From an optimization exercise on the open Yosys and OpenROAD flow, aimed at small area; shortcuts taken in it are not production practice. Where RTL was checked, it was by simulation tests only, not by an equivalence proof against the original. Some runs may be left out. An edit can pass the tests and still lose a function that they never use. Function not checked in run 6: the RTL went through the layout flow alone.

==> flow/design.v <==
module Decode_3b4b (
      input  [3:0] io_din,
      input   io_comma_in,
      output [2:0] io_dout,
      output  io_error);
  reg [2:0] result;
  reg  error;
  always @ (*) begin
    result = (3'b000);
    error = 1'b0;
    if((! io_comma_in))begin
      case(io_din)
        4'b1011 : begin
          result = (3'b000);
        end
        4'b0100 : begin
          result = (3'b000);
        end
        4'b1001 : begin
          result = (3'b001);
        end
        4'b0101 : begin
          result = (3'b010);
        end
        4'b1100 : begin
          result = (3'b011);
        end
        4'b0011 : begin
          result = (3'b011);
        end
        4'b1101 : begin
          result = (3'b100);
        end
        4'b0010 : begin
          result = (3'b100);
        end
        4'b1010 : begin
          result = (3'b101);
        end
        4'b0110 : begin
          result = (3'b110);
        end
        4'b1110 : begin
          result = (3'b111);
        end
        4'b0001 : begin
          result = (3'b111);
        end
        4'b0111 : begin
          result = (3'b111);
        end
        4'b1000 : begin
          result = (3'b111);
        end
        default : begin
          error = 1'b1;
        end
      endcase
    end else begin
      case(io_din)
        4'b1011 : begin
          result = (3'b000);
        end
        4'b0100 : begin
          result = (3'b000);
        end
        4'b1100 : begin
          result = (3'b011);
        end
        4'b0011 : begin
          result = (3'b011);
        end
        4'b1101 : begin
          result = (3'b100);
        end
        4'b0010 : begin
          result = (3'b100);
        end
        4'b1010 : begin
          result = (3'b101);
        end
        4'b0101 : begin
          result = (3'b101);
        end
        4'b0110 : begin
          result = (3'b110);
        end
        4'b1001 : begin
          result = (3'b110);
        end
        4'b0111 : begin
          result = (3'b111);
        end
        4'b1000 : begin
          result = (3'b111);
        end
        default : begin
          error = 1'b1;
        end
      endcase
    end
  end
  assign io_dout = result;
  assign io_error = error;
endmodule
module Decode_5b6b (
      input  [5:0] io_din,
      output [4:0] io_dout,
      output  io_comma,
      output  io_error);
  reg [4:0] result;
  reg  error;
  reg  comma;
  always @ (*) begin
    result = (5'b00000);
    error = 1'b0;
    comma = 1'b0;
    case(io_din)
      6'b100111 : begin
        result = (5'b00000);
      end
      6'b011000 : begin
        result = (5'b00000);
      end
      6'b011101 : begin
        result = (5'b00001);
      end
      6'b100010 : begin
        result = (5'b00001);
      end
      6'b101101 : begin
        result = (5'b00010);
      end
      6'b010010 : begin
        result = (5'b00010);
      end
      6'b110001 : begin
        result = (5'b00011);
      end
      6'b110101 : begin
        result = (5'b00100);
      end
      6'b001010 : begin
        result = (5'b00100);
      end
      6'b101001 : begin
        result = (5'b00101);
      end
      6'b011001 : begin
        result = (5'b00110);
      end
      6'b111000 : begin
        result = (5'b00111);
      end
      6'b000111 : begin
        result = (5'b00111);
      end
      6'b111001 : begin
        result = (5'b01000);
      end
      6'b000110 : begin
        result = (5'b01000);
      end
      6'b100101 : begin
        result = (5'b01001);
      end
      6'b010101 : begin
        result = (5'b01010);
      end
      6'b110100 : begin
        result = (5'b01011);
      end
      6'b001101 : begin
        result = (5'b01100);
      end
      6'b101100 : begin
        result = (5'b01101);
      end
      6'b011100 : begin
        result = (5'b01110);
      end
      6'b010111 : begin
        result = (5'b01111);
      end
      6'b101000 : begin
        result = (5'b01111);
      end
      6'b011011 : begin
        result = (5'b10000);
      end
      6'b100100 : begin
        result = (5'b10000);
      end
      6'b100011 : begin
        result = (5'b10001);
      end
      6'b010011 : begin
        result = (5'b10010);
      end
      6'b110010 : begin
        result = (5'b10011);
      end
      6'b001011 : begin
        result = (5'b10100);
      end
      6'b101010 : begin
        result = (5'b10101);
      end
      6'b011010 : begin
        result = (5'b10110);
      end
      6'b111010 : begin
        result = (5'b10111);
      end
      6'b000101 : begin
        result = (5'b10111);
      end
      6'b110011 : begin
        result = (5'b11000);
      end
      6'b001100 : begin
        result = (5'b11000);
      end
      6'b100110 : begin
        result = (5'b11001);
      end
      6'b010110 : begin
        result = (5'b11010);
      end
      6'b110110 : begin
        result = (5'b11011);
      end
      6'b001001 : begin
        result = (5'b11011);
      end
      6'b001110 : begin
        result = (5'b11100);
      end
      6'b101110 : begin
        result = (5'b11101);
      end
      6'b010001 : begin
        result = (5'b11101);
      end
      6'b011110 : begin
        result = (5'b11110);
      end
      6'b100001 : begin
        result = (5'b11110);
      end
      6'b101011 : begin
        result = (5'b11111);
      end
      6'b010100 : begin
        result = (5'b11111);
      end
      6'b001111 : begin
        result = (5'b11100);
        comma = 1'b1;
      end
      6'b110000 : begin
        result = (5'b11100);
        comma = 1'b1;
      end
      default : begin
        error = 1'b1;
      end
    endcase
  end
  assign io_dout = result;
  assign io_error = error;
  assign io_comma = comma;
endmodule
module Decode_8b10b (
      input  [9:0] io_din,
      output  io_comma,
      output reg [7:0] io_dout,
      output  io_error);
  wire [3:0] _zz_1_;
  wire [5:0] _zz_2_;
  wire [2:0] decode_3b4b_1__io_dout;
  wire  decode_3b4b_1__io_error;
  wire [4:0] decode_5b6b_1__io_dout;
  wire  decode_5b6b_1__io_comma;
  wire  decode_5b6b_1__io_error;
  Decode_3b4b decode_3b4b_1_ ( 
    .io_din(_zz_1_),
    .io_comma_in(io_comma),
    .io_dout(decode_3b4b_1__io_dout),
    .io_error(decode_3b4b_1__io_error) 
  );
  Decode_5b6b decode_5b6b_1_ ( 
    .io_din(_zz_2_),
    .io_dout(decode_5b6b_1__io_dout),
    .io_comma(decode_5b6b_1__io_comma),
    .io_error(decode_5b6b_1__io_error) 
  );
  assign _zz_2_ = io_din[9 : 4];
  assign io_comma = decode_5b6b_1__io_comma;
  assign _zz_1_ = io_din[3 : 0];
  always @ (*) begin
    io_dout[7 : 5] = decode_3b4b_1__io_dout;
    io_dout[4 : 0] = decode_5b6b_1__io_dout;
  end
  assign io_error = (decode_5b6b_1__io_error || decode_3b4b_1__io_error);
endmodule
module Delay #(
    parameter int W = 32
)(
    input  logic         clk_i,
    input  logic         reset_i,
    input  logic         strobe_i,
    output logic         strobe_o,
    input  logic [W-1:0] delay
);
    logic         busy;
    logic [W-1:0] cnt;
    always_ff @(posedge clk_i) begin
        if (reset_i) begin
            busy <= 1'b0;
            cnt  <= '0;
        end else if (!busy) begin
            busy <= strobe_i;
            cnt  <= '0;
        end else if (cnt < delay) begin
            cnt  <= cnt + 1'b1;
        end else begin
            busy <= 1'b0;
            cnt  <= '0;
        end
    end
    assign strobe_o = (cnt == delay);
endmodule
typedef struct packed
{
    logic [  7:0] payload_type;
    logic [127:0] data;
} payload_t;
typedef struct packed
{
    logic unsigned [63:0] pulse_id;
    logic          [63:0] empty;
} pulse_id_t;
typedef struct packed
{
    logic           [ 7:0] board;
    logic           [ 7:0] channel;
    logic           [ 7:0] status;
	 logic unsigned [31:0] delay;
     logic unsigned [31:0] length;
	 logic unsigned [ 7:0] divider;
	 logic unsigned [ 7:0] modulus;
	 logic          [23:0] empty;
} delay_data_t;
typedef struct packed
{
    payload_t    payload;
    logic [15:0] crc;
} frame_t;
module EmbeddedReceiver #(
        parameter int   board   = 2,
        parameter int Ki =     2,
        parameter int Kp =   500,
        parameter int K0 = 335544
    )(
        input  logic        clk_i,
        input  logic        reset_i,
        input  logic        data_i,
        output logic        error_o,
        output logic        trigger_o,
        output logic [63:0] pulse_id_o
    );
    logic [1:0] data_sync;
    always_ff @(posedge clk_i)
        data_sync <= {data_sync[0], data_i};
    logic [23:1] phase;
    logic [23:1] integral;
    logic bit_clk_d, ff1, ff2, ff3, ff4;
    wire bit_clk  = phase[23];
    wire rise     = bit_clk & ~bit_clk_d;
    wire fall     = ~bit_clk & bit_clk_d;
    wire late     = ff2 ^ ff4;
    wire early    = ff1 ^ ff4;
    always_ff @(posedge clk_i) begin
        if (reset_i) begin
            bit_clk_d <= 1'b0;
            ff1 <= 1'b0; ff2 <= 1'b0; ff3 <= 1'b0; ff4 <= 1'b0;
        end else begin
            bit_clk_d <= bit_clk;
            if (rise) begin
                ff1 <= data_sync[1];
                ff2 <= ff1;
                ff4 <= ff3;
            end
            if (fall)
                ff3 <= data_sync[1];
        end
    end
    localparam logic [23:1] C0 = 23'((K0 >> 1));
    localparam logic [23:1] CE = 23'(((K0 - Kp) >> 1));
    localparam logic [23:1] CL = 23'(((K0 + Kp) >> 1));
    logic [23:1] cadd;
    always_comb begin
        cadd = C0;
        if (early)     cadd = CE;
        else if (late) cadd = CL;
    end
    always_ff @(posedge clk_i) begin
        if (reset_i) begin
            phase    <= '0;
            integral <= '0;
        end else begin
            phase <= phase + integral + cadd;
            if (early)     integral <= integral - 23'(Ki >> 1);
            else if (late) integral <= integral + 23'(Ki >> 1);
        end
    end
    logic       tick_d, bit_d;
    always_ff @(posedge clk_i) begin
        tick_d <= rise;
        bit_d  <= ff2;
    end
    logic [9:0] shift_reg, result;
    logic [3:0] bit_cnt;
    always_ff @(posedge clk_i) begin
        if (reset_i) begin
            shift_reg <= '0;
            result    <= '0;
            bit_cnt   <= '0;
        end else if (tick_d) begin
            if ((bit_cnt == 4'd9) | (shift_reg == 10'h0f9) | (shift_reg == 10'h306)) begin
                bit_cnt <= '0;
                result  <= shift_reg;
            end else begin
                bit_cnt <= bit_cnt + 1'b1;
            end
            shift_reg <= {bit_d, shift_reg[9:1]};
        end
    end
    logic wt_d;
    always_ff @(posedge clk_i)
        wt_d <= (bit_cnt == 4'd0);
    wire word_tick = (bit_cnt == 4'd0) & ~wt_d;
    logic [7:0] byte_in;
    logic       comma, dec_err;
    Decode_8b10b decoder (
        .io_din  (result),
        .io_comma(comma),
        .io_dout (byte_in),
        .io_error(dec_err)
    );
    wire input_valid = ~comma & ~dec_err;
    localparam logic [2:0] S_CLEAR = 3'd0, S_WAIT = 3'd1, S_VALID = 3'd2,
                           S_ACCEPT = 3'd3, S_TICK = 3'd4, S_COMMA1 = 3'd5,
                           S_COMMA = 3'd6;
    logic [2:0] state;
    logic [4:0]   byte_cnt;
    logic         is_id;         
    logic         is_cfg;        
    logic         f_status;      
    logic [103:0] f_data;        
    logic [15:0]  crc;
    wire clr_frame = (state == S_CLEAR) & ~input_valid;
    wire wr_frame  = ((state == S_CLEAR) | (state == S_WAIT)) & input_valid & word_tick;
    function automatic logic [15:0] crc_step(input logic [15:0] c, input logic [7:0] d);
        logic [15:0] r;
        r = c;
        for (int k = 7; k >= 0; k--)
            r = {r[14:0], 1'b0} ^ ((r[15] ^ d[k]) ? 16'h8005 : 16'h0000);
        crc_step = r;
    endfunction
    always_ff @(posedge clk_i) begin
        if (clr_frame)
            byte_cnt <= '0;
        else if (wr_frame)
            byte_cnt <= byte_cnt + 1'b1;
    end
    always_ff @(posedge clk_i) begin
        if (wr_frame) begin
            case (byte_cnt)
                5'd0: begin
                    is_id  <= (byte_in == 8'h01);
                    is_cfg <= (byte_in == 8'h02);
                end
                5'd1: is_cfg <= is_cfg & (byte_in == 8'(board));
                5'd2: is_cfg <= is_cfg & (byte_in == 8'd1);
                5'd3: f_status <= byte_in[0];
                default: ;
            endcase
            for (int k = 4; k <= 16; k++)
                if (byte_cnt == 5'(k))
                    f_data[135 - 8*k -: 8] <= byte_in;
        end
    end
    always_ff @(posedge clk_i) begin
        if (reset_i | clr_frame)
            crc <= '0;
        else if (wr_frame)
            crc <= crc_step(crc, byte_in);
    end
    wire crc_ok = (crc == 16'd0);
    always_ff @(posedge clk_i) begin
        if (reset_i)
            state <= S_CLEAR;
        else case (state)
            S_CLEAR:  if (input_valid) state <= S_WAIT;
            S_WAIT:   if (byte_cnt >= 5'd19) state <= S_VALID;
            S_VALID:  state <= crc_ok ? S_ACCEPT : S_CLEAR;
            S_ACCEPT: state <= S_TICK;
            S_TICK:   state <= S_COMMA1;
            S_COMMA1, S_COMMA: state <= input_valid ? S_COMMA : S_CLEAR;
            default:  state <= S_CLEAR;
        endcase
    end
    wire frame_tick = (state == S_TICK);
    wire id_tick    = frame_tick & is_id;
    wire div_start  = (state == S_COMMA1) & is_id;
    assign error_o = dec_err | ((state == S_VALID) & ~crc_ok);
    always_ff @(posedge clk_i) begin
        if (reset_i)
            pulse_id_o <= '0;
        else if (id_tick)
            pulse_id_o <= f_data[63:0];
    end
    logic        status0;
    logic [31:0] dly, len;
    logic [7:0]  divider, modulus;
    always_ff @(posedge clk_i) begin
        if (reset_i) begin
            status0 <= 1'b0;
            dly     <= '0;
            len     <= '0;
            divider <= '0;
            modulus <= '0;
        end else if (frame_tick & is_cfg) begin
            status0 <= f_status;
            dly     <= f_data[103:72];
            len     <= f_data[71:40];
            divider <= f_data[39:32];
            modulus <= f_data[31:24];
        end
    end
    logic       div_busy, div_fin, all_ones;
    logic [5:0] div_idx;             
    logic [8:0] acc;
    logic [7:0] rem_reg;
    wire  [8:0] acc_sub = acc - {1'b0, divider};
    wire        acc_ge  = (acc >= {1'b0, divider});
    wire  [7:0] acc_red = acc_ge ? acc_sub[7:0] : acc[7:0];
    wire        id_bit  = pulse_id_o[div_idx];
    always_ff @(posedge clk_i) begin
        if (reset_i) begin
            div_busy <= 1'b0;
            div_fin  <= 1'b0;
        end else begin
            div_fin <= 1'b0;
            if (div_start) begin
                div_idx  <= 6'd62;
                div_busy <= (divider != 8'd0);
                acc      <= {8'd0, pulse_id_o[63]};
                all_ones <= pulse_id_o[63];
            end else if (div_busy) begin
                div_idx <= div_idx - 1'b1;
                if (div_idx == 6'd63) begin
                    div_busy <= 1'b0;
                    div_fin  <= 1'b1;
                    acc      <= {1'b0, acc_red};
                end else begin
                    acc      <= {acc_red, id_bit};
                    all_ones <= all_ones & id_bit;
                end
            end
        end
    end
    wire [7:0] rem_inc = acc[7:0] + 8'd1;
    always_ff @(posedge clk_i) begin
        if (reset_i)
            rem_reg <= 8'd0;
        else if (div_fin)
            rem_reg <= (all_ones | (rem_inc == divider)) ? 8'd0 : rem_inc;
    end
    wire trigger = id_tick & (rem_reg == modulus) & status0;
    logic after_delay1, after_delay2, after_length1, after_length2;
    Delay #(.W(32)) delay_gen_1 (
        .clk_i(clk_i), .reset_i(reset_i), .strobe_i(trigger),
        .strobe_o(after_delay1), .delay((dly >> 1) + 32'(dly[0])));
    Delay #(.W(31)) delay_gen_2 (
        .clk_i(clk_i), .reset_i(reset_i), .strobe_i(after_delay1),
        .strobe_o(after_delay2), .delay(dly[31:1]));
    Delay #(.W(32)) length_gen_1 (
        .clk_i(clk_i), .reset_i(reset_i), .strobe_i(after_delay2),
        .strobe_o(after_length1), .delay((len >> 1) + 32'(len[0])));
    Delay #(.W(31)) length_gen_2 (
        .clk_i(clk_i), .reset_i(reset_i), .strobe_i(after_length1),
        .strobe_o(after_length2), .delay(len[31:1]));
    always_ff @(posedge clk_i) begin
        if (reset_i)
            trigger_o <= 1'b0;
        else if (after_length2)
            trigger_o <= 1'b0;
        else if (after_delay2)
            trigger_o <= 1'b1;
    end
endmodule
==> flow/run.sh <==
#!/bin/bash
# synth_recipe.tcl (not shown) runs the flow's synth.tcl, then flattens the netlist and writes it again
# the make line also repeats each setting of config.mk as NAME=value (left out here)
make -C /OpenROAD-flow-scripts/flow DESIGN_CONFIG=/design/flow/config.mk WORK_HOME=/design/flow/orfs CLKGATE_MAP_FILE= SYNTH_SCRIPT=/design/flow/synth_recipe.tcl finish
==> flow/config.mk <==
export PLATFORM = sky130hd
export DESIGN_NAME = EmbeddedReceiver
export DESIGN_NICKNAME = EmbeddedReceiver
export VERILOG_FILES = /design/flow/design.v
export SDC_FILE = /design/flow/constraint.sdc
export NUM_CORES = 4
export LEC_CHECK = 0
export CAP_MARGIN = 20
export CORE_MARGIN = 2
export CORE_UTILIZATION = 40
export SLEW_MARGIN = 20
==> flow/constraint.sdc <==
create_clock -name core_clock -period 8.0 [get_ports {clk_i}]
set_input_delay 1.6000 -clock core_clock [delete_from_list [all_inputs] [get_ports {clk_i}]]
set_output_delay 1.6000 -clock core_clock [all_outputs]
set_load 0.01 [all_outputs]
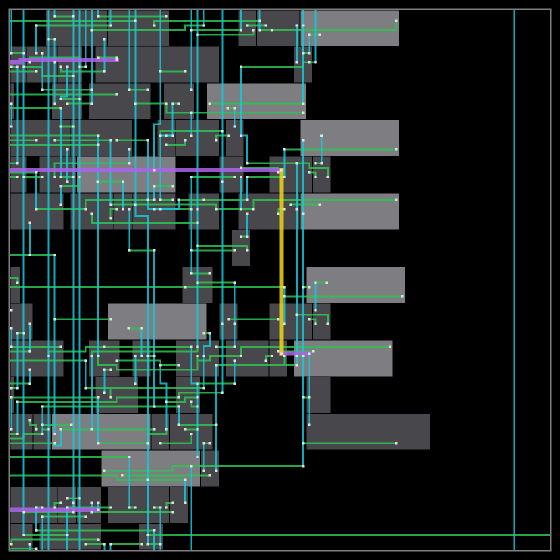
Fig. 1. Close-up of the layout (run 1).
Window x 180 to 220, y 47 to 87 um. Cells in gray, sequential cells in the stronger gray; small squares are vias.
| color | layer |
|---|---|
| yellow | metal 4 |
| cyan | metal 2 |
| green | metal 1 |
| purple | metal 3 |
cells with their middle in the window: 67
sequential cells in the window: 10
most frequent: nor2_1 (11), dfxtp_1 (10)
netlist names of flops here include: delay_gen_1.cnt (10)

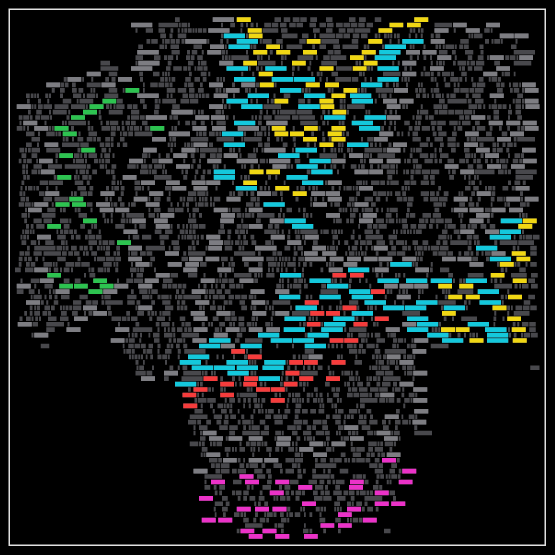
Fig. 2. Sequential cells grouped by signal name (run 1).
Scale: 2 px per um. Other sequential cells in the stronger gray, the rest of the logic in the fainter gray.
| color | netlist name | flops |
|---|---|---|
| green | integral | 23 |
| cyan | f_data | 104 |
| yellow | pulse_id_o | 64 |
| red | dly | 32 |
| magenta | delay_gen_2.cnt | 31 |
not colored: 274
Layout Utilization: 45.8%
sequential share of cell area: 37.6%
Reg area: 0.0118 mm2

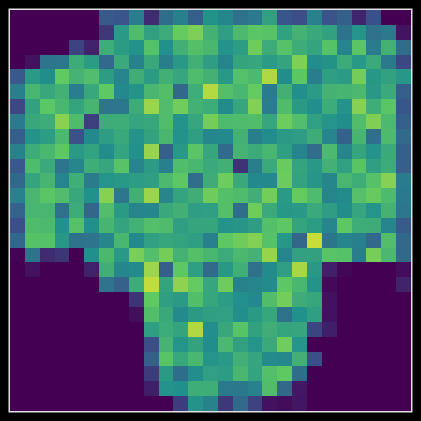
Fig. 3. Local utilization (run 1).
Scale: 1.5 px per um. The die is cut into 27 by 27 equal tiles; dark purple is low, yellow is high, 0 to 100% covered.
mean over tiles: 42%
tiles over 75% full: 6.3%
nearly empty tiles: 22%

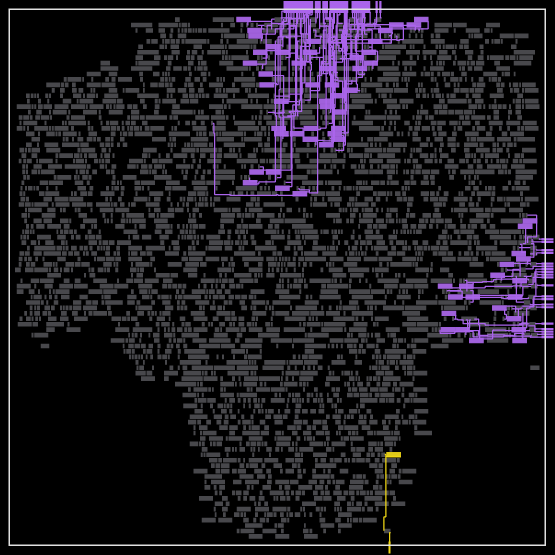
Fig. 4. Port wiring (run 1).
Scale: 2 px per um.
| color | port | bits | direction | edge | end cells | wire |
|---|---|---|---|---|---|---|
| yellow | trigger_o | 1 | output | south | 1 | 52.9 um |
| purple | pulse_id_o | 64 | output | 44 north, 20 east | 64 | 3320 um |

==> run notes, run 1 <==
P&R area growth vs syn=13.2%; max cap viols=0; Synth area leader=dfxtp_1; CTS H-Tree Depth=2; startpoint types=flop; Top class by area=multi-input combinational cells; actual slew at the worst max-slew pin=1.09 ns; mux cell area share after synthesis=3.30%; Setup Skew=~0.048 ns; GRT met3 Usage=2.76%; gr ovfl total=0; hold_buf cts=0; fmax=207 MHz; vias in the first global route=approximately 20000; hold path cells=0; Final Non-Filler Cells=about 4100; multi-input logic area=0.0149 mm2; Slew Limit Headroom=27.2%; Setup crit end=length_gen_1.busy; CP most frequent cell=ha_1; DP Area=between 0.02 and 0.03 mm2; multi-input gate share of the layout cell area=between 40% and 50%; EDFF count, synth=123; non-clk buf share=2.81%; Buf/Inv on CP=1; Main synth FF type=dfxtp_1; # diodes=0; layout cells sized above 1=under 10%; Worst R2R Path Depth=15; post-DR wirelength/cell=16.1 um; num sequential=528; Worst-Skew Late Latency=roughly 0.66 ns; cell chosen for the clock root=clkbuf_16; final setup fails=0; Top reg by flops=f_data; # nets final=3336; reg2reg end=length_gen_1.busy; synth cell count leaders=489 x nand2_1, 405 x dfxtp_1, 271 x nor2_1; buffer count from post-CTS setup fixing=0; met2 routed WL=a little over 30 mm; share of the synthesized area in the top cell type=29.2%; final hold vios=0; DR vias/cell=5.15; CTS tree=done; run status=finished clean; CTS buffer count=59; M1 GR Usage=24.5%; Top delay family on crit path=simple AND/OR/NAND/NOR gates; Non-clk invs=152; hold path start=data_sync[0]; final worst slack=3.17 ns; Ys Warns=6; syn_nets=3304; Clock Network Area Fraction=6.55%; DRC violations left=0; CTS Sinks=528; core area=0.0686 mm2; worst slack at placement=3.19 ns; Simple-Gate Fraction of Synth Area=19.6%; # Taps=between 900 and 1000; number of cells on the critical path=15; RR Startpoint=len[1]; Crit path required time=8.49 ns; total negative slack=0 ns; crit path capture type=flop; first-pass GRT wire length=107 mm; routed wire length=65.6 mm; max incr delay on CP=~0.7 ns; worst-path fanout max=29; Crit-path slowest cell=inv_1; clock tree buffer depth=3; RSZ-0062 raised after global routing=false; flop2flop setup slack=3.17 ns; grt met2 use=30.8%; worst endpoint data arrival time=between 5 and 6 ns; Syn Area/Cell=9.03 um2; count leader, synth=nand2_1; Starting Density=40.4%; clock slew at reported path FFs=about 0.060 ns; IO Port Bufs=between 60 and 70; Synth Area in XOR/XNOR=8.40%; max reg flops=between 100 and 150; Post-Syn Instances=3071; Worst Path Class, Setup=flop to flop; boundary pin count=69; die width=267 um; commonest cells after routing, fill and taps aside=489 x nand2_1, 405 x dfxtp_1, 270 x nor2_1; antenna-violating nets left=0; Tmin final=4.83 ns; fin. max-slew vios=0; Hold Crit Class=flop to flop; synthesized area=0.0277 mm2; initial antenna violation count=1; clkbuf count=76; Yosys cell types=80; FF+latch count, synth=528; crit-path cells=ha_1 -> ha_1 -> nand2_1 -> nor3_1 -> and3_1 -> nor4b_1 -> nand3_1 -> xnor2_1 -> ha_1 -> nand4_1 -> nor2_1 -> nand2_1 -> o221a_2 -> inv_1 -> o32ai_1; design area=0.0314 mm2; total number of vias=21000
Fig. 5: run 1, clock nets
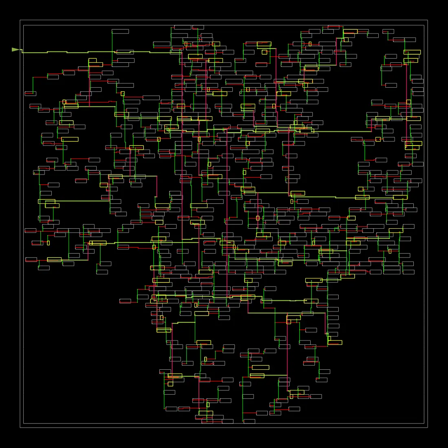

## Run 2: what changed since run 1
--- a/flow/config.mk
+++ b/flow/config.mk
@@ -5,6 +5,7 @@
 export SDC_FILE = /design/flow/constraint.sdc
 export NUM_CORES = 4
 export LEC_CHECK = 0
+export ABC_AREA = 1
 export CAP_MARGIN = 20
 export CORE_MARGIN = 2
 export CORE_UTILIZATION = 40
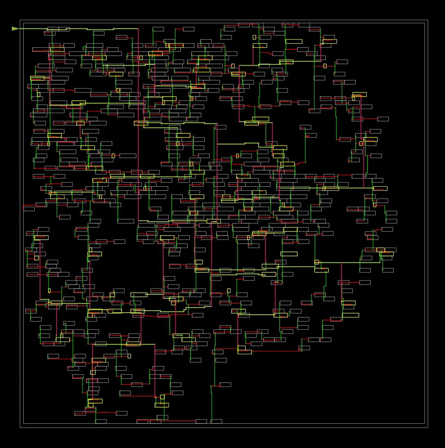
Fig. 6. Clock nets (run 2).
clkbuf count: 72
Setup Skew: 0.0645 ns
num sequential: 528
Worst-Skew Late Latency: 0.67 ns

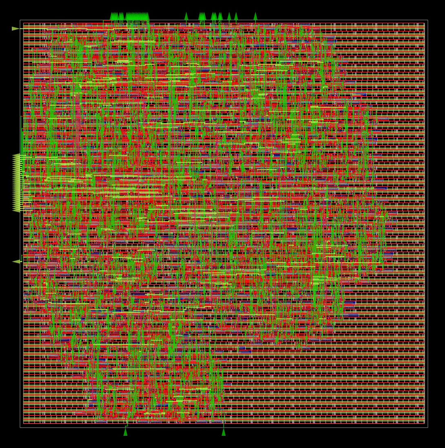
Fig. 7. The routed nets (run 2).
Top Layer Used: met4
routed wire length: 71.7 mm

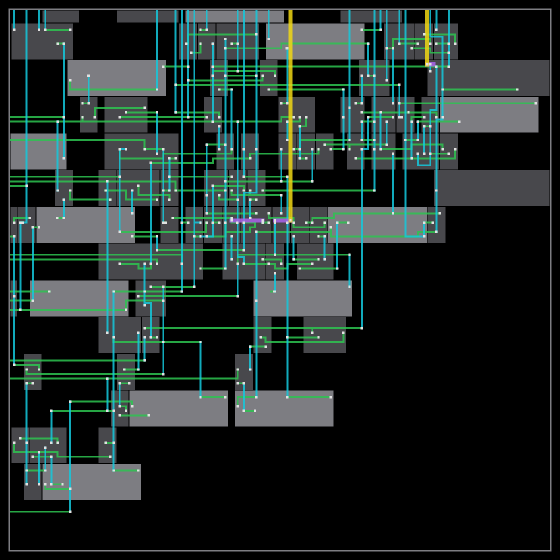
Fig. 8. Close-up of the layout (run 2).
Window x 183 to 223, y 48 to 88 um. Cells in gray, sequential cells in the stronger gray; small squares are vias.
| color | layer |
|---|---|
| yellow | metal 4 |
| green | metal 1 |
| purple | metal 3 |
| cyan | metal 2 |
most frequent: nor2_1 (16), nand2_1 (15), dfxtp_1 (11)
sequential cells in the window: 11
cells with their middle in the window: 75
netlist names of flops here include: delay_gen_1.cnt (11)

==> run 2 against run 1 <==
Against the previous run: still clean on timing, DRC and antenna; sequential cell count did not move; clock skew grew 0.017 ns; sequential share of layout area is 1.1 points lower; synthesized area increased by 3.1%; maximum frequency fell by 0.16%; non-clock buffer count rose by 2; global-route usage is 0.91 points higher; final area up 3.0%; largest cell class unchanged; highest routed layer is now met4.
==> run notes, run 2 <==
Top delay family on crit path=buffers and inverters; Reg area=0.0118 mm2 (about the same); Worst Hold Path EP=data_sync[1]; boundary pin count=69 (unchanged); vias in the first global route=22200 (+10%); worst slack at placement=3.19 ns (+0.00387 ns); CTS tree=done; Layout Utilization=45.5% (-0.30 points); Non-clk invs=437 (+190%); max reg flops=104 (unchanged); initial antenna violation count=1 (unchanged); P&R area growth vs syn=13.1% (about the same); total negative slack=0 ns (unchanged); flop2flop setup slack=3.16 ns (about the same); Simple-Gate Fraction of Synth Area=22.7% (+3.2 points); fin. max-slew vios=0 (unchanged); non-clk buf share=2.66% (-0.15 points); multi-input logic area=0.0148 mm2 (-1.1%); number of cells on the critical path=23 (+8); M1 GR Usage=27.6% (+3.1 points); fmax=207 MHz (-0.16%); mux cell area share after synthesis=0% (-3.3 points); # diodes=2 (+2); max cap viols=0 (unchanged); hold path start=data_sync[0]; Hold Crit Class=flop to flop; CP most frequent cell=nor2_1; Worst Path Class, Setup=flop to flop; final setup fails=0 (unchanged); worst-path fanout max=24 (-17%); DRC violations left=0 (unchanged); FF+latch count, synth=528 (unchanged); count leader, synth=nand2_1; total number of vias=23600 (+12%); reg2reg end=phase[22]; hold path cells=0 (unchanged); commonest cells after routing, fill and taps aside=531 x nand2_1, 435 x nor2_1, 420 x inv_1; synth cell count leaders=532 x nand2_1, 436 x nor2_1, 421 x inv_1; IO Port Bufs=68 (unchanged); Synth Area in XOR/XNOR=4.84% (-3.6 points); buffer count from post-CTS setup fixing=0 (unchanged); crit path capture type=flop; crit-path cells=xnor2_1 -> inv_1 -> nor2_1 -> buf_4 -> inv_1 -> fa_1 -> ha_1 -> inv_1 -> fa_1 -> nor2_1 -> nor2_1 -> o21bai_1 -> inv_1 -> nor3_1 -> nor2_1 -> o21ai_1 -> a21boi_0 -> o21ai_1 -> nand2_1 -> nand2_1 -> nand2_1 -> nand2_1 -> nor2_1; Top class by area=multi-input combinational cells; DR vias/cell=5.08 (-1.3%); Setup crit end=phase[22]; Synth area leaders=dfxtp_1 28%, edfxtp_1 13%, ha_1 9.5%; layout cells sized above 1=6.40% (+0.63 points); Ys Warns=6 (unchanged); first-pass GRT wire length=117 mm (+9.9%); design area=0.0323 mm2 (+3.0%); run status=finished clean; met2 routed WL=31.4 mm (+3.1%); Syn Area/Cell=7.97 um2 (-12%); Final Non-Filler Cells=4639 (+14%); post-DR wirelength/cell=15.5 um (-3.7%); share of the synthesized area in the top cell type=28.4% (-0.88 points); startpoint types=flop; actual slew at the worst max-slew pin=1.07 ns (-0.0209 ns); multi-input gate share of the layout cell area=45.6% (-1.9 points); DP Area=0.0302 mm2 (+3.1%); RR Startpoint=ff1; GRT met3 Usage=2.64% (-0.11 points); CTS Sinks=528 (unchanged); Slew Limit Headroom=28.4% (+1.1 points); Synth area leader=dfxtp_1; Yosys cell types=71 (-11%); grt met2 use=30.4% (-0.40 points); synthesized area=0.0286 mm2 (+3.1%); hold_buf cts=0 (unchanged); Main synth FF type=dfxtp_1; Tmin final=4.84 ns (+0.00770 ns); max incr delay on CP=0.57 ns (-0.12 ns); # nets final=3869 (+16%); CTS buffer count=60 (+1.7%); die width=271 um (+1.5%); syn_nets=3817 (+16%); final hold vios=0 (unchanged); antenna-violating nets left=0 (unchanged); Starting Density=40.2% (-0.24 points); CTS H-Tree Depth=2 (unchanged); # Taps=950 (+2.0%); final worst slack=3.16 ns (-0.00770 ns); Worst R2R Path Depth=23 (+8); gr ovfl total=0 (unchanged); EDFF count, synth=123 (unchanged); worst endpoint data arrival time=5.38 ns (+0.06 ns); Crit path required time=8.54 ns (+0.05 ns); Top reg by flops=f_data; clock tree buffer depth=3 (unchanged); Post-Syn Instances=3584 (+17%); RSZ-0062 raised after global routing=false; cell chosen for the clock root=clkbuf_16
Fig. 9: run 2, port wiring
Scale: 2 px per um.
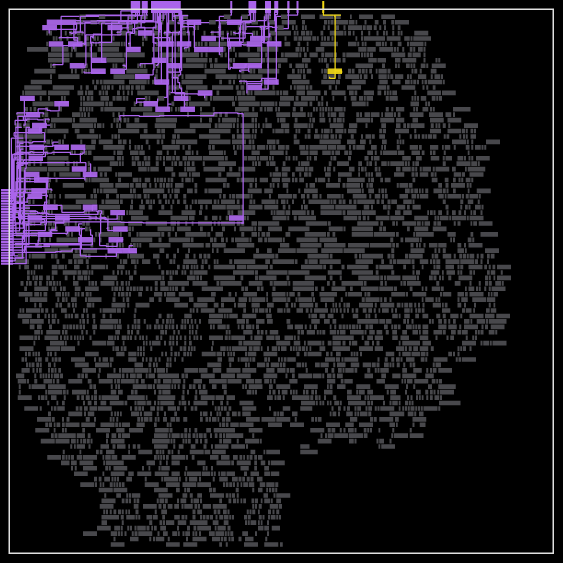

## Run 3: what changed since run 2
--- a/flow/config.mk
+++ b/flow/config.mk
@@ -5,8 +5,10 @@
 export SDC_FILE = /design/flow/constraint.sdc
 export NUM_CORES = 4
 export LEC_CHECK = 0
-export ABC_AREA = 1
 export CAP_MARGIN = 20
 export CORE_MARGIN = 2
 export CORE_UTILIZATION = 40
+export CTS_BUF_LIST = sky130_fd_sc_hd__clkbuf_16
+export CTS_CLUSTER_DIAMETER = 100
+export CTS_CLUSTER_SIZE = 30
 export SLEW_MARGIN = 20
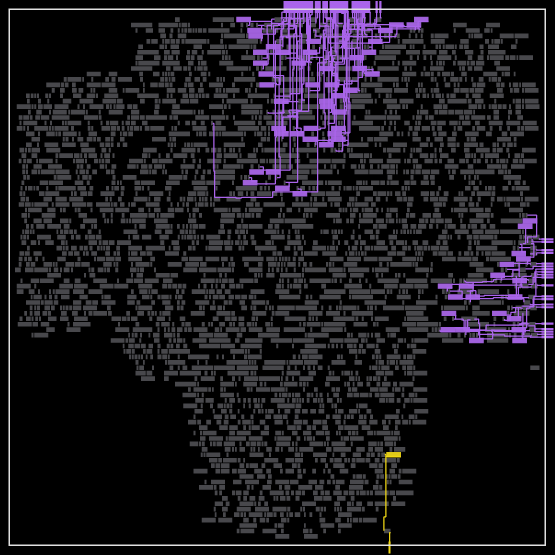
Fig. 10. Port wiring (run 3).
Scale: 2 px per um.
| color | port | bits | direction | edge | end cells | wire |
|---|---|---|---|---|---|---|
| purple | pulse_id_o | 64 | output | 44 north, 20 east | 64 | 3330 um |
| yellow | trigger_o | 1 | output | south | 1 | 52.9 um |
boundary pin count: 69
IO Port Bufs: 68

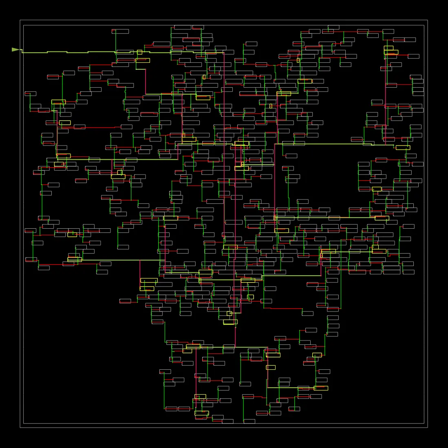
Fig. 11. Clock nets (run 3).
CTS buffer count: 27
Setup Skew: 0.0610 ns
CTS Sinks: 528
Worst-Skew Late Latency: 0.64 ns

==> run 3 against run 2 <==
Against the previous run: die area fell by 2.9%; utilization fell by 1.3 points; final cell count fell by 13%; register-to-register slack improved by 0.02 ns; synthesized area fell by 3.0%.
==> run notes, run 3 <==
run status=finished clean; max incr delay on CP=0.70 ns (+0.13 ns); synth cell count leaders=489 x nand2_1, 405 x dfxtp_1, 271 x nor2_1; max cap viols=0 (unchanged); Top class by area=multi-input combinational cells; CTS H-Tree Depth=1 (-1); Synth area leader=dfxtp_1; max reg flops=104 (unchanged); CP most frequent cell=ha_1; Slew Limit Headroom=23.8% (-4.5 points); num sequential=528 (unchanged); initial antenna violation count=1 (unchanged); synthesized area=0.0277 mm2 (-3.0%); worst slack at placement=3.19 ns (-0.00387 ns); final hold vios=0 (unchanged); RSZ-0062 raised after global routing=false; vias in the first global route=19700 (-11%); die width=267 um (-1.5%); count leader, synth=nand2_1; Reg area=0.0118 mm2 (about the same); crit path capture type=flop; Yosys cell types=80 (+13%); P&R area growth vs syn=9.18%; Tmin final=4.82 ns (-0.0248 ns); fmax=208 MHz (+0.52%); Hold Crit Class=flop to flop; antenna-violating nets left=0 (unchanged); hold path start=data_sync[0]; fin. max-slew vios=0 (unchanged); Top delay family on crit path=simple AND/OR/NAND/NOR gates; first-pass GRT wire length=105 mm (-10%); Syn Area/Cell=9.03 um2 (+13%); worst endpoint data arrival time=5.30 ns (-0.08 ns); hold_buf cts=0 (unchanged); EDFF count, synth=123 (unchanged); FF+latch count, synth=528 (unchanged); total negative slack=0 ns (unchanged); RR Startpoint=dly[1]; Worst R2R Path Depth=17 (-26%); cell chosen for the clock root=clkbuf_16; Ys Warns=6 (unchanged); crit-path cells=ha_1 -> ha_1 -> nand2_1 -> nor3_1 -> and3_1 -> nor4b_1 -> nand3_1 -> xnor2_1 -> ha_1 -> nand4_1 -> nor2_1 -> nand4_1 -> nor4_1 -> o21ai_0 -> o211ai_1 -> buf_4 -> nor2_1; DR vias/cell=5.17 (+1.8%); final worst slack=3.18 ns (+0.0248 ns); commonest cells after routing, fill and taps aside=489 x nand2_1, 405 x dfxtp_1, 270 x nor2_1; Synth area leaders=dfxtp_1 29%, edfxtp_1 13%, ha_1 9.8%; M1 GR Usage=24.3% (-3.3 points); Worst Path Class, Setup=flop to flop; final setup fails=0 (unchanged); # diodes=0 (-2); syn_nets=3304 (-13%); Worst Hold Path EP=data_sync[1]; # nets final=3304 (-15%); non-clk buf share=2.91% (+0.25 points); DRC violations left=0 (unchanged); total number of vias=20800 (-12%); met2 routed WL=30.1 mm (-4.3%); Synth Area in XOR/XNOR=8.40% (+3.6 points); # Taps=931 (-2.0%); Post-Syn Instances=3071 (-14%); DP Area=0.0293 mm2 (-3.0%)
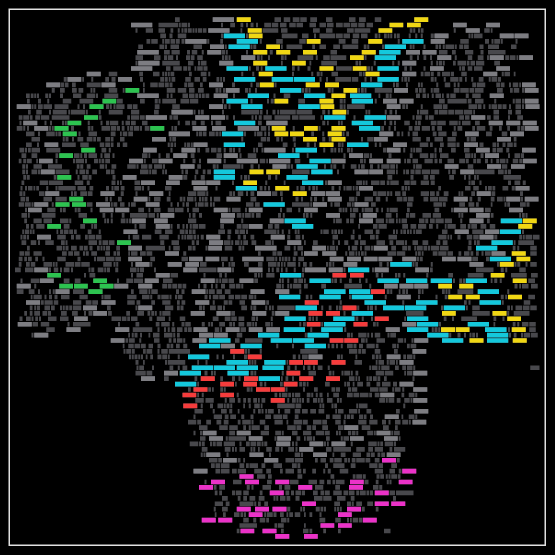
Fig. 12. Sequential cells grouped by signal name (run 3).
Scale: 2 px per um. Other sequential cells in the stronger gray, the rest of the logic in the fainter gray.
| color | netlist name | flops |
|---|---|---|
| cyan | f_data | 104 |
| yellow | pulse_id_o | 64 |
| red | dly | 32 |
| green | integral | 23 |
| magenta | delay_gen_2.cnt | 31 |
not colored: 274
Layout Utilization: 44.1%
sequential share of cell area: 39.0%

Fig. 13: run 3, close-up of the layout
Window x 180 to 220, y 47 to 87 um. Cells in gray, sequential cells in the stronger gray; small squares are vias.
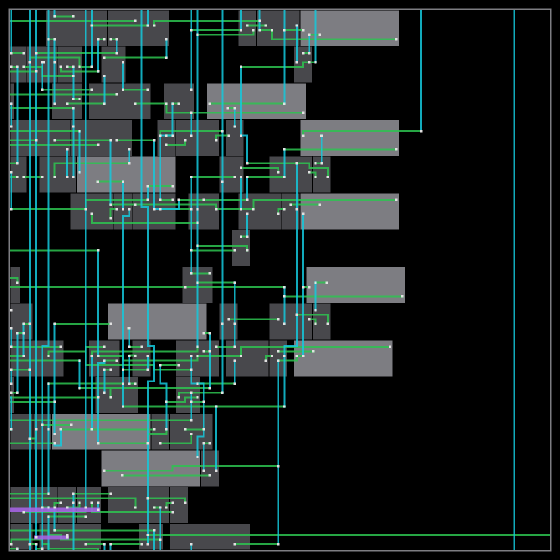

## Run 4: what changed since run 3
--- a/flow/config.mk
+++ b/flow/config.mk
@@ -8,7 +8,7 @@
 export CAP_MARGIN = 20
 export CORE_MARGIN = 2
 export CORE_UTILIZATION = 40
-export CTS_BUF_LIST = sky130_fd_sc_hd__clkbuf_16
-export CTS_CLUSTER_DIAMETER = 100
-export CTS_CLUSTER_SIZE = 30
+export CTS_BUF_LIST = sky130_fd_sc_hd__clkbuf_8
+export CTS_CLUSTER_DIAMETER = 50
+export CTS_CLUSTER_SIZE = 12
 export SLEW_MARGIN = 20
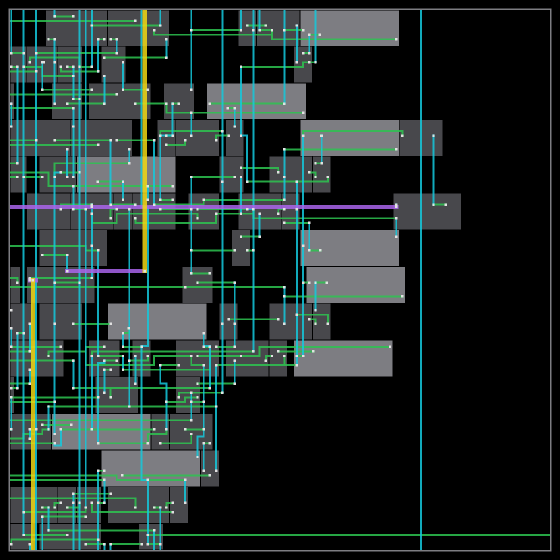
Fig. 14. Close-up of the layout (run 4).
Window x 180 to 220, y 47 to 87 um. Cells in gray, sequential cells in the stronger gray; small squares are vias.
| color | layer |
|---|---|
| cyan | metal 2 |
| green | metal 1 |
| yellow | metal 4 |
| purple | metal 3 |
cells with their middle in the window: 71
most frequent: nor2_1 (11), dfxtp_1 (10)
netlist names of flops here include: delay_gen_1.cnt (10)
sequential cells in the window: 10

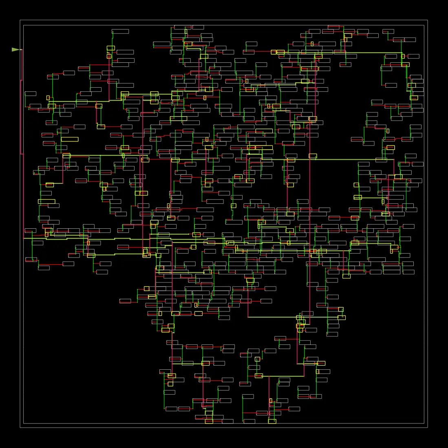
Fig. 15. Clock nets (run 4).
CTS buffer count: 69
clkbuf count: 73
Worst-Skew Late Latency: 0.65 ns

==> run 4 against run 3 <==
Against the previous run: synthesized area unchanged; synthesized cell count unchanged; first-iteration DRC count up 3.2%; sequential cell count did not move; final area is 1.8% higher; critical endpoint is now length_gen_1.busy.
==> run notes, run 4 <==
run status=finished clean; Starting Density=about two fifths; Setup Skew=0.0504 ns (-0.0107 ns); Slew Limit Headroom=24.0% (+0.18 points); final hold vios=0 (unchanged); post-DR wirelength/cell=around 16 um; Reg area=0.0118 mm2 (unchanged); hold slack=0.364 ns; CTS tree=done; synthesized area=0.0277 mm2 (unchanged); total number of vias=21100 (+1.3%); hold path start=data_sync[0]; fmax=207 MHz (-0.23%); worst setup path start=len[1]; RSZ-0062 raised after global routing=false; Final Non-Filler Cells=between 4000 and 5000; DR pass1 iterations=5; commonest cells after routing, fill and taps aside=489 x nand2_1, 405 x dfxtp_1, 270 x nor2_1; multi-input gate share of the layout cell area=48.4%; RR Startpoint=len[1]; worst endpoint data arrival time=5.32 ns (+0.02 ns); # Taps=931 (unchanged); Top class by area=multi-input combinational cells; Multi-input comb cells=2273; total negative slack=0 ns (unchanged); max cap viols=0 (unchanged); CTS H-Tree Depth=3 (+2); commonest non-fill, non-tap cell in the layout=nand2_1; Crit-path slowest cell=inv_1; Syn Area/Cell=9.03 um2 (unchanged); cell chosen for the clock root=clkbuf_8; startpoint types=flop; IO Port Bufs=68 (unchanged); actual slew at the worst max-slew pin=approximately 1.1 ns; EDFF count, synth=123 (unchanged); vias in the first global route=20000 (+1.9%); fin. max-slew vios=0 (unchanged); largest registers=f_data (104), pulse_id_o (64); Synth area leader=dfxtp_1; non-clk buf share=2.86% (-0.051 points); met2 routed WL=30.3 mm (+0.65%); max reg flops=104 (unchanged); main combinational cell family by area after synthesis=simple AND/OR/NAND/NOR gates; P&R area growth vs syn=11.1%; Layout Utilization=44.9% (+0.79 points); Post-Syn Instances=3071 (unchanged); mux cell area share after synthesis=3.30%; syn_nets=3304 (unchanged); Worst Hold Path EP=data_sync[1]; die width=267 um (unchanged); Top reg by flops=f_data; worst slack at placement=3.19 ns (unchanged); DRC violations left=0 (unchanged); first-pass GRT wire length=106 mm (+1.4%); final setup fails=0 (unchanged); synth cell count leaders=489 x nand2_1, 405 x dfxtp_1, 271 x nor2_1; sequential share of cell area=38.3% (-0.68 points); Ys Warns=6 (unchanged); Top Layer Used=met5; gr ovfl total=0; total track usage=a little under a fifth; CTS Sinks=528 (unchanged); met3 WL=2.45 mm; Tmin final=4.83 ns (+0.0114 ns); hold_buf cts=0 (unchanged); share of the synthesized area in the top cell type=29.2%; async set-or-reset flop fraction in the synthesized netlist=0%; final worst slack=3.17 ns (-0.0114 ns); CP most frequent cell=ha_1; Worst Path Class, Setup=flop to flop; DP Area=0.0293 mm2 (unchanged); Crit path required time=about 8.5 ns; Top delay family on crit path=simple AND/OR/NAND/NOR gates; Synth Area in XOR/XNOR=8.40% (unchanged); DP HPWL=46.5 mm; Hold Crit Class=flop to flop; wl on met1=31.1 mm; Compound-Gate Fraction of Synth Area=11.7%; Yosys cell types=80 (unchanged); worst-path fanout max=29; M1 GR Usage=24.6% (+0.28 points); Worst R2R Path Depth=15 (-2); count leader, synth=nand2_1; initial antenna violation count=2 (+1); boundary pin count=69 (unchanged); antenna-violating nets left=0 (unchanged); max incr delay on CP=0.70 ns (about the same); core area=between 0.06 and 0.07 mm2; crit-path cells=ha_1 -> ha_1 -> nand2_1 -> nor3_1 -> and3_1 -> nor4b_1 -> nand3_1 -> xnor2_1 -> ha_1 -> nand4_1 -> nor2_1 -> nand2_1 -> o221a_2 -> inv_1 -> o32ai_1; gpl congestion=0.829; # diodes=1 (+1); FF+latch count, synth=528 (unchanged); num sequential=528 (unchanged); Synth area leaders=dfxtp_1 29%, edfxtp_1 13%, ha_1 9.8%; crit path capture type=flop; DR vias/cell=5.14 (-0.54%); reg2reg end=length_gen_1.busy; largest net degree at the start of global routing=~80; # nets final=3346 (+1.3%)
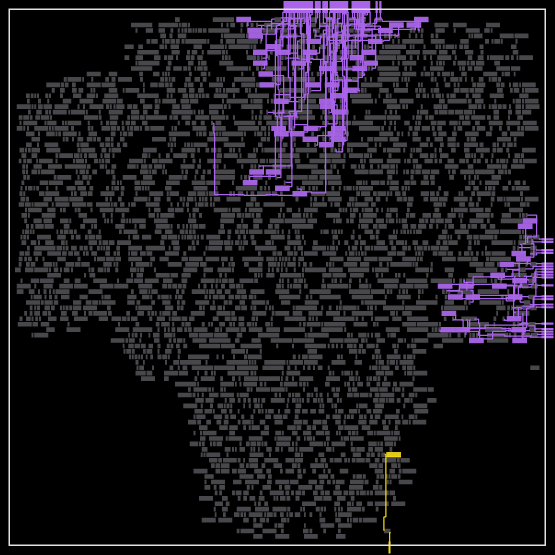
Fig. 16. Port wiring (run 4).
Scale: 2 px per um.
| color | port | bits | direction | edge | end cells | wire |
|---|---|---|---|---|---|---|
| yellow | trigger_o | 1 | output | south | 1 | 52.9 um |
| purple | pulse_id_o | 64 | output | 44 north, 20 east | 64 | 3330 um |

Fig. 17: run 4, local utilization
Scale: 1.5 px per um. The die is cut into 27 by 27 equal tiles; dark purple is low, yellow is high, 0 to 100% covered.
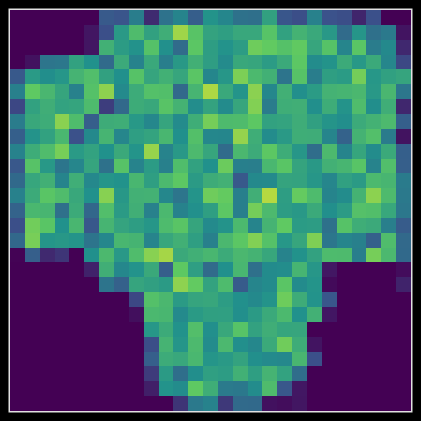

## Run 5: what changed since run 4
==> flow/config.mk (replaced) <==
export PLATFORM = sky130hd
export DESIGN_NAME = EmbeddedReceiver
export DESIGN_NICKNAME = EmbeddedReceiver
export VERILOG_FILES = /design/flow/design.v
export SDC_FILE = /design/flow/constraint.sdc
export NUM_CORES = 4
export LEC_CHECK = 0
export CAP_MARGIN = 0
export CORE_MARGIN = 2
export CORE_UTILIZATION = 60
export PLACE_DENSITY = 0.75
export SLEW_MARGIN = 0
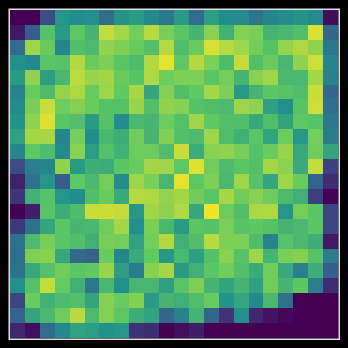
Fig. 18. Local utilization (run 5).
Scale: 1.5 px per um. The die is cut into 22 by 22 equal tiles; dark purple is low, yellow is high, 0 to 100% covered.
tiles over 75% full: 35%
mean over tiles: 63%
nearly empty tiles: 4.1%
emptiest ninth of the die: south-east

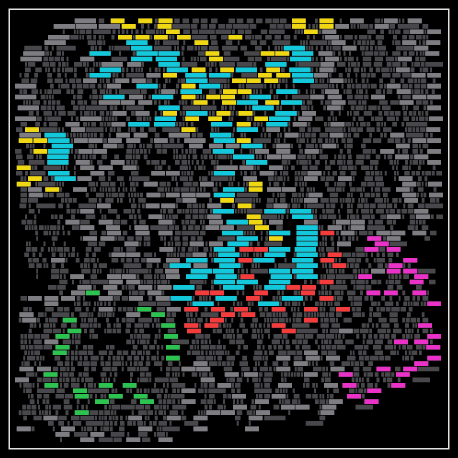
Fig. 19. Sequential cells grouped by signal name (run 5).
Scale: 2 px per um. Other sequential cells in the stronger gray, the rest of the logic in the fainter gray.
| color | netlist name | flops |
|---|---|---|
| green | integral | 23 |
| red | dly | 32 |
| magenta | delay_gen_2.cnt | 31 |
| yellow | pulse_id_o | 64 |
| cyan | f_data | 104 |
not colored: 274
Layout Utilization: 67.8%
sequential share of cell area: 38.3%

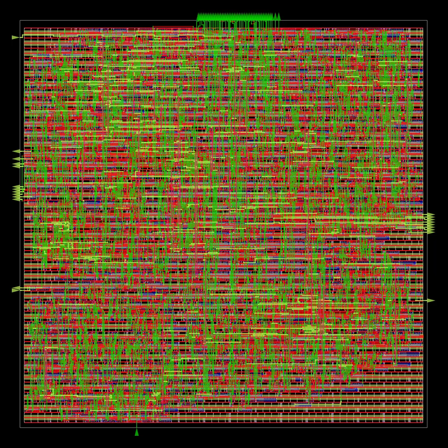
Fig. 20. The routed nets (run 5).
wl on met1: 29.8 mm
met3 WL: 3.81 mm

==> run 5 against run 4 <==
Against the previous run: register-to-register slack lost 0.21 ns; non-clock buffer count shrank 5; critical path type unchanged; sequential cell count is the same; highest routed layer is now met4; setup slack lost 0.21 ns; global-route usage grew 9.3 points; maximum frequency shrank 4.1%.
==> run notes, run 5 <==
first-pass GRT wire length=108 mm (+1.2%); met2 routed WL=31.1 mm (+2.8%); boundary pin count=69 (unchanged); largest net degree at the start of global routing=131 (+60%); CTS buffer count=55 (-20%); CTS tree=done; max reg flops=104 (unchanged); Crit-path slowest cell=o21a_1; FF+latch count, synth=528 (unchanged); Top Layer Used=met4; share of the synthesized area in the top cell type=29.2% (unchanged); largest registers=f_data (104), pulse_id_o (64); total number of vias=22000 (+4.2%); count leader, synth=nand2_1; antenna-violating nets left=0 (unchanged); total negative slack=0 ns (unchanged); startpoint types=flop; worst slack at placement=3.06 ns (-0.128 ns); Filler Cell Count=3618; main combinational cell family by area after synthesis=simple AND/OR/NAND/NOR gates; M1 GR Usage=36.8% (+12 points); hold path start=data_sync[0]; fin. max-slew vios=0 (unchanged); core area=0.0455 mm2 (-34%); crit-path cells=ha_1 -> ha_1 -> nand2_1 -> nor3_1 -> and3_1 -> nor4b_1 -> nand3_1 -> xnor2_1 -> ha_1 -> nand4_1 -> nor2_1 -> nand2_1 -> nor3_1 -> o21a_1 -> o32ai_1; initial antenna violation count=0 (-2); CTS H-Tree Depth=2 (-1); # Taps=600 (-36%); DP HPWL=46.9 mm (+0.87%); Top delay family on crit path=simple AND/OR/NAND/NOR gates; crit path capture type=flop; final setup fails=0 (unchanged); EDFF count, synth=123 (unchanged); vias in the first global route=21200 (+5.8%); synth cell count leaders=489 x nand2_1, 405 x dfxtp_1, 271 x nor2_1; Worst-Skew Late Latency=0.61 ns (-0.04 ns); Syn Area/Cell=9.03 um2 (unchanged); Synth area leaders=dfxtp_1 29%, edfxtp_1 13%, ha_1 9.8%; gpl congestion=0.914 (+10%); syn_nets=3304 (unchanged); CTS Sinks=528 (unchanged); num sequential=528 (unchanged); RSZ-0062 raised after global routing=false; Worst Hold Path EP=data_sync[1]; final hold vios=0 (unchanged); Setup Skew=0.0141 ns (-0.0363 ns); Multi-input comb cells=2273 (unchanged); CP most frequent cell=ha_1; Synth Area in XOR/XNOR=8.40% (unchanged); DRC violations left=0 (unchanged); synthesized area=0.0277 mm2 (unchanged); non-clk buf share=2.65% (-0.21 points); Top class by area=multi-input combinational cells; Reg area=0.0118 mm2 (unchanged); cell chosen for the clock root=clkbuf_16; final worst slack=2.97 ns (-0.208 ns); Worst R2R Path Depth=15 (unchanged); Yosys cell types=80 (unchanged); gr ovfl total=0 (unchanged); Worst Path Class, Setup=flop to flop; Die ar.=0.0479 mm2; hold slack=0.328 ns (-0.0355 ns); Starting Density=61.0% (+21 points); max incr delay on CP=0.95 ns (+0.25 ns); DP Area=0.0288 mm2 (-1.7%); Hold Crit Class=flop to flop; clkbuf count=64 (-12%); worst endpoint data arrival time=5.46 ns (+0.14 ns); RR Startpoint=len[1]; Top reg by flops=f_data; commonest non-fill, non-tap cell in the layout=nand2_1; multi-input gate share of the layout cell area=48.3% (-0.062 points); DR pass1 iterations=5 (unchanged); Compound-Gate Fraction of Synth Area=11.7% (unchanged); run status=finished clean; Synth area leader=dfxtp_1; # nets final=3327 (-0.57%); # diodes=0 (-1); Crit path required time=8.42 ns (-0.08 ns); max cap viols=0 (unchanged); fmax=199 MHz (-4.1%); IO Port Bufs=68 (unchanged); die width=219 um (-18%); hold_buf cts=0 (unchanged); Ys Warns=6 (unchanged); worst setup path start=len[1]; total track usage=27.7% (+9.3 points); Tmin final=5.03 ns (+0.208 ns); Final Non-Filler Cells=3741 (-8.7%); P&R area growth vs syn=11.2% (about the same); DR vias/cell=5.87 (+14%); async set-or-reset flop fraction in the synthesized netlist=0% (unchanged); commonest cells after routing, fill and taps aside=489 x nand2_1, 405 x dfxtp_1, 270 x nor2_1; mux cell area share after synthesis=3.30% (unchanged); Slew Limit Headroom=23.5% (-0.52 points)
Fig. 21: run 5, port wiring
Scale: 2 px per um.
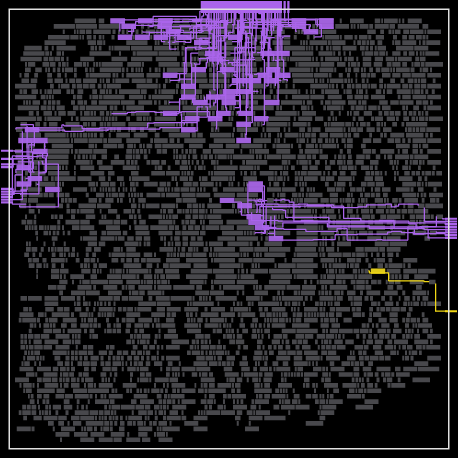

==> run 6: a larger rewrite; changed files in full <==
removed: flow/run.sh
==> flow/design.v <==
module Decode_3b4b (
      input  [3:0] io_din,
      input   io_comma_in,
      output [2:0] io_dout,
      output  io_error);
  reg [2:0] result;
  reg  error;
  always @ (*) begin
    result = (3'b000);
    error = 1'b0;
    if((! io_comma_in))begin
      case(io_din)
        4'b1011 : begin
          result = (3'b000);
        end
        4'b0100 : begin
          result = (3'b000);
        end
        4'b1001 : begin
          result = (3'b001);
        end
        4'b0101 : begin
          result = (3'b010);
        end
        4'b1100 : begin
          result = (3'b011);
        end
        4'b0011 : begin
          result = (3'b011);
        end
        4'b1101 : begin
          result = (3'b100);
        end
        4'b0010 : begin
          result = (3'b100);
        end
        4'b1010 : begin
          result = (3'b101);
        end
        4'b0110 : begin
          result = (3'b110);
        end
        4'b1110 : begin
          result = (3'b111);
        end
        4'b0001 : begin
          result = (3'b111);
        end
        4'b0111 : begin
          result = (3'b111);
        end
        4'b1000 : begin
          result = (3'b111);
        end
        default : begin
          error = 1'b1;
        end
      endcase
    end else begin
      case(io_din)
        4'b1011 : begin
          result = (3'b000);
        end
        4'b0100 : begin
          result = (3'b000);
        end
        4'b1100 : begin
          result = (3'b011);
        end
        4'b0011 : begin
          result = (3'b011);
        end
        4'b1101 : begin
          result = (3'b100);
        end
        4'b0010 : begin
          result = (3'b100);
        end
        4'b1010 : begin
          result = (3'b101);
        end
        4'b0101 : begin
          result = (3'b101);
        end
        4'b0110 : begin
          result = (3'b110);
        end
        4'b1001 : begin
          result = (3'b110);
        end
        4'b0111 : begin
          result = (3'b111);
        end
        4'b1000 : begin
          result = (3'b111);
        end
        default : begin
          error = 1'b1;
        end
      endcase
    end
  end
  assign io_dout = result;
  assign io_error = error;
endmodule
module Decode_5b6b (
      input  [5:0] io_din,
      output [4:0] io_dout,
      output  io_comma,
      output  io_error);
  reg [4:0] result;
  reg  error;
  reg  comma;
  always @ (*) begin
    result = (5'b00000);
    error = 1'b0;
    comma = 1'b0;
    case(io_din)
      6'b100111 : begin
        result = (5'b00000);
      end
      6'b011000 : begin
        result = (5'b00000);
      end
      6'b011101 : begin
        result = (5'b00001);
      end
      6'b100010 : begin
        result = (5'b00001);
      end
      6'b101101 : begin
        result = (5'b00010);
      end
      6'b010010 : begin
        result = (5'b00010);
      end
      6'b110001 : begin
        result = (5'b00011);
      end
      6'b110101 : begin
        result = (5'b00100);
      end
      6'b001010 : begin
        result = (5'b00100);
      end
      6'b101001 : begin
        result = (5'b00101);
      end
      6'b011001 : begin
        result = (5'b00110);
      end
      6'b111000 : begin
        result = (5'b00111);
      end
      6'b000111 : begin
        result = (5'b00111);
      end
      6'b111001 : begin
        result = (5'b01000);
      end
      6'b000110 : begin
        result = (5'b01000);
      end
      6'b100101 : begin
        result = (5'b01001);
      end
      6'b010101 : begin
        result = (5'b01010);
      end
      6'b110100 : begin
        result = (5'b01011);
      end
      6'b001101 : begin
        result = (5'b01100);
      end
      6'b101100 : begin
        result = (5'b01101);
      end
      6'b011100 : begin
        result = (5'b01110);
      end
      6'b010111 : begin
        result = (5'b01111);
      end
      6'b101000 : begin
        result = (5'b01111);
      end
      6'b011011 : begin
        result = (5'b10000);
      end
      6'b100100 : begin
        result = (5'b10000);
      end
      6'b100011 : begin
        result = (5'b10001);
      end
      6'b010011 : begin
        result = (5'b10010);
      end
      6'b110010 : begin
        result = (5'b10011);
      end
      6'b001011 : begin
        result = (5'b10100);
      end
      6'b101010 : begin
        result = (5'b10101);
      end
      6'b011010 : begin
        result = (5'b10110);
      end
      6'b111010 : begin
        result = (5'b10111);
      end
      6'b000101 : begin
        result = (5'b10111);
      end
      6'b110011 : begin
        result = (5'b11000);
      end
      6'b001100 : begin
        result = (5'b11000);
      end
      6'b100110 : begin
        result = (5'b11001);
      end
      6'b010110 : begin
        result = (5'b11010);
      end
      6'b110110 : begin
        result = (5'b11011);
      end
      6'b001001 : begin
        result = (5'b11011);
      end
      6'b001110 : begin
        result = (5'b11100);
      end
      6'b101110 : begin
        result = (5'b11101);
      end
      6'b010001 : begin
        result = (5'b11101);
      end
      6'b011110 : begin
        result = (5'b11110);
      end
      6'b100001 : begin
        result = (5'b11110);
      end
      6'b101011 : begin
        result = (5'b11111);
      end
      6'b010100 : begin
        result = (5'b11111);
      end
      6'b001111 : begin
        result = (5'b11100);
        comma = 1'b1;
      end
      6'b110000 : begin
        result = (5'b11100);
        comma = 1'b1;
      end
      default : begin
        error = 1'b1;
      end
    endcase
  end
  assign io_dout = result;
  assign io_error = error;
  assign io_comma = comma;
endmodule
module Decode_8b10b (
      input  [9:0] io_din,
      output  io_comma,
      output reg [7:0] io_dout,
      output  io_error);
  wire [3:0] _zz_1_;
  wire [5:0] _zz_2_;
  wire [2:0] decode_3b4b_1__io_dout;
  wire  decode_3b4b_1__io_error;
  wire [4:0] decode_5b6b_1__io_dout;
  wire  decode_5b6b_1__io_comma;
  wire  decode_5b6b_1__io_error;
  Decode_3b4b decode_3b4b_1_ ( 
    .io_din(_zz_1_),
    .io_comma_in(io_comma),
    .io_dout(decode_3b4b_1__io_dout),
    .io_error(decode_3b4b_1__io_error) 
  );
  Decode_5b6b decode_5b6b_1_ ( 
    .io_din(_zz_2_),
    .io_dout(decode_5b6b_1__io_dout),
    .io_comma(decode_5b6b_1__io_comma),
    .io_error(decode_5b6b_1__io_error) 
  );
  assign _zz_2_ = io_din[9 : 4];
  assign io_comma = decode_5b6b_1__io_comma;
  assign _zz_1_ = io_din[3 : 0];
  always @ (*) begin
    io_dout[7 : 5] = decode_3b4b_1__io_dout;
    io_dout[4 : 0] = decode_5b6b_1__io_dout;
  end
  assign io_error = (decode_5b6b_1__io_error || decode_3b4b_1__io_error);
endmodule
module CDR_10b_8b #(
    parameter int Ki =     2,
    parameter int Kp =   500,
    parameter int K0 = 335544
)(
    input  logic       clk,
    input  logic       reset,
    input  logic       serial_i,
    output logic       word_tick_o,
    output logic [7:0] data_o,
    output logic       comma_o,
    output logic       error_o
);
    logic [1:0] data_sync;
    always_ff @(posedge clk)
        data_sync <= {data_sync[0], serial_i};
    logic [23:1] phase;
    logic bit_clk_d, ff1, ff2, ff3, ff4;
    wire bit_clk = phase[23];
    wire rise    = bit_clk & ~bit_clk_d;
    wire fall    = ~bit_clk & bit_clk_d;
    wire late    = ff2 ^ ff4;
    wire early   = ff1 ^ ff4;
    always_ff @(posedge clk) begin
        if (reset) begin
            bit_clk_d <= 1'b0;
            ff1 <= 1'b0; ff2 <= 1'b0; ff3 <= 1'b0; ff4 <= 1'b0;
        end else begin
            bit_clk_d <= bit_clk;
            if (rise) begin
                ff1 <= data_sync[1];
                ff2 <= ff1;
                ff4 <= ff3;
            end
            if (fall)
                ff3 <= data_sync[1];
        end
    end
    logic [23:1] freq;
    wire [1:0] s_now  = early ? 2'b11 : late ? 2'b01 : 2'b00;
    wire early_nx = rise ? (data_sync[1] ^ ff3) : early;
    wire late_nx  = rise ? (ff1 ^ ff3) : late;
    wire [1:0] s_nx   = early_nx ? 2'b11 : late_nx ? 2'b01 : 2'b00;
    localparam int KPH = Kp / 2;
    localparam int KIH = Ki / 2;
    logic signed [11:0] delta;
    always_comb begin
        delta = 12'sd0;
        case (s_now)
            2'b11: delta = -12'(KIH);
            2'b01: delta = 12'(KIH);
            default: ;
        endcase
        case (s_nx)
            2'b11: delta = delta - 12'(KPH);
            2'b01: delta = delta + 12'(KPH);
            default: ;
        endcase
        case (s_now)
            2'b11: delta = delta + 12'(KPH);
            2'b01: delta = delta - 12'(KPH);
            default: ;
        endcase
    end
    always_ff @(posedge clk) begin
        if (reset) begin
            phase <= '0;
            freq  <= 23'(K0 >> 1);
        end else begin
            phase <= phase + freq;
            freq  <= freq + {{11{delta[11]}}, delta};
        end
    end
    logic tick_d, bit_d;
    always_ff @(posedge clk) begin
        tick_d <= rise;
        bit_d  <= ff2;
    end
    logic [9:0] shift_reg, result;
    logic [3:0] bit_cnt;
    always_ff @(posedge clk) begin
        if (reset) begin
            shift_reg <= '0;
            result    <= '0;
            bit_cnt   <= '0;
        end else if (tick_d) begin
            if ((bit_cnt == 4'd9) | (shift_reg == 10'h0f9) | (shift_reg == 10'h306)) begin
                bit_cnt <= '0;
                result  <= shift_reg;
            end else begin
                bit_cnt <= bit_cnt + 1'b1;
            end
            shift_reg <= {bit_d, shift_reg[9:1]};
        end
    end
    logic wt_d;
    always_ff @(posedge clk)
        wt_d <= (bit_cnt == 4'd0);
    assign word_tick_o = (bit_cnt == 4'd0) & ~wt_d;
    Decode_8b10b decoder (
        .io_din  (result),
        .io_comma(comma_o),
        .io_dout (data_o),
        .io_error(error_o)
    );
endmodule
module FrameReceiver #(
    parameter int board = 2
)(
    input  logic         clk,
    input  logic         reset,
    input  logic         word_tick_i,
    input  logic         comma_i,
    input  logic [7:0]   data_i,
    input  logic         error_i,
    output logic         frame_tick_o,    
    output logic         tick_d_o,        
    output logic         is_id_o,         
    output logic         is_cfg_o,        
    output logic         status_o,        
    output logic [103:0] data_o,          
    output logic         error_o          
);
    wire input_valid = ~comma_i & ~error_i;
    localparam logic [2:0] S_CLEAR = 3'd0, S_WAIT = 3'd1, S_VALID = 3'd2,
                           S_ACCEPT = 3'd3, S_TICK = 3'd4, S_COMMA1 = 3'd5,
                           S_COMMA = 3'd6;
    logic [2:0]  state;
    logic [4:0]  byte_cnt;
    logic [15:0] crc;
    wire clr_frame = (state == S_CLEAR) & ~input_valid;
    wire wr_frame  = ((state == S_CLEAR) | (state == S_WAIT)) & input_valid & word_tick_i;
    function automatic logic [15:0] crc_step(input logic [15:0] c, input logic [7:0] d);
        logic [15:0] r;
        r = c;
        for (int k = 7; k >= 0; k--)
            r = {r[14:0], 1'b0} ^ ((r[15] ^ d[k]) ? 16'h8005 : 16'h0000);
        crc_step = r;
    endfunction
    always_ff @(posedge clk) begin
        if (clr_frame)
            byte_cnt <= '0;
        else if (wr_frame)
            byte_cnt <= byte_cnt + 1'b1;
    end
    wire [7:0] wr_byte = reset ? 8'd0 : data_i;
    always_ff @(posedge clk) begin
        if (reset)
            status_o <= 1'b0;
        else if (wr_frame) begin
            case (byte_cnt)
                5'd0: begin
                    is_id_o  <= (data_i == 8'h01);
                    is_cfg_o <= (data_i == 8'h02);
                end
                5'd1: is_cfg_o <= is_cfg_o & (data_i == 8'(board));
                5'd2: is_cfg_o <= is_cfg_o & (data_i == 8'd1);
                5'd3: status_o <= data_i[0];
                default: ;
            endcase
        end
    end
    always_ff @(posedge clk) begin
        for (int k = 4; k <= 16; k++)
            if (reset | (wr_frame & (byte_cnt == 5'(k))))
                data_o[135 - 8*k -: 8] <= wr_byte;
    end
    always_ff @(posedge clk) begin
        if (clr_frame)           
            crc <= '0;
        else if (wr_frame)
            crc <= crc_step(crc, data_i);
    end
    wire crc_ok = (crc == 16'd0);
    always_ff @(posedge clk) begin
        if (reset)
            state <= S_CLEAR;
        else case (state)
            S_CLEAR:  if (input_valid) state <= S_WAIT;
            S_WAIT:   if (byte_cnt >= 5'd19) state <= S_VALID;
            S_VALID:  state <= crc_ok ? S_ACCEPT : S_CLEAR;
            S_ACCEPT: state <= S_TICK;
            S_TICK:   state <= S_COMMA1;
            S_COMMA1, S_COMMA: state <= input_valid ? S_COMMA : S_CLEAR;
            default:  state <= S_CLEAR;
        endcase
    end
    assign frame_tick_o = (state == S_TICK);
    assign tick_d_o     = (state == S_COMMA1);
    assign error_o      = (state == S_VALID) & ~crc_ok;
endmodule
module LongDivision (
    input  logic        clk,
    input  logic        rst,
    input  logic        start,
    input  logic [63:0] id,
    input  logic [7:0]  divider,
    output logic [7:0]  rem_o
);
    logic       busy, fin, all_ones;
    logic [5:0] idx;                 
    logic [8:0] acc;
    wire  [8:0] acc_sub = acc - {1'b0, divider};
    wire        acc_ge  = (acc >= {1'b0, divider});
    wire  [7:0] acc_red = acc_ge ? acc_sub[7:0] : acc[7:0];
    wire        id_bit  = id[idx];
    always_ff @(posedge clk) begin
        if (rst) begin
            busy <= 1'b0;
            fin  <= 1'b0;
        end else begin
            fin <= 1'b0;
            if (start) begin
                idx      <= 6'd62;
                busy     <= (divider != 8'd0);
                acc      <= {8'd0, id[63]};
                all_ones <= id[63];
            end else if (busy) begin
                idx <= idx - 1'b1;
                if (idx == 6'd63) begin
                    busy <= 1'b0;
                    fin  <= 1'b1;
                    acc  <= {1'b0, acc_red};
                end else begin
                    acc      <= {acc_red, id_bit};
                    all_ones <= all_ones & id_bit;
                end
            end
        end
    end
    wire [7:0] rem_inc = acc[7:0] + 8'd1;
    always_ff @(posedge clk) begin
        if (rst)
            rem_o <= 8'd0;
        else if (fin)
            rem_o <= (all_ones | (rem_inc == divider)) ? 8'd0 : rem_inc;
    end
endmodule
module Delay #(
    parameter int W = 32
)(
    input  logic         clk_i,
    input  logic         reset_i,
    input  logic         strobe_i,
    output logic         strobe_o,
    input  logic [W-1:0] delay
);
    logic         busy;
    logic [W-1:0] cnt;
    always_ff @(posedge clk_i) begin
        if (reset_i) begin
            busy <= 1'b0;
            cnt  <= '0;
        end else if (!busy) begin
            busy <= strobe_i;
            cnt  <= '0;
        end else if (cnt < delay) begin
            cnt  <= cnt + 1'b1;
        end else begin
            busy <= 1'b0;
            cnt  <= '0;
        end
    end
    assign strobe_o = (cnt == delay);
endmodule
module Trigger (
    input  logic         clk,
    input  logic         reset,
    input  logic         frame_tick_i,
    input  logic         tick_d_i,
    input  logic         is_id_i,
    input  logic         is_cfg_i,
    input  logic         status_i,
    input  logic [103:0] data_i,
    input  logic [63:0]  id_i,           
    output logic         pulse_o
);
    logic        status0;
    logic [31:0] dly, len;
    logic [7:0]  divider, modulus;
    always_ff @(posedge clk) begin
        if (reset | (frame_tick_i & is_cfg_i)) begin
            status0 <= status_i;
            dly     <= data_i[103:72];
            len     <= data_i[71:40];
            divider <= data_i[39:32];
            modulus <= data_i[31:24];
        end
    end
    logic [7:0] rem;
    LongDivision division (
        .clk(clk), .rst(reset), .start(tick_d_i & is_id_i),
        .id(id_i), .divider(divider), .rem_o(rem));
    wire trigger = frame_tick_i & is_id_i & (rem == modulus) & status0;
    logic after_delay1, after_delay2, after_length1, after_length2;
    Delay #(.W(32)) delay_gen_1 (
        .clk_i(clk), .reset_i(reset), .strobe_i(trigger),
        .strobe_o(after_delay1), .delay((dly >> 1) + 32'(dly[0])));
    Delay #(.W(31)) delay_gen_2 (
        .clk_i(clk), .reset_i(reset), .strobe_i(after_delay1),
        .strobe_o(after_delay2), .delay(dly[31:1]));
    Delay #(.W(32)) length_gen_1 (
        .clk_i(clk), .reset_i(reset), .strobe_i(after_delay2),
        .strobe_o(after_length1), .delay((len >> 1) + 32'(len[0])));
    Delay #(.W(31)) length_gen_2 (
        .clk_i(clk), .reset_i(reset), .strobe_i(after_length1),
        .strobe_o(after_length2), .delay(len[31:1]));
    always_ff @(posedge clk) begin
        if (reset)
            pulse_o <= 1'b0;
        else if (after_length2)
            pulse_o <= 1'b0;
        else if (after_delay2)
            pulse_o <= 1'b1;
    end
endmodule
typedef struct packed
{
    logic [  7:0] payload_type;
    logic [127:0] data;
} payload_t;
typedef struct packed
{
    logic unsigned [63:0] pulse_id;
    logic          [63:0] empty;
} pulse_id_t;
typedef struct packed
{
    logic           [ 7:0] board;
    logic           [ 7:0] channel;
    logic           [ 7:0] status;
	 logic unsigned [31:0] delay;
     logic unsigned [31:0] length;
	 logic unsigned [ 7:0] divider;
	 logic unsigned [ 7:0] modulus;
	 logic          [23:0] empty;
} delay_data_t;
typedef struct packed
{
    payload_t    payload;
    logic [15:0] crc;
} frame_t;
module EmbeddedReceiver #(
        parameter int   board   = 2,
        parameter int Ki =     2,
        parameter int Kp =   500,
        parameter int K0 = 335544
    )(
        input  logic        clk_i,
        input  logic        reset_i,
        input  logic        data_i,
        output logic        error_o,
        output logic        trigger_o,
        output logic [63:0] pulse_id_o
    );
    logic         word_tick, comma, error_8b10b;
    logic [7:0]   data_decoded;
    CDR_10b_8b #(.Ki(Ki), .Kp(Kp), .K0(K0)) cdr_10b_8b (
        .clk(clk_i), .reset(reset_i), .serial_i(data_i),
        .word_tick_o(word_tick), .data_o(data_decoded),
        .comma_o(comma), .error_o(error_8b10b));
    logic         frame_tick, tick_d, is_id, is_cfg, status, error_crc;
    logic [103:0] frame_data;
    FrameReceiver #(.board(board)) frame_receiver (
        .clk(clk_i), .reset(reset_i),
        .word_tick_i(word_tick), .comma_i(comma), .data_i(data_decoded),
        .error_i(error_8b10b),
        .frame_tick_o(frame_tick), .tick_d_o(tick_d), .is_id_o(is_id),
        .is_cfg_o(is_cfg), .status_o(status), .data_o(frame_data),
        .error_o(error_crc));
    always_ff @(posedge clk_i) begin
        if (reset_i | (frame_tick & is_id))
            pulse_id_o <= frame_data[63:0];
    end
    Trigger trigger_1 (
        .clk(clk_i), .reset(reset_i),
        .frame_tick_i(frame_tick), .tick_d_i(tick_d), .is_id_i(is_id),
        .is_cfg_i(is_cfg), .status_i(status), .data_i(frame_data),
        .id_i(pulse_id_o), .pulse_o(trigger_o));
    assign error_o = error_8b10b | error_crc;
endmodule
==> flow/flow/run.sh <==
#!/bin/bash
set -euo pipefail
export BUFFER_PORTS_ARGS="-buffer_cell sky130_fd_sc_hd__buf_1"
export CTS_ARGS="-sink_clustering_enable -repair_clock_nets -dont_use_dummy_load -sink_clustering_size 30 -sink_clustering_max_diameter 100 -buf_list sky130_fd_sc_hd__clkbuf_16"
bash standard.sh > standard.log 2>&1
==> flow/standard.sh <==
#!/bin/bash
# synth_recipe.tcl (not shown) runs the flow's synth.tcl, then flattens the netlist and writes it again
# the make line also repeats each setting of config.mk as NAME=value (left out here)
make -C /OpenROAD-flow-scripts/flow DESIGN_CONFIG=/design/flow/config.mk WORK_HOME=/design/flow/orfs CLKGATE_MAP_FILE= SYNTH_SCRIPT=/design/flow/synth_recipe.tcl "${@:-finish}"
==> flow/config.mk <==
export PLATFORM = sky130hd
export DESIGN_NAME = EmbeddedReceiver
export DESIGN_NICKNAME = EmbeddedReceiver
export VERILOG_FILES = /design/flow/design.v
export SDC_FILE = /design/flow/constraint.sdc
export NUM_CORES = 4
export LEC_CHECK = 0
export CAP_MARGIN = 20
export CORE_MARGIN = 2
export CORE_UTILIZATION = 40
export CTS_BUF_LIST = sky130_fd_sc_hd__clkbuf_16
export CTS_CLUSTER_DIAMETER = 100
export CTS_CLUSTER_SIZE = 30
export SLEW_MARGIN = 20
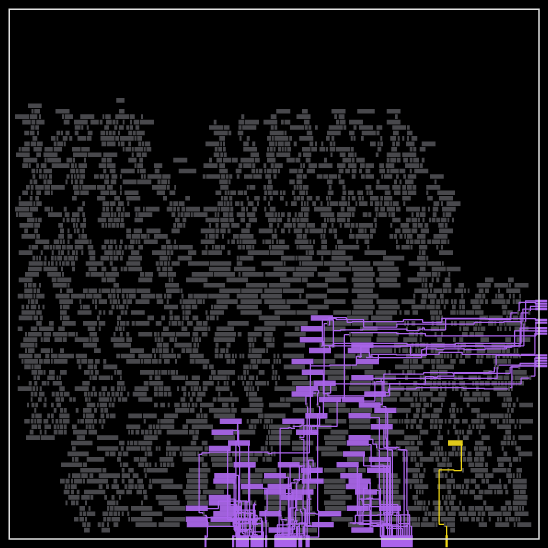
Fig. 22. Port wiring (run 6).
Scale: 2 px per um.
| color | port | bits | direction | edge | end cells | wire |
|---|---|---|---|---|---|---|
| purple | pulse_id_o | 64 | output | 50 south, 14 east | 64 | 4260 um |
| yellow | trigger_o | 1 | output | south | 1 | 60.3 um |

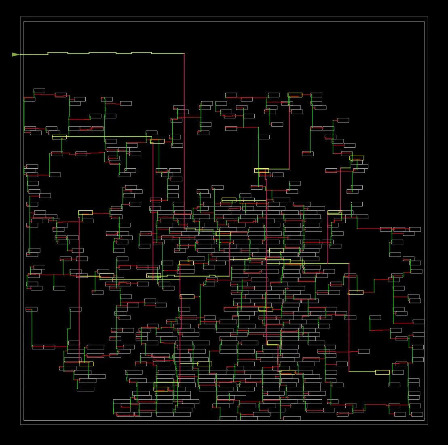
Fig. 23. Clock nets (run 6).
Setup Skew: 0.0567 ns
Worst-Skew Late Latency: 0.60 ns

==> run 6 against run 5 <==
Against the previous run: still clean on timing, DRC and antenna; utilization is 25 points lower; maximum frequency is 7.7% higher; non-clock buffer count is 6 higher; synthesized cell count is 16% lower; setup slack better by 0.36 ns; global-route usage is 11 points lower; register-to-register slack better by 0.36 ns; critical path depth stayed put; synthesized area is 2.4% lower; hold slack better by 0.0058 ns; critical endpoint is now cdr_10b_8b.freq[23]; highest routed layer unchanged.
==> run notes, run 6 <==
max incr delay on CP=0.63 ns (-0.32 ns); fmax=214 MHz (+7.7%); Top reg by flops=frame_receiver.data_o; Worst R2R Path Depth=15 (unchanged); Filler Cell Count=6377 (+76%); P&R area growth vs syn=6.87%; DP HPWL=44.1 mm (-6.0%); hold_buf cts=0 (unchanged); hold slack=0.334 ns (+0.00584 ns); non-clk buf share=1.47% (-1.2 points); total negative slack=0 ns (unchanged); Final Non-Filler Cells=3499 (-6.5%); Starting Density=40.4% (-21 points); Ys Warns=10 (+4); fin. max-slew vios=0 (unchanged); clkbuf count=23 (-64%); run status=finished clean; met3 WL=2.54 mm (-33%); Synth area leader=edfxtp_1; CTS buffer count=23 (-58%); Worst Hold Path EP=cdr_10b_8b.data_sync[1]; DR vias/cell=5.42 (-7.7%); synth cell count leaders=288 x nor2_1, 267 x edfxtp_1, 261 x dfxtp_1; Yosys cell types=79 (-1.3%); num sequential=528 (unchanged); DP Area=0.0283 mm2 (-1.8%); final setup fails=0 (unchanged); commonest cells after routing, fill and taps aside=287 x nor2_1, 267 x edfxtp_1, 261 x dfxtp_1; vias in the first global route=18400 (-13%); Synth area leaders=edfxtp_1 30%, dfxtp_1 19%, ha_1 9.7%; async set-or-reset flop fraction in the synthesized netlist=0% (unchanged); Multi-input comb cells=1865 (-18%); Compound-Gate Fraction of Synth Area=9.52% (-2.1 points); M1 GR Usage=23.0% (-14 points); antenna-violating nets left=0 (unchanged); worst endpoint data arrival time=5.10 ns (-0.36 ns); final worst slack=3.33 ns (+0.360 ns); commonest non-fill, non-tap cell in the layout=nor2_1; synthesized area=0.0271 mm2 (-2.4%); Hold Crit Class=flop to flop; wl on met1=27.7 mm (-6.8%); Syn Area/Cell=10.5 um2 (+16%); DRC violations left=0 (unchanged); first-pass GRT wire length=97.3 mm (-9.5%); main combinational cell family by area after synthesis=simple AND/OR/NAND/NOR gates; # Taps=873 (+46%); core area=0.0670 mm2 (+47%); DR pass1 iterations=5 (unchanged); # nets final=2844 (-15%); mux cell area share after synthesis=3.31% (+0.011 points); initial antenna violation count=0 (unchanged); max cap viols=0 (unchanged); Layout Utilization=43.1% (-25 points)
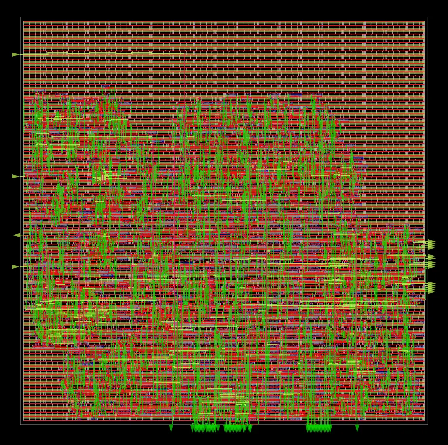
Fig. 24. The routed nets (run 6).
routed wire length: 60.0 mm
post-DR wirelength/cell: 17.2 um

Fig. 25: run 6, local utilization
Scale: 1.5 px per um. The die is cut into 26 by 26 equal tiles; dark purple is low, yellow is high, 0 to 100% covered.
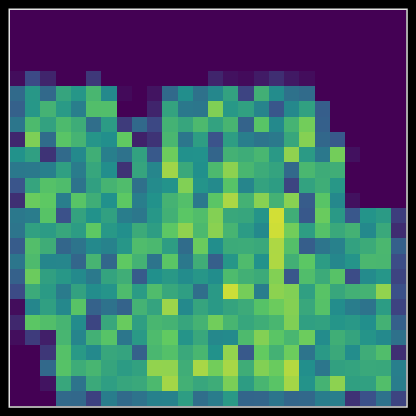

## Run 7: what changed since run 6
--- a/flow/design.v
+++ b/flow/design.v
@@ -343,38 +343,36 @@
         end
     end
     logic [23:1] freq;
-    wire [1:0] s_now  = early ? 2'b11 : late ? 2'b01 : 2'b00;
+    wire s_e  = early;
+    wire s_l  = ~early & late;
     wire early_nx = rise ? (data_sync[1] ^ ff3) : early;
     wire late_nx  = rise ? (ff1 ^ ff3) : late;
-    wire [1:0] s_nx   = early_nx ? 2'b11 : late_nx ? 2'b01 : 2'b00;
-    localparam int KPH = Kp / 2;
-    localparam int KIH = Ki / 2;
-    logic signed [11:0] delta;
+    wire n_e  = early_nx;
+    wire n_l  = ~early_nx & late_nx;
+    localparam logic [23:1] KIH = 23'd1;      
+    localparam logic [23:1] KPH = 23'd250;    
+    localparam logic [23:1] F0  = 23'd167772;  
+    logic [23:1] delta;
     always_comb begin
-        delta = 12'sd0;
-        case (s_now)
-            2'b11: delta = -12'(KIH);
-            2'b01: delta = 12'(KIH);
-            default: ;
-        endcase
-        case (s_nx)
-            2'b11: delta = delta - 12'(KPH);
-            2'b01: delta = delta + 12'(KPH);
-            default: ;
-        endcase
-        case (s_now)
-            2'b11: delta = delta + 12'(KPH);
-            2'b01: delta = delta - 12'(KPH);
-            default: ;
+        case ({s_e, s_l, n_e, n_l})
+            4'b0001: delta = KPH;                         
+            4'b0010: delta = 23'd0 - KPH;                 
+            4'b0101: delta = KIH;                         
+            4'b0100: delta = KIH - KPH;                   
+            4'b0110: delta = KIH - KPH - KPH;             
+            4'b1010: delta = 23'd0 - KIH;                 
+            4'b1000: delta = KPH - KIH;                   
+            4'b1001: delta = KPH + KPH - KIH;             
+            default: delta = 23'd0;
         endcase
     end
     always_ff @(posedge clk) begin
         if (reset) begin
             phase <= '0;
-            freq  <= 23'(K0 >> 1);
+            freq  <= F0;
         end else begin
             phase <= phase + freq;
-            freq  <= freq + {{11{delta[11]}}, delta};
+            freq  <= freq + delta;
         end
     end
     logic tick_d, bit_d;
==> flow/run.sh (new file) <==
#!/bin/bash
# synth_recipe.tcl (not shown) runs the flow's synth.tcl, then flattens the netlist and writes it again
# the make line also repeats each setting of config.mk as NAME=value (left out here)
make -C /OpenROAD-flow-scripts/flow DESIGN_CONFIG=/design/flow/config.mk WORK_HOME=/design/flow/orfs CLKGATE_MAP_FILE= SYNTH_SCRIPT=/design/flow/synth_recipe.tcl finish
removed: flow/flow/run.sh
removed: flow/standard.sh
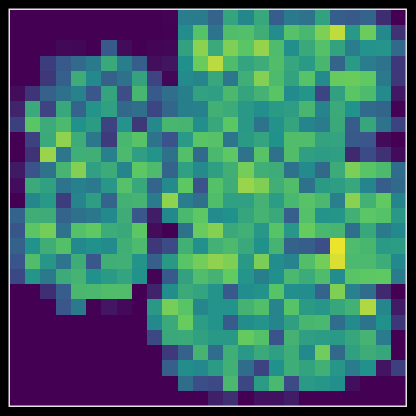
Fig. 26. Local utilization (run 7).
Scale: 1.5 px per um. The die is cut into 26 by 26 equal tiles; dark purple is low, yellow is high, 0 to 100% covered.
emptiest ninth of the die: south-west
nearly empty tiles: 19%
mean over tiles: 41%

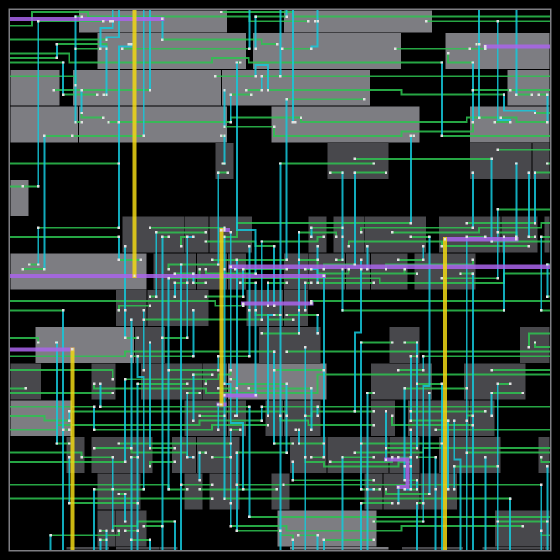
Fig. 27. Close-up of the layout (run 7).
Window x 178 to 218, y 46 to 86 um. Cells in gray, sequential cells in the stronger gray; small squares are vias.
| color | layer |
|---|---|
| cyan | metal 2 |
| yellow | metal 4 |
| purple | metal 3 |
| green | metal 1 |
sequential cells in the window: 15
most frequent: ha_1 (16), edfxtp_1 (11)
netlist names of flops here include: trigger_1.len (7), frame_receiver.data_o (2), pulse_id_o (2)
cells with their middle in the window: 73

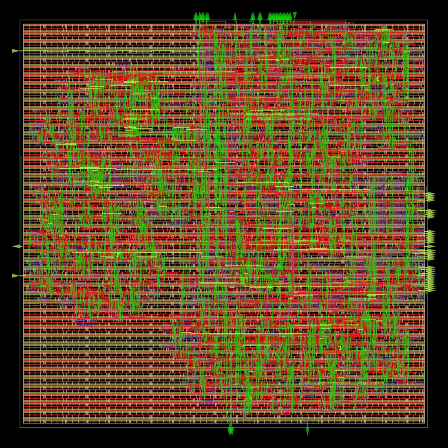
Fig. 28. The routed nets (run 7).
total track usage: 17.8%
routed wire length: 63.0 mm

==> run 7 against run 6 <==
Against the previous run: sequential share of layout area fell by 1.1 points; first-iteration DRC count down 4.5%; routed wire length is 4.9% higher; critical endpoint is now error_o; utilization rose by 1.1 points; synthesized cell count decreased by 0.12%; hold slack gained 0.013 ns; synthesized area is 0.28% lower; register-to-register slack gained 0.56 ns; sequential cell count unchanged; setup slack gained 0.51 ns; global-route usage grew 0.82 points.
==> run notes, run 7 <==
# Taps=873 (unchanged); Syn Area/Cell=10.4 um2 (-0.17%); Ys Warns=10 (unchanged); die height=264 um; Hold Crit Class=flop to flop; DR vias/cell=5.35 (-1.2%); largest net degree at the start of global routing=86; wl on met1=30.4 mm (+9.8%); Filler Cell Count=6235 (-2.2%); commonest non-fill, non-tap cell in the layout=nor2_1; first-pass GRT wire length=101 mm (+3.6%); DR pass1 iterations=8 (+3); Setup crit end=error_o; final setup fails=0 (unchanged); Starting Density=40.3% (-0.11 points); mux cell area share after synthesis=3.23% (-0.083 points); non-clk buf share=3.02% (+1.6 points); core area=0.0670 mm2 (unchanged); initial antenna violation count=0 (unchanged); Buf/Inv on CP=1; vias in the first global route=18400 (-0.065%); M1 GR Usage=25.2% (+2.2 points); worst endpoint data arrival time=2.57 ns (-2.53 ns); largest registers=frame_receiver.data_o (104), pulse_id_o (64); Worst-Skew Late Latency=0.62 ns (+0.02 ns); hold slack=0.347 ns (+0.0128 ns); synth cell count leaders=282 x nor2_1, 267 x edfxtp_1, 261 x dfxtp_1; commonest cells after routing, fill and taps aside=282 x nor2_1, 267 x edfxtp_1, 261 x dfxtp_1; max incr delay on CP=0.55 ns (-0.08 ns); Final Non-Filler Cells=3523 (+0.69%); Synth area leader=edfxtp_1; fmax=240 MHz (+12%); Layout Utilization=44.3% (+1.1 points); most used routing layer=met2; DP HPWL=45.9 mm (+4.1%); max cap viols=0 (unchanged); # nets final=2844 (unchanged); worst slack at placement=3.40 ns; main combinational cell family by area after synthesis=simple AND/OR/NAND/NOR gates; actual slew at the worst max-slew pin=1.05 ns; Worst Hold Path EP=cdr_10b_8b.data_sync[1]; boundary pin count=slightly below 70; multi-input logic area=between 0.01 and 0.015 mm2; gpl congestion=0.857; Top reg by flops=frame_receiver.data_o; met3 WL=2.12 mm (-17%); P&R area growth vs syn=9.92%; clkbuf count=28 (+22%); Compound-Gate Fraction of Synth Area=9.12% (-0.40 points); num sequential=528 (unchanged); DRC violations left=0 (unchanged); synthesized area=0.0270 mm2 (-0.28%); DP Area=0.0287 mm2 (+1.1%); antenna-violating nets left=0 (unchanged); Yosys cell types=89 (+13%); CTS buffer count=27 (+17%); Synth area leaders=edfxtp_1 30%, dfxtp_1 19%, ha_1 9.6%; post-DR wirelength/cell=17.9 um (+4.2%); total negative slack=0 ns (unchanged); startpoint types=flop; hold_buf cts=0 (unchanged); Multi-input comb cells=1858 (-0.38%); final worst slack=3.83 ns (+0.506 ns); Clock Network Area Fraction=3.22%; Setup Skew=0.0344 ns (-0.0223 ns); run status=finished clean; Worst R2R Path Depth=17 (+2); async set-or-reset flop fraction in the synthesized netlist=0% (unchanged); fin. max-slew vios=0 (unchanged)
Fig. 29: run 7, clock nets
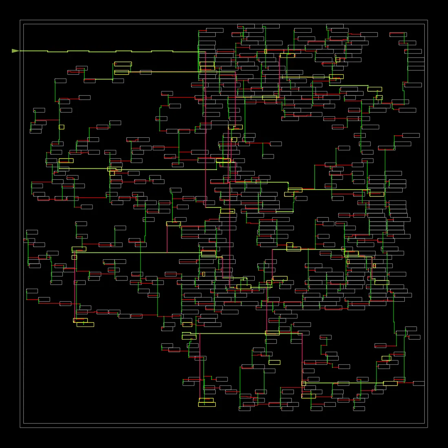

## Run 8: files that changed since run 7, shown whole
removed: flow/run.sh
==> flow/design.v <==
module Decode_8b10b (
    input  [9:0] io_din,
    output       io_comma,
    output [7:0] io_dout,
    output       io_error);
  wire [5:0] d6 = io_din[9:4];
  wire [3:0] d4 = io_din[3:0];
  wire k = (d6 == 6'b001111) | (d6 == 6'b110000);
  assign io_comma = k;
  wire e5 = (~d6[2] & ~d6[3] & ~d6[4] & ~d6[5]) | (~d6[0] & ~d6[1] & ~d6[2] & ~d6[3] & ~d6[4]) | (~d6[0] & ~d6[1] & ~d6[3] & ~d6[4] & ~d6[5]) | (~d6[0] & ~d6[1] & ~d6[2] & ~d6[4] & ~d6[5]) | (d6[0] & d6[1] & d6[2] & d6[3] & d6[4]) | (d6[0] & d6[1] & d6[2] & d6[3] & d6[5]) | (~d6[0] & ~d6[1] & ~d6[2] & ~d6[3] & ~d6[5]) | (d6[0] & d6[1] & d6[2] & d6[4] & d6[5]) | (d6[0] & d6[1] & d6[3] & d6[4] & d6[5]) | (d6[2] & d6[3] & d6[4] & d6[5]);
  wire e3 = (~d4[0] & ~d4[1] & ~d4[2] & ~d4[3]) | (~d4[1] & ~d4[2] & ~d4[3] & k) | (d4[1] & d4[2] & d4[3] & k) | (d4[0] & d4[1] & d4[2] & d4[3]);
  assign io_error = e5 | e3;
  assign io_dout[0] = d6[2] ^ ((d6[0] & ~d6[1] & ~d6[3] & d6[4]) | (~d6[0] & d6[1] & d6[2] & ~d6[5]) | (~d6[0] & ~d6[1] & ~d6[3] & ~d6[4]) | (~d6[0] & ~d6[2] & d6[5]) | (d6[0] & ~d6[1] & d6[3] & ~d6[4]) | (d6[0] & d6[1] & ~d6[4] & d6[5]) | (~d6[0] & d6[2] & d6[3] & ~d6[5]));
  assign io_dout[1] = d6[5] ^ ~((~d6[0] & ~d6[4] & ~d6[5]) | (~d6[1] & ~d6[2] & ~d6[3]) | (~d6[0] & ~d6[1] & ~d6[2]) | (d6[0] & d6[1] & d6[3]) | (d6[0] & d6[2] & d6[3]) | (~d6[0] & d6[4] & d6[5]));
  assign io_dout[2] = d6[5] ^ ~((~d6[1] & ~d6[2] & ~d6[4]) | (d6[0] & ~d6[1] & d6[2] & d6[4]) | (~d6[0] & d6[1] & ~d6[3] & ~d6[5]) | (~d6[0] & ~d6[1] & ~d6[2]) | (d6[1] & d6[3] & d6[5]) | (~d6[0] & ~d6[1] & d6[3] & ~d6[4]) | (d6[0] & d6[1] & ~d6[2] & d6[4] & ~d6[5]));
  assign io_dout[3] = d6[4] ^ ((d6[0] & ~d6[1] & ~d6[3] & d6[5]) | (~d6[0] & d6[1] & d6[2] & ~d6[4]) | (d6[0] & d6[1] & d6[3] & d6[5]) | (~d6[0] & ~d6[2] & d6[4]) | (d6[0] & ~d6[1] & d6[3] & ~d6[5]) | (~d6[0] & ~d6[1] & d6[3] & ~d6[4]) | (d6[1] & ~d6[2] & d6[4] & ~d6[5]));
  assign io_dout[4] = d6[1] ^ ~((d6[0] & d6[2] & d6[3]) | (d6[1] & d6[2] & d6[3]) | (d6[0] & d6[1] & ~d6[2]) | (d6[0] & ~d6[1] & d6[2] & d6[4]) | (d6[0] & ~d6[1] & d6[2] & d6[5]) | (d6[3] & d6[4]) | (~d6[0] & d6[1] & d6[2] & d6[5]) | (d6[3] & d6[5]) | (d6[4] & d6[5]) | (~d6[0] & d6[1] & d6[2] & d6[4]));
  assign io_dout[5] = ((~d4[1] & ~d4[2]) | (~d4[0] & d4[3]) | (d4[0] & d4[1] & ~d4[3]));
  assign io_dout[6] = ((d4[0] & ~d4[3]) | (d4[1] & d4[2]) | (~d4[0] & ~d4[1] & d4[3]));
  assign io_dout[7] = d4[2] ^ ((~d4[1] & ~d4[3]) | (~d4[0] & ~d4[2]) | (~d4[0] & ~d4[1]));
endmodule
module CDR_10b_8b #(
    parameter int Ki =     2,
    parameter int Kp =   500,
    parameter int K0 = 335544
)(
    input  logic       clk,
    input  logic       reset,
    input  logic       serial_i,
    output logic       word_tick_o,
    output logic [7:0] data_o,
    output logic       comma_o,
    output logic       error_o
);
    logic [1:0] data_sync;
    always_ff @(posedge clk)
        data_sync <= {data_sync[0], serial_i};
    logic [23:1] phase;
    logic bit_clk_d, ff1, ff2, ff3, ff4;
    wire bit_clk = phase[23];
    wire rise    = bit_clk & ~bit_clk_d;
    wire fall    = ~bit_clk & bit_clk_d;
    wire late    = ff2 ^ ff4;
    wire early   = ff1 ^ ff4;
    always_ff @(posedge clk) begin
        if (reset) begin
            bit_clk_d <= 1'b0;
            ff1 <= 1'b0; ff2 <= 1'b0; ff3 <= 1'b0; ff4 <= 1'b0;
        end else begin
            bit_clk_d <= bit_clk;
            if (rise) begin
                ff1 <= data_sync[1];
                ff2 <= ff1;
                ff4 <= ff3;
            end
            if (fall)
                ff3 <= data_sync[1];
        end
    end
    logic [23:1] freq;
    wire s_e  = early;
    wire s_l  = ~early & late;
    wire early_nx = rise ? (data_sync[1] ^ ff3) : early;
    wire late_nx  = rise ? (ff1 ^ ff3) : late;
    wire n_e  = early_nx;
    wire n_l  = ~early_nx & late_nx;
    localparam logic [23:1] KIH = 23'd1;      
    localparam logic [23:1] KPH = 23'd250;    
    localparam logic [23:1] F0  = 23'd167772;  
    logic [23:1] delta;
    always_comb begin
        case ({s_e, s_l, n_e, n_l})
            4'b0001: delta = KPH;                         
            4'b0010: delta = 23'd0 - KPH;                 
            4'b0101: delta = KIH;                         
            4'b0100: delta = KIH - KPH;                   
            4'b0110: delta = KIH - KPH - KPH;             
            4'b1010: delta = 23'd0 - KIH;                 
            4'b1000: delta = KPH - KIH;                   
            4'b1001: delta = KPH + KPH - KIH;             
            default: delta = 23'd0;
        endcase
    end
    always_ff @(posedge clk) begin
        if (reset) begin
            phase <= '0;
            freq  <= F0;
        end else begin
            phase <= phase + freq;
            freq  <= freq + delta;
        end
    end
    logic tick_d, bit_d;
    always_ff @(posedge clk) begin
        tick_d <= rise;
        bit_d  <= ff2;
    end
    logic [9:0] shift_reg, result;
    logic [3:0] bit_cnt;
    always_ff @(posedge clk) begin
        if (reset) begin
            shift_reg <= '0;
            result    <= '0;
            bit_cnt   <= '0;
        end else if (tick_d) begin
            if ((bit_cnt == 4'd9) | (shift_reg == 10'h0f9) | (shift_reg == 10'h306)) begin
                bit_cnt <= '0;
                result  <= shift_reg;
            end else begin
                bit_cnt <= bit_cnt + 1'b1;
            end
            shift_reg <= {bit_d, shift_reg[9:1]};
        end
    end
    logic wt_d;
    always_ff @(posedge clk)
        wt_d <= (bit_cnt == 4'd0);
    assign word_tick_o = (bit_cnt == 4'd0) & ~wt_d;
    Decode_8b10b decoder (
        .io_din  (result),
        .io_comma(comma_o),
        .io_dout (data_o),
        .io_error(error_o)
    );
endmodule
module FrameReceiver #(
    parameter int board = 2
)(
    input  logic         clk,
    input  logic         reset,
    input  logic         word_tick_i,
    input  logic         comma_i,
    input  logic [7:0]   data_i,
    input  logic         error_i,
    output logic         frame_tick_o,    
    output logic         tick_d_o,        
    output logic         is_id_o,         
    output logic         is_cfg_o,        
    output logic         status_o,        
    output logic [103:0] data_o,          
    output logic         error_o          
);
    wire input_valid = ~comma_i & ~error_i;
    localparam logic [2:0] S_CLEAR = 3'd0, S_WAIT = 3'd1, S_VALID = 3'd2,
                           S_ACCEPT = 3'd3, S_TICK = 3'd4, S_COMMA1 = 3'd5,
                           S_COMMA = 3'd6;
    logic [2:0]  state;
    logic [4:0]  byte_cnt;
    logic [15:0] crc;
    wire clr_frame = (state == S_CLEAR) & ~input_valid;
    wire wr_frame  = ((state == S_CLEAR) | (state == S_WAIT)) & input_valid & word_tick_i;
    function automatic logic [15:0] crc_step(input logic [15:0] c, input logic [7:0] d);
        logic [15:0] r;
        r = c;
        for (int k = 7; k >= 0; k--)
            r = {r[14:0], 1'b0} ^ ((r[15] ^ d[k]) ? 16'h8005 : 16'h0000);
        crc_step = r;
    endfunction
    always_ff @(posedge clk) begin
        if (clr_frame)
            byte_cnt <= '0;
        else if (wr_frame)
            byte_cnt <= byte_cnt + 1'b1;
    end
    wire [7:0] wr_byte = reset ? 8'd0 : data_i;
    always_ff @(posedge clk) begin
        if (reset)
            status_o <= 1'b0;
        else if (wr_frame) begin
            case (byte_cnt)
                5'd0: begin
                    is_id_o  <= (data_i == 8'h01);
                    is_cfg_o <= (data_i == 8'h02);
                end
                5'd1: is_cfg_o <= is_cfg_o & (data_i == 8'(board));
                5'd2: is_cfg_o <= is_cfg_o & (data_i == 8'd1);
                5'd3: status_o <= data_i[0];
                default: ;
            endcase
        end
    end
    always_ff @(posedge clk) begin
        for (int k = 4; k <= 16; k++)
            if (reset | (wr_frame & (byte_cnt == 5'(k))))
                data_o[135 - 8*k -: 8] <= wr_byte;
    end
    always_ff @(posedge clk) begin
        if (clr_frame)           
            crc <= '0;
        else if (wr_frame)
            crc <= crc_step(crc, data_i);
    end
    wire crc_ok = (crc == 16'd0);
    always_ff @(posedge clk) begin
        if (reset)
            state <= S_CLEAR;
        else case (state)
            S_CLEAR:  if (input_valid) state <= S_WAIT;
            S_WAIT:   if (byte_cnt >= 5'd19) state <= S_VALID;
            S_VALID:  state <= crc_ok ? S_ACCEPT : S_CLEAR;
            S_ACCEPT: state <= S_TICK;
            S_TICK:   state <= S_COMMA1;
            S_COMMA1, S_COMMA: state <= input_valid ? S_COMMA : S_CLEAR;
            default:  state <= S_CLEAR;
        endcase
    end
    assign frame_tick_o = (state == S_TICK);
    assign tick_d_o     = (state == S_COMMA1);
    assign error_o      = (state == S_VALID) & ~crc_ok;
endmodule
module LongDivision (
    input  logic        clk,
    input  logic        rst,
    input  logic        start,
    input  logic [63:0] id,
    input  logic [7:0]  divider,
    output logic [7:0]  rem_o
);
    logic       busy, fin, all_ones;
    logic [5:0] idx;                 
    logic [8:0] acc;
    wire  [8:0] acc_sub = acc - {1'b0, divider};
    wire        acc_ge  = (acc >= {1'b0, divider});
    wire  [7:0] acc_red = acc_ge ? acc_sub[7:0] : acc[7:0];
    wire        id_bit  = id[idx];
    always_ff @(posedge clk) begin
        if (rst) begin
            busy <= 1'b0;
            fin  <= 1'b0;
        end else begin
            fin <= 1'b0;
            if (start) begin
                idx      <= 6'd62;
                busy     <= (divider != 8'd0);
                acc      <= {8'd0, id[63]};
                all_ones <= id[63];
            end else if (busy) begin
                idx <= idx - 1'b1;
                if (idx == 6'd63) begin
                    busy <= 1'b0;
                    fin  <= 1'b1;
                    acc  <= {1'b0, acc_red};
                end else begin
                    acc      <= {acc_red, id_bit};
                    all_ones <= all_ones & id_bit;
                end
            end
        end
    end
    wire [7:0] rem_inc = acc[7:0] + 8'd1;
    always_ff @(posedge clk) begin
        if (rst)
            rem_o <= 8'd0;
        else if (fin)
            rem_o <= (all_ones | (rem_inc == divider)) ? 8'd0 : rem_inc;
    end
endmodule
module Delay #(
    parameter int W = 32
)(
    input  logic         clk_i,
    input  logic         reset_i,
    input  logic         strobe_i,
    output logic         strobe_o,
    input  logic [W-1:0] delay
);
    logic         busy;
    logic [W-1:0] cnt;
    always_ff @(posedge clk_i) begin
        if (reset_i) begin
            busy <= 1'b0;
            cnt  <= '0;
        end else if (!busy) begin
            busy <= strobe_i;
            cnt  <= '0;
        end else if (cnt < delay) begin
            cnt  <= cnt + 1'b1;
        end else begin
            busy <= 1'b0;
            cnt  <= '0;
        end
    end
    assign strobe_o = (cnt == delay);
endmodule
module Trigger (
    input  logic         clk,
    input  logic         reset,
    input  logic         frame_tick_i,
    input  logic         tick_d_i,
    input  logic         is_id_i,
    input  logic         is_cfg_i,
    input  logic         status_i,
    input  logic [103:0] data_i,
    input  logic [63:0]  id_i,           
    output logic         pulse_o
);
    logic        status0;
    logic [31:0] dly, len;
    logic [7:0]  divider, modulus;
    always_ff @(posedge clk) begin
        if (reset | (frame_tick_i & is_cfg_i)) begin
            status0 <= status_i;
            dly     <= data_i[103:72];
            len     <= data_i[71:40];
            divider <= data_i[39:32];
            modulus <= data_i[31:24];
        end
    end
    logic [7:0] rem;
    LongDivision division (
        .clk(clk), .rst(reset), .start(tick_d_i & is_id_i),
        .id(id_i), .divider(divider), .rem_o(rem));
    wire trigger = frame_tick_i & is_id_i & (rem == modulus) & status0;
    logic after_delay1, after_delay2, after_length1, after_length2;
    Delay #(.W(32)) delay_gen_1 (
        .clk_i(clk), .reset_i(reset), .strobe_i(trigger),
        .strobe_o(after_delay1), .delay((dly >> 1) + 32'(dly[0])));
    Delay #(.W(31)) delay_gen_2 (
        .clk_i(clk), .reset_i(reset), .strobe_i(after_delay1),
        .strobe_o(after_delay2), .delay(dly[31:1]));
    Delay #(.W(32)) length_gen_1 (
        .clk_i(clk), .reset_i(reset), .strobe_i(after_delay2),
        .strobe_o(after_length1), .delay((len >> 1) + 32'(len[0])));
    Delay #(.W(31)) length_gen_2 (
        .clk_i(clk), .reset_i(reset), .strobe_i(after_length1),
        .strobe_o(after_length2), .delay(len[31:1]));
    always_ff @(posedge clk) begin
        if (reset)
            pulse_o <= 1'b0;
        else if (after_length2)
            pulse_o <= 1'b0;
        else if (after_delay2)
            pulse_o <= 1'b1;
    end
endmodule
typedef struct packed
{
    logic [  7:0] payload_type;
    logic [127:0] data;
} payload_t;
typedef struct packed
{
    logic unsigned [63:0] pulse_id;
    logic          [63:0] empty;
} pulse_id_t;
typedef struct packed
{
    logic           [ 7:0] board;
    logic           [ 7:0] channel;
    logic           [ 7:0] status;
	 logic unsigned [31:0] delay;
     logic unsigned [31:0] length;
	 logic unsigned [ 7:0] divider;
	 logic unsigned [ 7:0] modulus;
	 logic          [23:0] empty;
} delay_data_t;
typedef struct packed
{
    payload_t    payload;
    logic [15:0] crc;
} frame_t;
module EmbeddedReceiver #(
        parameter int   board   = 2,
        parameter int Ki =     2,
        parameter int Kp =   500,
        parameter int K0 = 335544
    )(
        input  logic        clk_i,
        input  logic        reset_i,
        input  logic        data_i,
        output logic        error_o,
        output logic        trigger_o,
        output logic [63:0] pulse_id_o
    );
    logic         word_tick, comma, error_8b10b;
    logic [7:0]   data_decoded;
    CDR_10b_8b #(.Ki(Ki), .Kp(Kp), .K0(K0)) cdr_10b_8b (
        .clk(clk_i), .reset(reset_i), .serial_i(data_i),
        .word_tick_o(word_tick), .data_o(data_decoded),
        .comma_o(comma), .error_o(error_8b10b));
    logic         frame_tick, tick_d, is_id, is_cfg, status, error_crc;
    logic [103:0] frame_data;
    FrameReceiver #(.board(board)) frame_receiver (
        .clk(clk_i), .reset(reset_i),
        .word_tick_i(word_tick), .comma_i(comma), .data_i(data_decoded),
        .error_i(error_8b10b),
        .frame_tick_o(frame_tick), .tick_d_o(tick_d), .is_id_o(is_id),
        .is_cfg_o(is_cfg), .status_o(status), .data_o(frame_data),
        .error_o(error_crc));
    always_ff @(posedge clk_i) begin
        if (reset_i | (frame_tick & is_id))
            pulse_id_o <= frame_data[63:0];
    end
    Trigger trigger_1 (
        .clk(clk_i), .reset(reset_i),
        .frame_tick_i(frame_tick), .tick_d_i(tick_d), .is_id_i(is_id),
        .is_cfg_i(is_cfg), .status_i(status), .data_i(frame_data),
        .id_i(pulse_id_o), .pulse_o(trigger_o));
    assign error_o = error_8b10b | error_crc;
endmodule
==> flow/flow/run.sh <==
#!/bin/bash
set -euo pipefail
rm -rf scripts_own
cp -r "$FLOW_HOME/scripts" scripts_own
cp flow/abc_map.script scripts_own/abc_speed.script
export BUFFER_PORTS_ARGS="-buffer_cell sky130_fd_sc_hd__buf_1"
export CTS_ARGS="-sink_clustering_enable -repair_clock_nets -dont_use_dummy_load -sink_clustering_size 30 -sink_clustering_max_diameter 100 -buf_list sky130_fd_sc_hd__clkbuf_16"
bash standard.sh SCRIPTS_DIR="$PWD/scripts_own" finish > standard.log 2>&1
==> flow/flow/abc_map.script <==
strash
dch
amap
topo
stime -c
==> flow/standard.sh <==
#!/bin/bash
# synth_recipe.tcl (not shown) runs the flow's synth.tcl, then flattens the netlist and writes it again
# the make line also repeats each setting of config.mk as NAME=value (left out here)
make -C /OpenROAD-flow-scripts/flow DESIGN_CONFIG=/design/flow/config.mk WORK_HOME=/design/flow/orfs CLKGATE_MAP_FILE= SYNTH_SCRIPT=/design/flow/synth_recipe.tcl "${@:-finish}"
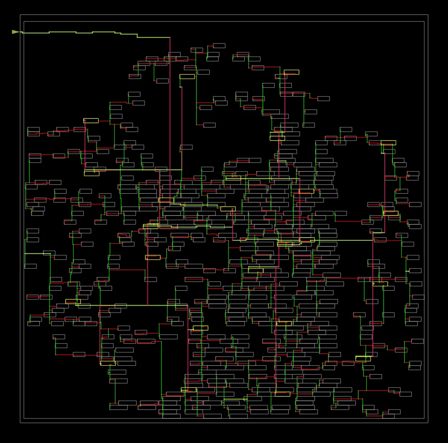
Fig. 30. Clock nets (run 8).
CTS buffer count: 24
Setup Skew: 0.0696 ns
num sequential: 513

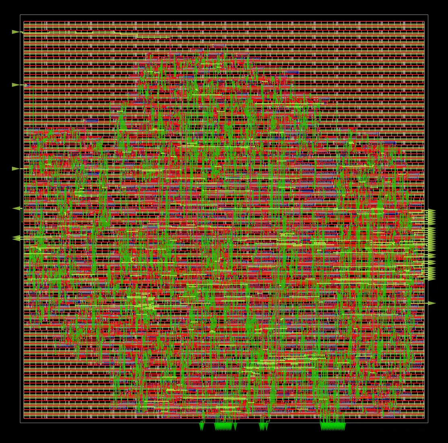
Fig. 31. The routed nets (run 8).
total number of vias: 18800
total track usage: 18.2%
met3 WL: 2.65 mm

==> run 8 against run 7 <==
Against the previous run: still clean; via count decreased by 0.14%; global-route usage up 0.35 points; setup slack worse by 3.0 ns; count of clock-buffer cells in the layout down 4; hold slack got worse by 0.0071 ns; synthesized cell count decreased by 3.9%; die area shrank 8.9%; sequential share of layout area increased by 4.0 points; clock skew grew 0.035 ns; first-iteration DRC count down 8.8%.
==> run notes, run 8 <==
run status=finished clean; DR pass1 iterations=5 (-3); fmax=139 MHz (-42%); total negative slack=0 ns (unchanged); boundary pin count=69 (unchanged); commonest cells after routing, fill and taps aside=317 x clkinv_1, 309 x nor2_1, 267 x edfxtp_1; Multi-input comb cells=1655 (-11%); commonest non-fill, non-tap cell in the layout=clkinv_1; max incr delay on CP=0.43 ns (-0.12 ns); vias in the first global route=17800 (-3.0%); initial antenna violation count=2 (+2); DP Area=0.0259 mm2 (-9.5%); FF+latch count, synth=513; Die ar.=0.0633 mm2; Row Count=90; Simple-Gate Fraction of Synth Area=about 14%; Synth area leader=edfxtp_1; Crit path required time=8.42 ns; synth cell count leaders=318 x clkinv_1, 314 x nor2_1, 267 x edfxtp_1; core area=0.0605 mm2 (-9.8%); Top Layer Used=met4; Starting DRT DRC Count=~1100; Worst Hold Path EP=cdr_10b_8b.data_sync[1]; Reg area=around 0.013 mm2; post-DR wirelength/cell=17.2 um (-3.7%); # nets final=2804 (-1.4%); Filler Cell Count=5654 (-9.3%); routed wire length=58.2 mm (-7.6%); Top reg by flops=frame_receiver.data_o; first-pass GRT wire length=93.2 mm (-7.5%); hold path cells=0; GRT met3 Usage=under 10%; P&R area growth vs syn=8.52%; Buf/Inv on CP=13 (+12); Hold Crit Class=flop to flop; actual slew at the worst max-slew pin=1.14 ns (+0.0961 ns); Final Non-Filler Cells=3381 (-4.0%); antenna-violating nets left=0 (unchanged); Tmin final=7.19 ns; Setup crit end=trigger_1.delay_gen_1.cnt[29]; max reg flops=104; Clock Network Area Fraction=2.26% (-0.97 points); Synth Area in XOR/XNOR=0.107%; Worst-Skew Late Latency=0.60 ns (-0.02 ns); # Taps=782 (-10%); main combinational cell family by area after synthesis=compound AO/OA/AOI/OAI gates; largest registers=frame_receiver.data_o (104), pulse_id_o (64); clock slew at reported path FFs=0.11 ns; Layout Utilization=44.0% (-0.22 points); worst endpoint data arrival time=7.61 ns (+5.04 ns); gr ovfl total=0; async set-or-reset flop fraction in the synthesized netlist=0% (unchanged); DP HPWL=42.8 mm (-6.8%); DR vias/cell=5.57 (+4.1%); multi-input logic area=0.0105 mm2 (-20%); buffer count from post-CTS setup fixing=0; share of the synthesized area in the top cell type=32.7%; mux cell area share after synthesis=0% (-3.2 points); Synth area leaders=edfxtp_1 33%, dfxtp_1 20%, ha_1 10%; DRC violations left=0 (unchanged); Main synth FF type=edfxtp_1; synthesized area=0.0245 mm2 (-9.1%); flop2flop setup slack=0.81 ns; wl on met1=27.0 mm (-11%); largest net degree at the start of global routing=82 (-4.7%); startpoint types=flop; M1 GR Usage=24.9% (-0.35 points); count leader, synth=clkinv_1; Ys Warns=7 (-3); crit path capture type=flop; non-clk buf share=1.61% (-1.4 points); # diodes=0; final worst slack=0.809 ns (-3.02 ns); max cap viols=0 (unchanged); clkbuf count=24 (-14%); RR Startpoint=trigger_1.dly[1]; clock tree buffer depth=3; worst slack at placement=0.130 ns (-3.27 ns); final setup fails=0 (unchanged); Yosys cell types=49 (-45%); gpl congestion=0.854 (-0.40%); fin. max-slew vios=0 (unchanged); Compound-Gate Fraction of Synth Area=17.6% (+8.4 points); hold slack=0.340 ns (-0.00708 ns); most used routing layer=met2; Starting Density=40.6% (+0.32 points); Worst R2R Path Depth=37 (+20); die height=252 um (-4.6%); Syn Area/Cell=9.87 um2 (-5.4%); hold_buf cts=0 (unchanged)
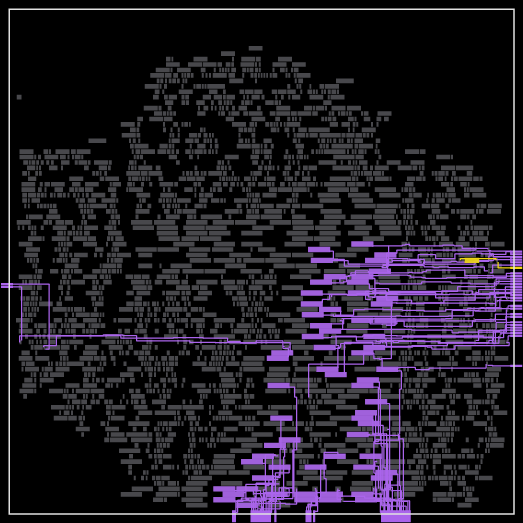
Fig. 32. Port wiring (run 8).
Scale: 2 px per um.
| color | port | bits | direction | edge | end cells | wire |
|---|---|---|---|---|---|---|
| purple | pulse_id_o | 64 | output | 34 south, 28 east, 2 west | 64 | 4530 um |
| yellow | trigger_o | 1 | output | east | 1 | 29.4 um |

Fig. 33: run 8, local utilization
Scale: 1.5 px per um. The die is cut into 25 by 25 equal tiles; dark purple is low, yellow is high, 0 to 100% covered.
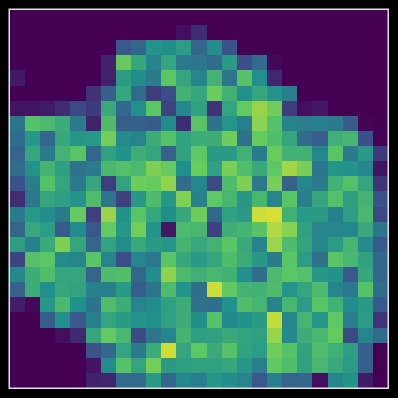

## Run 9: what changed since run 8
==> flow/run.sh (new file) <==
#!/bin/bash
# synth_recipe.tcl (not shown) runs the flow's synth.tcl, then flattens the netlist and writes it again
# the make line also repeats each setting of config.mk as NAME=value (left out here)
make -C /OpenROAD-flow-scripts/flow DESIGN_CONFIG=/design/flow/config.mk WORK_HOME=/design/flow/orfs CLKGATE_MAP_FILE= SYNTH_SCRIPT=/design/flow/synth_recipe.tcl finish
removed: flow/flow/run.sh
removed: flow/flow/abc_map.script
removed: flow/standard.sh
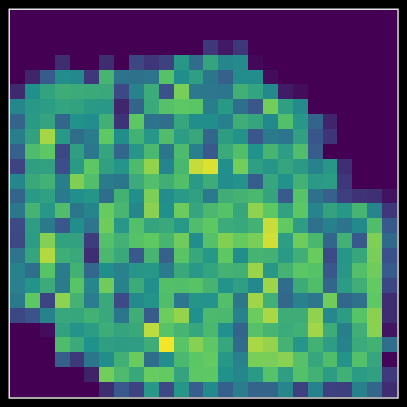
Fig. 34. Local utilization (run 9).
Scale: 1.5 px per um. The die is cut into 26 by 26 equal tiles; dark purple is low, yellow is high, 0 to 100% covered.
emptiest ninth of the die: north-east
nearly empty tiles: 22%
tiles over 75% full: 8.4%
Starting Density: 40.2%
core area: 0.0642 mm2
Layout Utilization: 44.1%

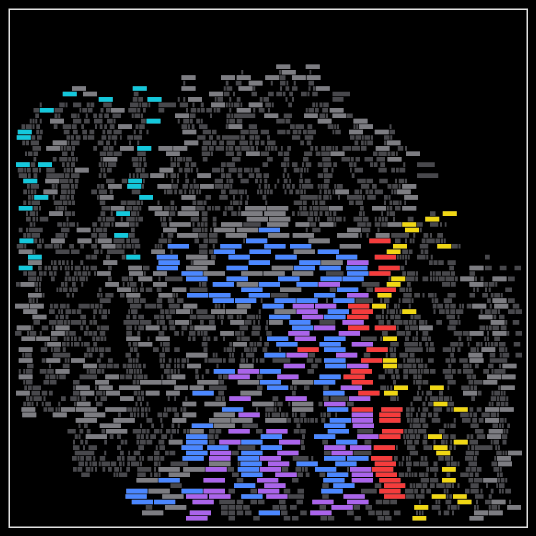
Fig. 35. Sequential cells grouped by signal name (run 9).
Scale: 2 px per um. Other sequential cells in the stronger gray, the rest of the logic in the fainter gray.
| color | netlist name | flops |
|---|---|---|
| blue | frame_receiver.data_o | 104 |
| cyan | cdr_10b_8b.phase | 23 |
| red | trigger_1.len | 32 |
| yellow | trigger_1.length_gen_2.cnt | 31 |
| purple | pulse_id_o | 64 |
not colored: 259
sequential share of cell area: 45.6%

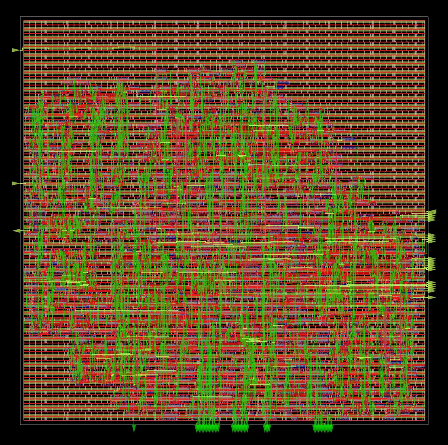
Fig. 36. The routed nets (run 9).
post-DR wirelength/cell: 17.2 um
total number of vias: 17800
met2 routed WL: 27.6 mm

==> run 9 against run 8 <==
Against the previous run: clock skew fell by 0.041 ns; global-route usage fell by 0.96 points; synthesized cell count decreased by 1.2%; setup slack gained 2.5 ns; hold slack is essentially flat; highest routed layer unchanged; non-clock buffer count shrank 8; critical path depth shrank 31; die area rose by 5.3%; register-to-register slack better by 2.5 ns; critical endpoint is now error_o; largest cell class unchanged.
==> run notes, run 9 <==
fin. max-slew vios=0 (unchanged); DR pass1 iterations=6 (+1); synthesized area=0.0259 mm2 (+5.4%); hold slack=0.340 ns (+0.000488 ns); buffer count from post-CTS setup fixing=0 (unchanged); Top reg by flops=frame_receiver.data_o; Worst R2R Path Depth=17 (-54%); DRC violations left=0 (unchanged); Main synth FF type=edfxtp_1; run status=finished clean; Buf/Inv on CP=1 (-12); # diodes=0 (unchanged); count leader, synth=nor2_1; commonest non-fill, non-tap cell in the layout=nor2_1; FF+latch count, synth=513 (unchanged); Syn Area/Cell=10.5 um2 (+6.6%); Top Layer Used=met4; DR vias/cell=5.28 (-5.2%); Synth area leaders=edfxtp_1 31%, dfxtp_1 19%, ha_1 9.5%; hold_buf cts=0 (unchanged); clock slew at reported path FFs=0.11 ns (about the same); Setup Skew=0.0287 ns (-0.0408 ns); max incr delay on CP=0.73 ns (+0.30 ns); final setup fails=0 (unchanged); Hold Crit Class=flop to flop; num sequential=513 (unchanged); worst slack at placement=3.34 ns (+3.21 ns); Clock Network Area Fraction=3.26% (+1.0 points); Crit path required time=6.40 ns (-2.02 ns); M1 GR Usage=23.7% (-1.2 points); commonest cells after routing, fill and taps aside=314 x nor2_1, 267 x edfxtp_1, 246 x dfxtp_1; met3 WL=1.82 mm (-31%); Final Non-Filler Cells=3367 (-0.41%); max reg flops=104 (unchanged); Ys Warns=7 (unchanged); mux cell area share after synthesis=2.68% (+2.7 points); Filler Cell Count=6032 (+6.7%); gr ovfl total=0 (unchanged); Starting DRT DRC Count=1102 (-2.7%); Synth area leader=edfxtp_1; Worst-Skew Late Latency=0.60 ns (about the same); vias in the first global route=17400 (-2.3%); routed wire length=57.9 mm (-0.52%); total track usage=17.2% (-0.96 points); # Taps=855 (+9.3%); initial antenna violation count=0 (-2); antenna-violating nets left=0 (unchanged); startpoint types=flop; Simple-Gate Fraction of Synth Area=16.0% (+1.6 points); hold path cells=0 (unchanged); # nets final=2695 (-3.9%); largest registers=frame_receiver.data_o (104), pulse_id_o (64); first-pass GRT wire length=93.2 mm (about the same); crit path capture type=output pin; share of the synthesized area in the top cell type=31.0% (-1.7 points); DP Area=0.0274 mm2 (+5.7%); die height=258 um (+2.6%); flop2flop setup slack=3.35 ns (+2.54 ns); main combinational cell family by area after synthesis=simple AND/OR/NAND/NOR gates; DP HPWL=42.0 mm (-1.8%); actual slew at the worst max-slew pin=1.06 ns (-0.0848 ns); Worst Hold Path EP=cdr_10b_8b.data_sync[1]; Yosys cell types=80 (+63%)
Fig. 37: run 9, port wiring
Scale: 2 px per um.
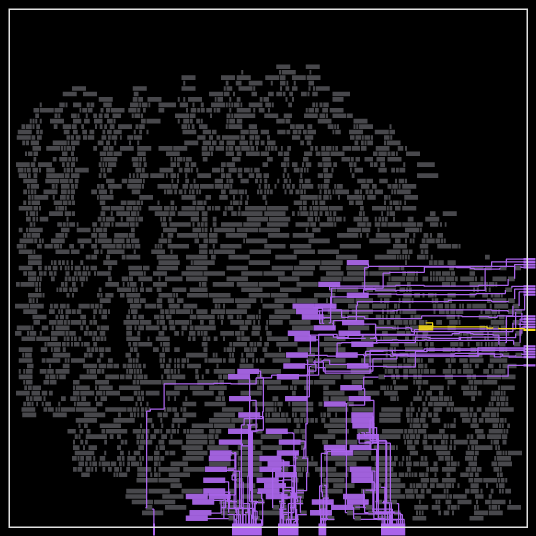

## Run 10: what changed since run 9
--- a/flow/design.v
+++ b/flow/design.v
@@ -81,13 +81,21 @@
             default: delta = 23'd0;
         endcase
     end
+    function automatic logic [22:0] radd(input logic [22:0] a, input logic [22:0] b);
+        logic c;
+        c = 1'b0;
+        for (int i = 0; i < 23; i++) begin
+            radd[i] = a[i] ^ b[i] ^ c;
+            c = (a[i] & b[i]) | (c & (a[i] ^ b[i]));
+        end
+    endfunction
     always_ff @(posedge clk) begin
         if (reset) begin
             phase <= '0;
             freq  <= F0;
         end else begin
-            phase <= phase + freq;
-            freq  <= freq + delta;
+            phase <= radd(phase, freq);
+            freq  <= radd(freq, delta);
         end
     end
     logic tick_d, bit_d;
@@ -219,8 +227,19 @@
     logic       busy, fin, all_ones;
     logic [5:0] idx;                 
     logic [8:0] acc;
-    wire  [8:0] acc_sub = acc - {1'b0, divider};
-    wire        acc_ge  = (acc >= {1'b0, divider});
+    logic [8:0] acc_sub;
+    logic       acc_ge;
+    always_comb begin
+        logic c;
+        c = 1'b1;
+        for (int i = 0; i < 9; i++) begin
+            logic b;
+            b = (i < 8) ? ~divider[i] : 1'b1;
+            acc_sub[i] = acc[i] ^ b ^ c;
+            c = (acc[i] & b) | (c & (acc[i] ^ b));
+        end
+        acc_ge = c;
+    end
     wire  [7:0] acc_red = acc_ge ? acc_sub[7:0] : acc[7:0];
     wire        id_bit  = id[idx];
     always_ff @(posedge clk) begin
==> flow/flow/run.sh (new file) <==
#!/bin/bash
set -euo pipefail
rm -rf scripts_own
cp -r "$FLOW_HOME/scripts" scripts_own
cp flow/abc_map.script scripts_own/abc_speed.script
export BUFFER_PORTS_ARGS="-buffer_cell sky130_fd_sc_hd__buf_1"
export CTS_ARGS="-sink_clustering_enable -repair_clock_nets -dont_use_dummy_load -sink_clustering_size 40 -sink_clustering_max_diameter 60 -buf_list sky130_fd_sc_hd__clkbuf_16"
bash standard.sh SCRIPTS_DIR="$PWD/scripts_own" finish > standard.log 2>&1
==> flow/flow/abc_map.script (new file) <==
strash
dch
amap
topo
stime -c
==> flow/standard.sh (new file) <==
#!/bin/bash
# synth_recipe.tcl (not shown) runs the flow's synth.tcl, then flattens the netlist and writes it again
# the make line also repeats each setting of config.mk as NAME=value (left out here)
make -C /OpenROAD-flow-scripts/flow DESIGN_CONFIG=/design/flow/config.mk WORK_HOME=/design/flow/orfs CLKGATE_MAP_FILE= SYNTH_SCRIPT=/design/flow/synth_recipe.tcl "${@:-finish}"
removed: flow/run.sh
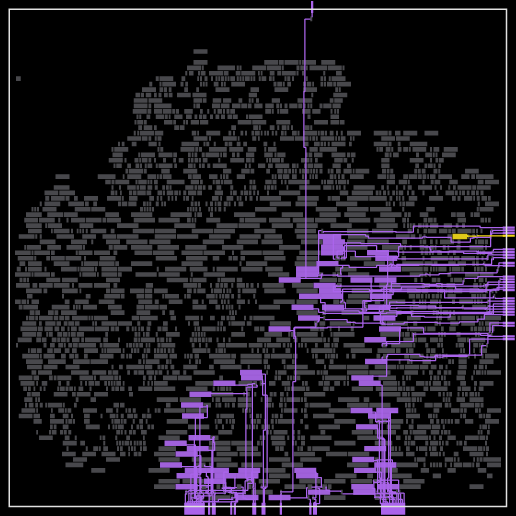
Fig. 38. Port wiring (run 10).
Scale: 2 px per um.
| color | port | bits | direction | edge | end cells | wire |
|---|---|---|---|---|---|---|
| purple | pulse_id_o | 64 | output | 37 south, 26 east, 1 north | 64 | 4090 um |
| yellow | trigger_o | 1 | output | east | 1 | 19.3 um |

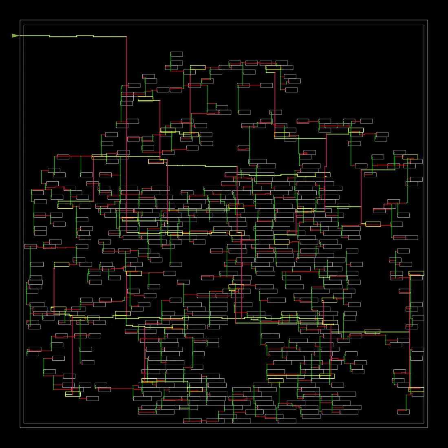
Fig. 39. Clock nets (run 10).
CTS buffer count: 37
CTS Sinks: 513
clkbuf count: 37

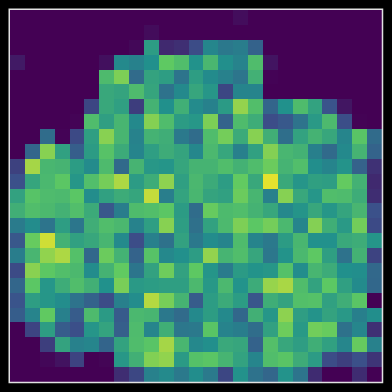
Fig. 40. Local utilization (run 10).
Scale: 1.5 px per um. The die is cut into 25 by 25 equal tiles; dark purple is low, yellow is high, 0 to 100% covered.
mean over tiles: 42%
fullest tile: 96%
tiles over 75% full: 7.8%
nearly empty tiles: 23%
core area: 0.0589 mm2
Layout Utilization: 45.2%
Starting Density: 40.4%

==> run 10 against run 9 <==
Against the previous run: first-iteration DRC count down 5.9%; critical path type is now flop to flop; maximum frequency shrank 47%; setup slack worse by 4.2 ns; highest routed layer unchanged; final cell count down 4.9%; the layout now fails its checks (negative setup slack).
==> run notes, run 10 <==
run status=failed layout checks; violated checks=negative setup slack; DR vias/cell=5.42 (+2.7%); Synth area leaders=edfxtp_1 34%, dfxtp_1 21%, ha_1 7.8%; routed wire length=54.7 mm (-5.6%); Worst Hold Path EP=cdr_10b_8b.data_sync[1]; Top class by area=registers; Non-clk invs=a little under 300; sequential share of cell area=48.7% (+3.1 points); Starting DRT DRC Count=1037 (-5.9%); hold path start=cdr_10b_8b.data_sync[0]; hold_buf cts=0 (unchanged); DP Area=0.0255 mm2 (-7.1%); final period utilization=111%; Row Count=89; flop2flop setup slack=-0.88 ns (-4.23 ns); max cap viols=0; antenna-violating nets left=0 (unchanged); gr ovfl total=0 (unchanged); Top reg by flops=frame_receiver.data_o; max incr delay on CP=0.36 ns (-0.37 ns); final setup fails=6 (+6); vias in the first global route=16700 (-4.3%); # diodes=0 (unchanged); Synth area leader=edfxtp_1; number of cells on the critical path=31; CTS resizes=15; boundary pin count=69; met2 routed WL=26.2 mm (-5.2%); commonest non-fill, non-tap cell in the layout=clkinv_1; Syn Area/Cell=10.4 um2 (-0.92%); GRT met3 Usage=3.14%; Buf/Inv on CP=2 (+1); DP HPWL=39.7 mm (-5.3%); Filler Cell Count=5458 (-9.5%); num sequential=513 (unchanged); Ys Warns=7 (unchanged); # nets final=2631 (-2.4%); fin. max-slew vios=0 (unchanged); met3 WL=3.10 mm (+71%); Seq/Total Area, Yosys=54.4%; Slew Limit Headroom=29.2%; Post-Syn Instances=approximately 2300; CP most frequent cell=fa_2; clock slew at reported path FFs=0.06 ns (-0.05 ns); Setup Skew=0.0691 ns (+0.0404 ns); fmax=113 MHz; adder-cell area share of the yosys netlist=about an eighth; P&R area growth vs syn=11.8%; RR Startpoint=cdr_10b_8b.phase[23]; worst slack at placement=-0.946 ns (-4.29 ns); Hold Crit Class=flop to flop; Main synth FF type=edfxtp_1; Crit-path slowest cell=fa_2; most used routing layer=met2; clock tree buffer depth=3; Worst-Skew Late Latency=0.60 ns (about the same); DRC violations left=0 (unchanged); multi-input gate share of the layout cell area=roughly 38%; largest registers=frame_receiver.data_o (104), pulse_id_o (64); M1 GR Usage=23.6% (-0.034 points); startpoint types=flop; actual slew at the worst max-slew pin=1.06 ns (+0.00409 ns); total track usage=18.0% (+0.82 points); Top Layer Used=met4; Simple-Gate Fraction of Synth Area=14.2% (-1.8 points); first-pass GRT wire length=87.4 mm (-6.2%); Crit path required time=8.41 ns (+2.01 ns); Yosys cell types=53 (-34%); mux cell area share after synthesis=0% (-2.7 points); FF+latch count, synth=513 (unchanged); final worst slack=-0.883 ns; hold path cells=0 (unchanged); count leader, synth=clkinv_1; EDFF count, synth=267; # Taps=773 (-9.6%); synthesized area=0.0238 mm2 (-8.0%); RSZ-0062 raised after global routing=true; initial antenna violation count=1 (+1); Worst R2R Path Depth=31 (+14); largest net degree at the start of global routing=82; commonest cells after routing, fill and taps aside=279 x clkinv_1, 272 x nor2_1, 267 x edfxtp_1; total number of vias=17400 (-2.3%); nonclk buf count=110; Final Non-Filler Cells=3202 (-4.9%); share of the synthesized area in the top cell type=33.7% (+2.7 points); worst setup path start=cdr_10b_8b.phase[23]; Clock Network Area Fraction=3.48% (+0.22 points); die height=248 um (-4.0%); crit path capture type=flop; post-DR wirelength/cell=17.1 um (-0.71%); hold slack=0.329 ns (-0.0110 ns); main combinational cell family by area after synthesis=compound AO/OA/AOI/OAI gates; max reg flops=104 (unchanged); DR pass1 iterations=5 (-1); buffer count from post-CTS setup fixing=6 (+6); reg2reg end=cdr_10b_8b.freq[23]

## port drivers added, routing unchanged
How much do the figures lean on ideal ports? The routed layouts below were timed once more, with nothing changed but the port constraints.
Step 1: set_driving_cell puts a clkbuf_16 on clk_i and a buf_2 on each other input, an assumption about the parent block.
Step 2 also shifts input and output timing later by t, the mid clock arrival at the registers, as if the neighbouring blocks saw the same clock.
Three values: ideal, step 1, step 2; two values: the first two.
| run | shift t [ns] | setup WS [ns] | worst hold slack (ns) | worst data-port slew with drivers (ns) | cell pins on the clock port's net |
|---|---|---|---|---|---|
| run 1 | 0.701 | 3.168 / 3.168 / 3.168 | 0.361 / 0.361 / 0.361 | 0.04 | 1 |
| run 2 | 0.701 | 3.160 / 3.160 / 3.160 | 0.329 / 0.329 / 0.329 | 0.05 | 1 |
| run 3 | 0.675 | 3.185 / 3.185 / 3.185 | 0.368 / 0.368 / 0.368 | 0.04 | 1 |
| run 4 | 0.693 | 3.173 / 3.173 / 3.173 | 0.364 / 0.364 / 0.364 | 0.04 | 1 |
| run 5 | 0.669 | 2.966 / 2.966 / 2.966 | 0.328 / 0.328 / 0.328 | 0.04 | 1 |
| run 6 | 0.631 | 3.326 / 3.326 / 3.326 | 0.334 / 0.334 / 0.334 | 0.03 | 1 |
| run 7 | 0.661 | 3.832 / 3.775 / 3.352 | 0.347 / 0.347 / 0.347 | 0.04 | 1 |
| run 8 | 0.626 | 0.809 / 0.809 / 0.809 | 0.340 / 0.340 / 0.340 | 0.03 | 1 |
| run 9 | 0.645 | 3.326 / 3.263 / 3.348 | 0.340 / 0.340 / 0.340 | 0.04 | 1 |
| run 10 | 0.621 | -0.883 / -0.883 / -0.883 | 0.329 / 0.329 / 0.329 | 0.03 | 1 |
The setup slack of run 7, which loses most, moves by -0.057 ns with the drivers and by -0.480 ns with both steps.
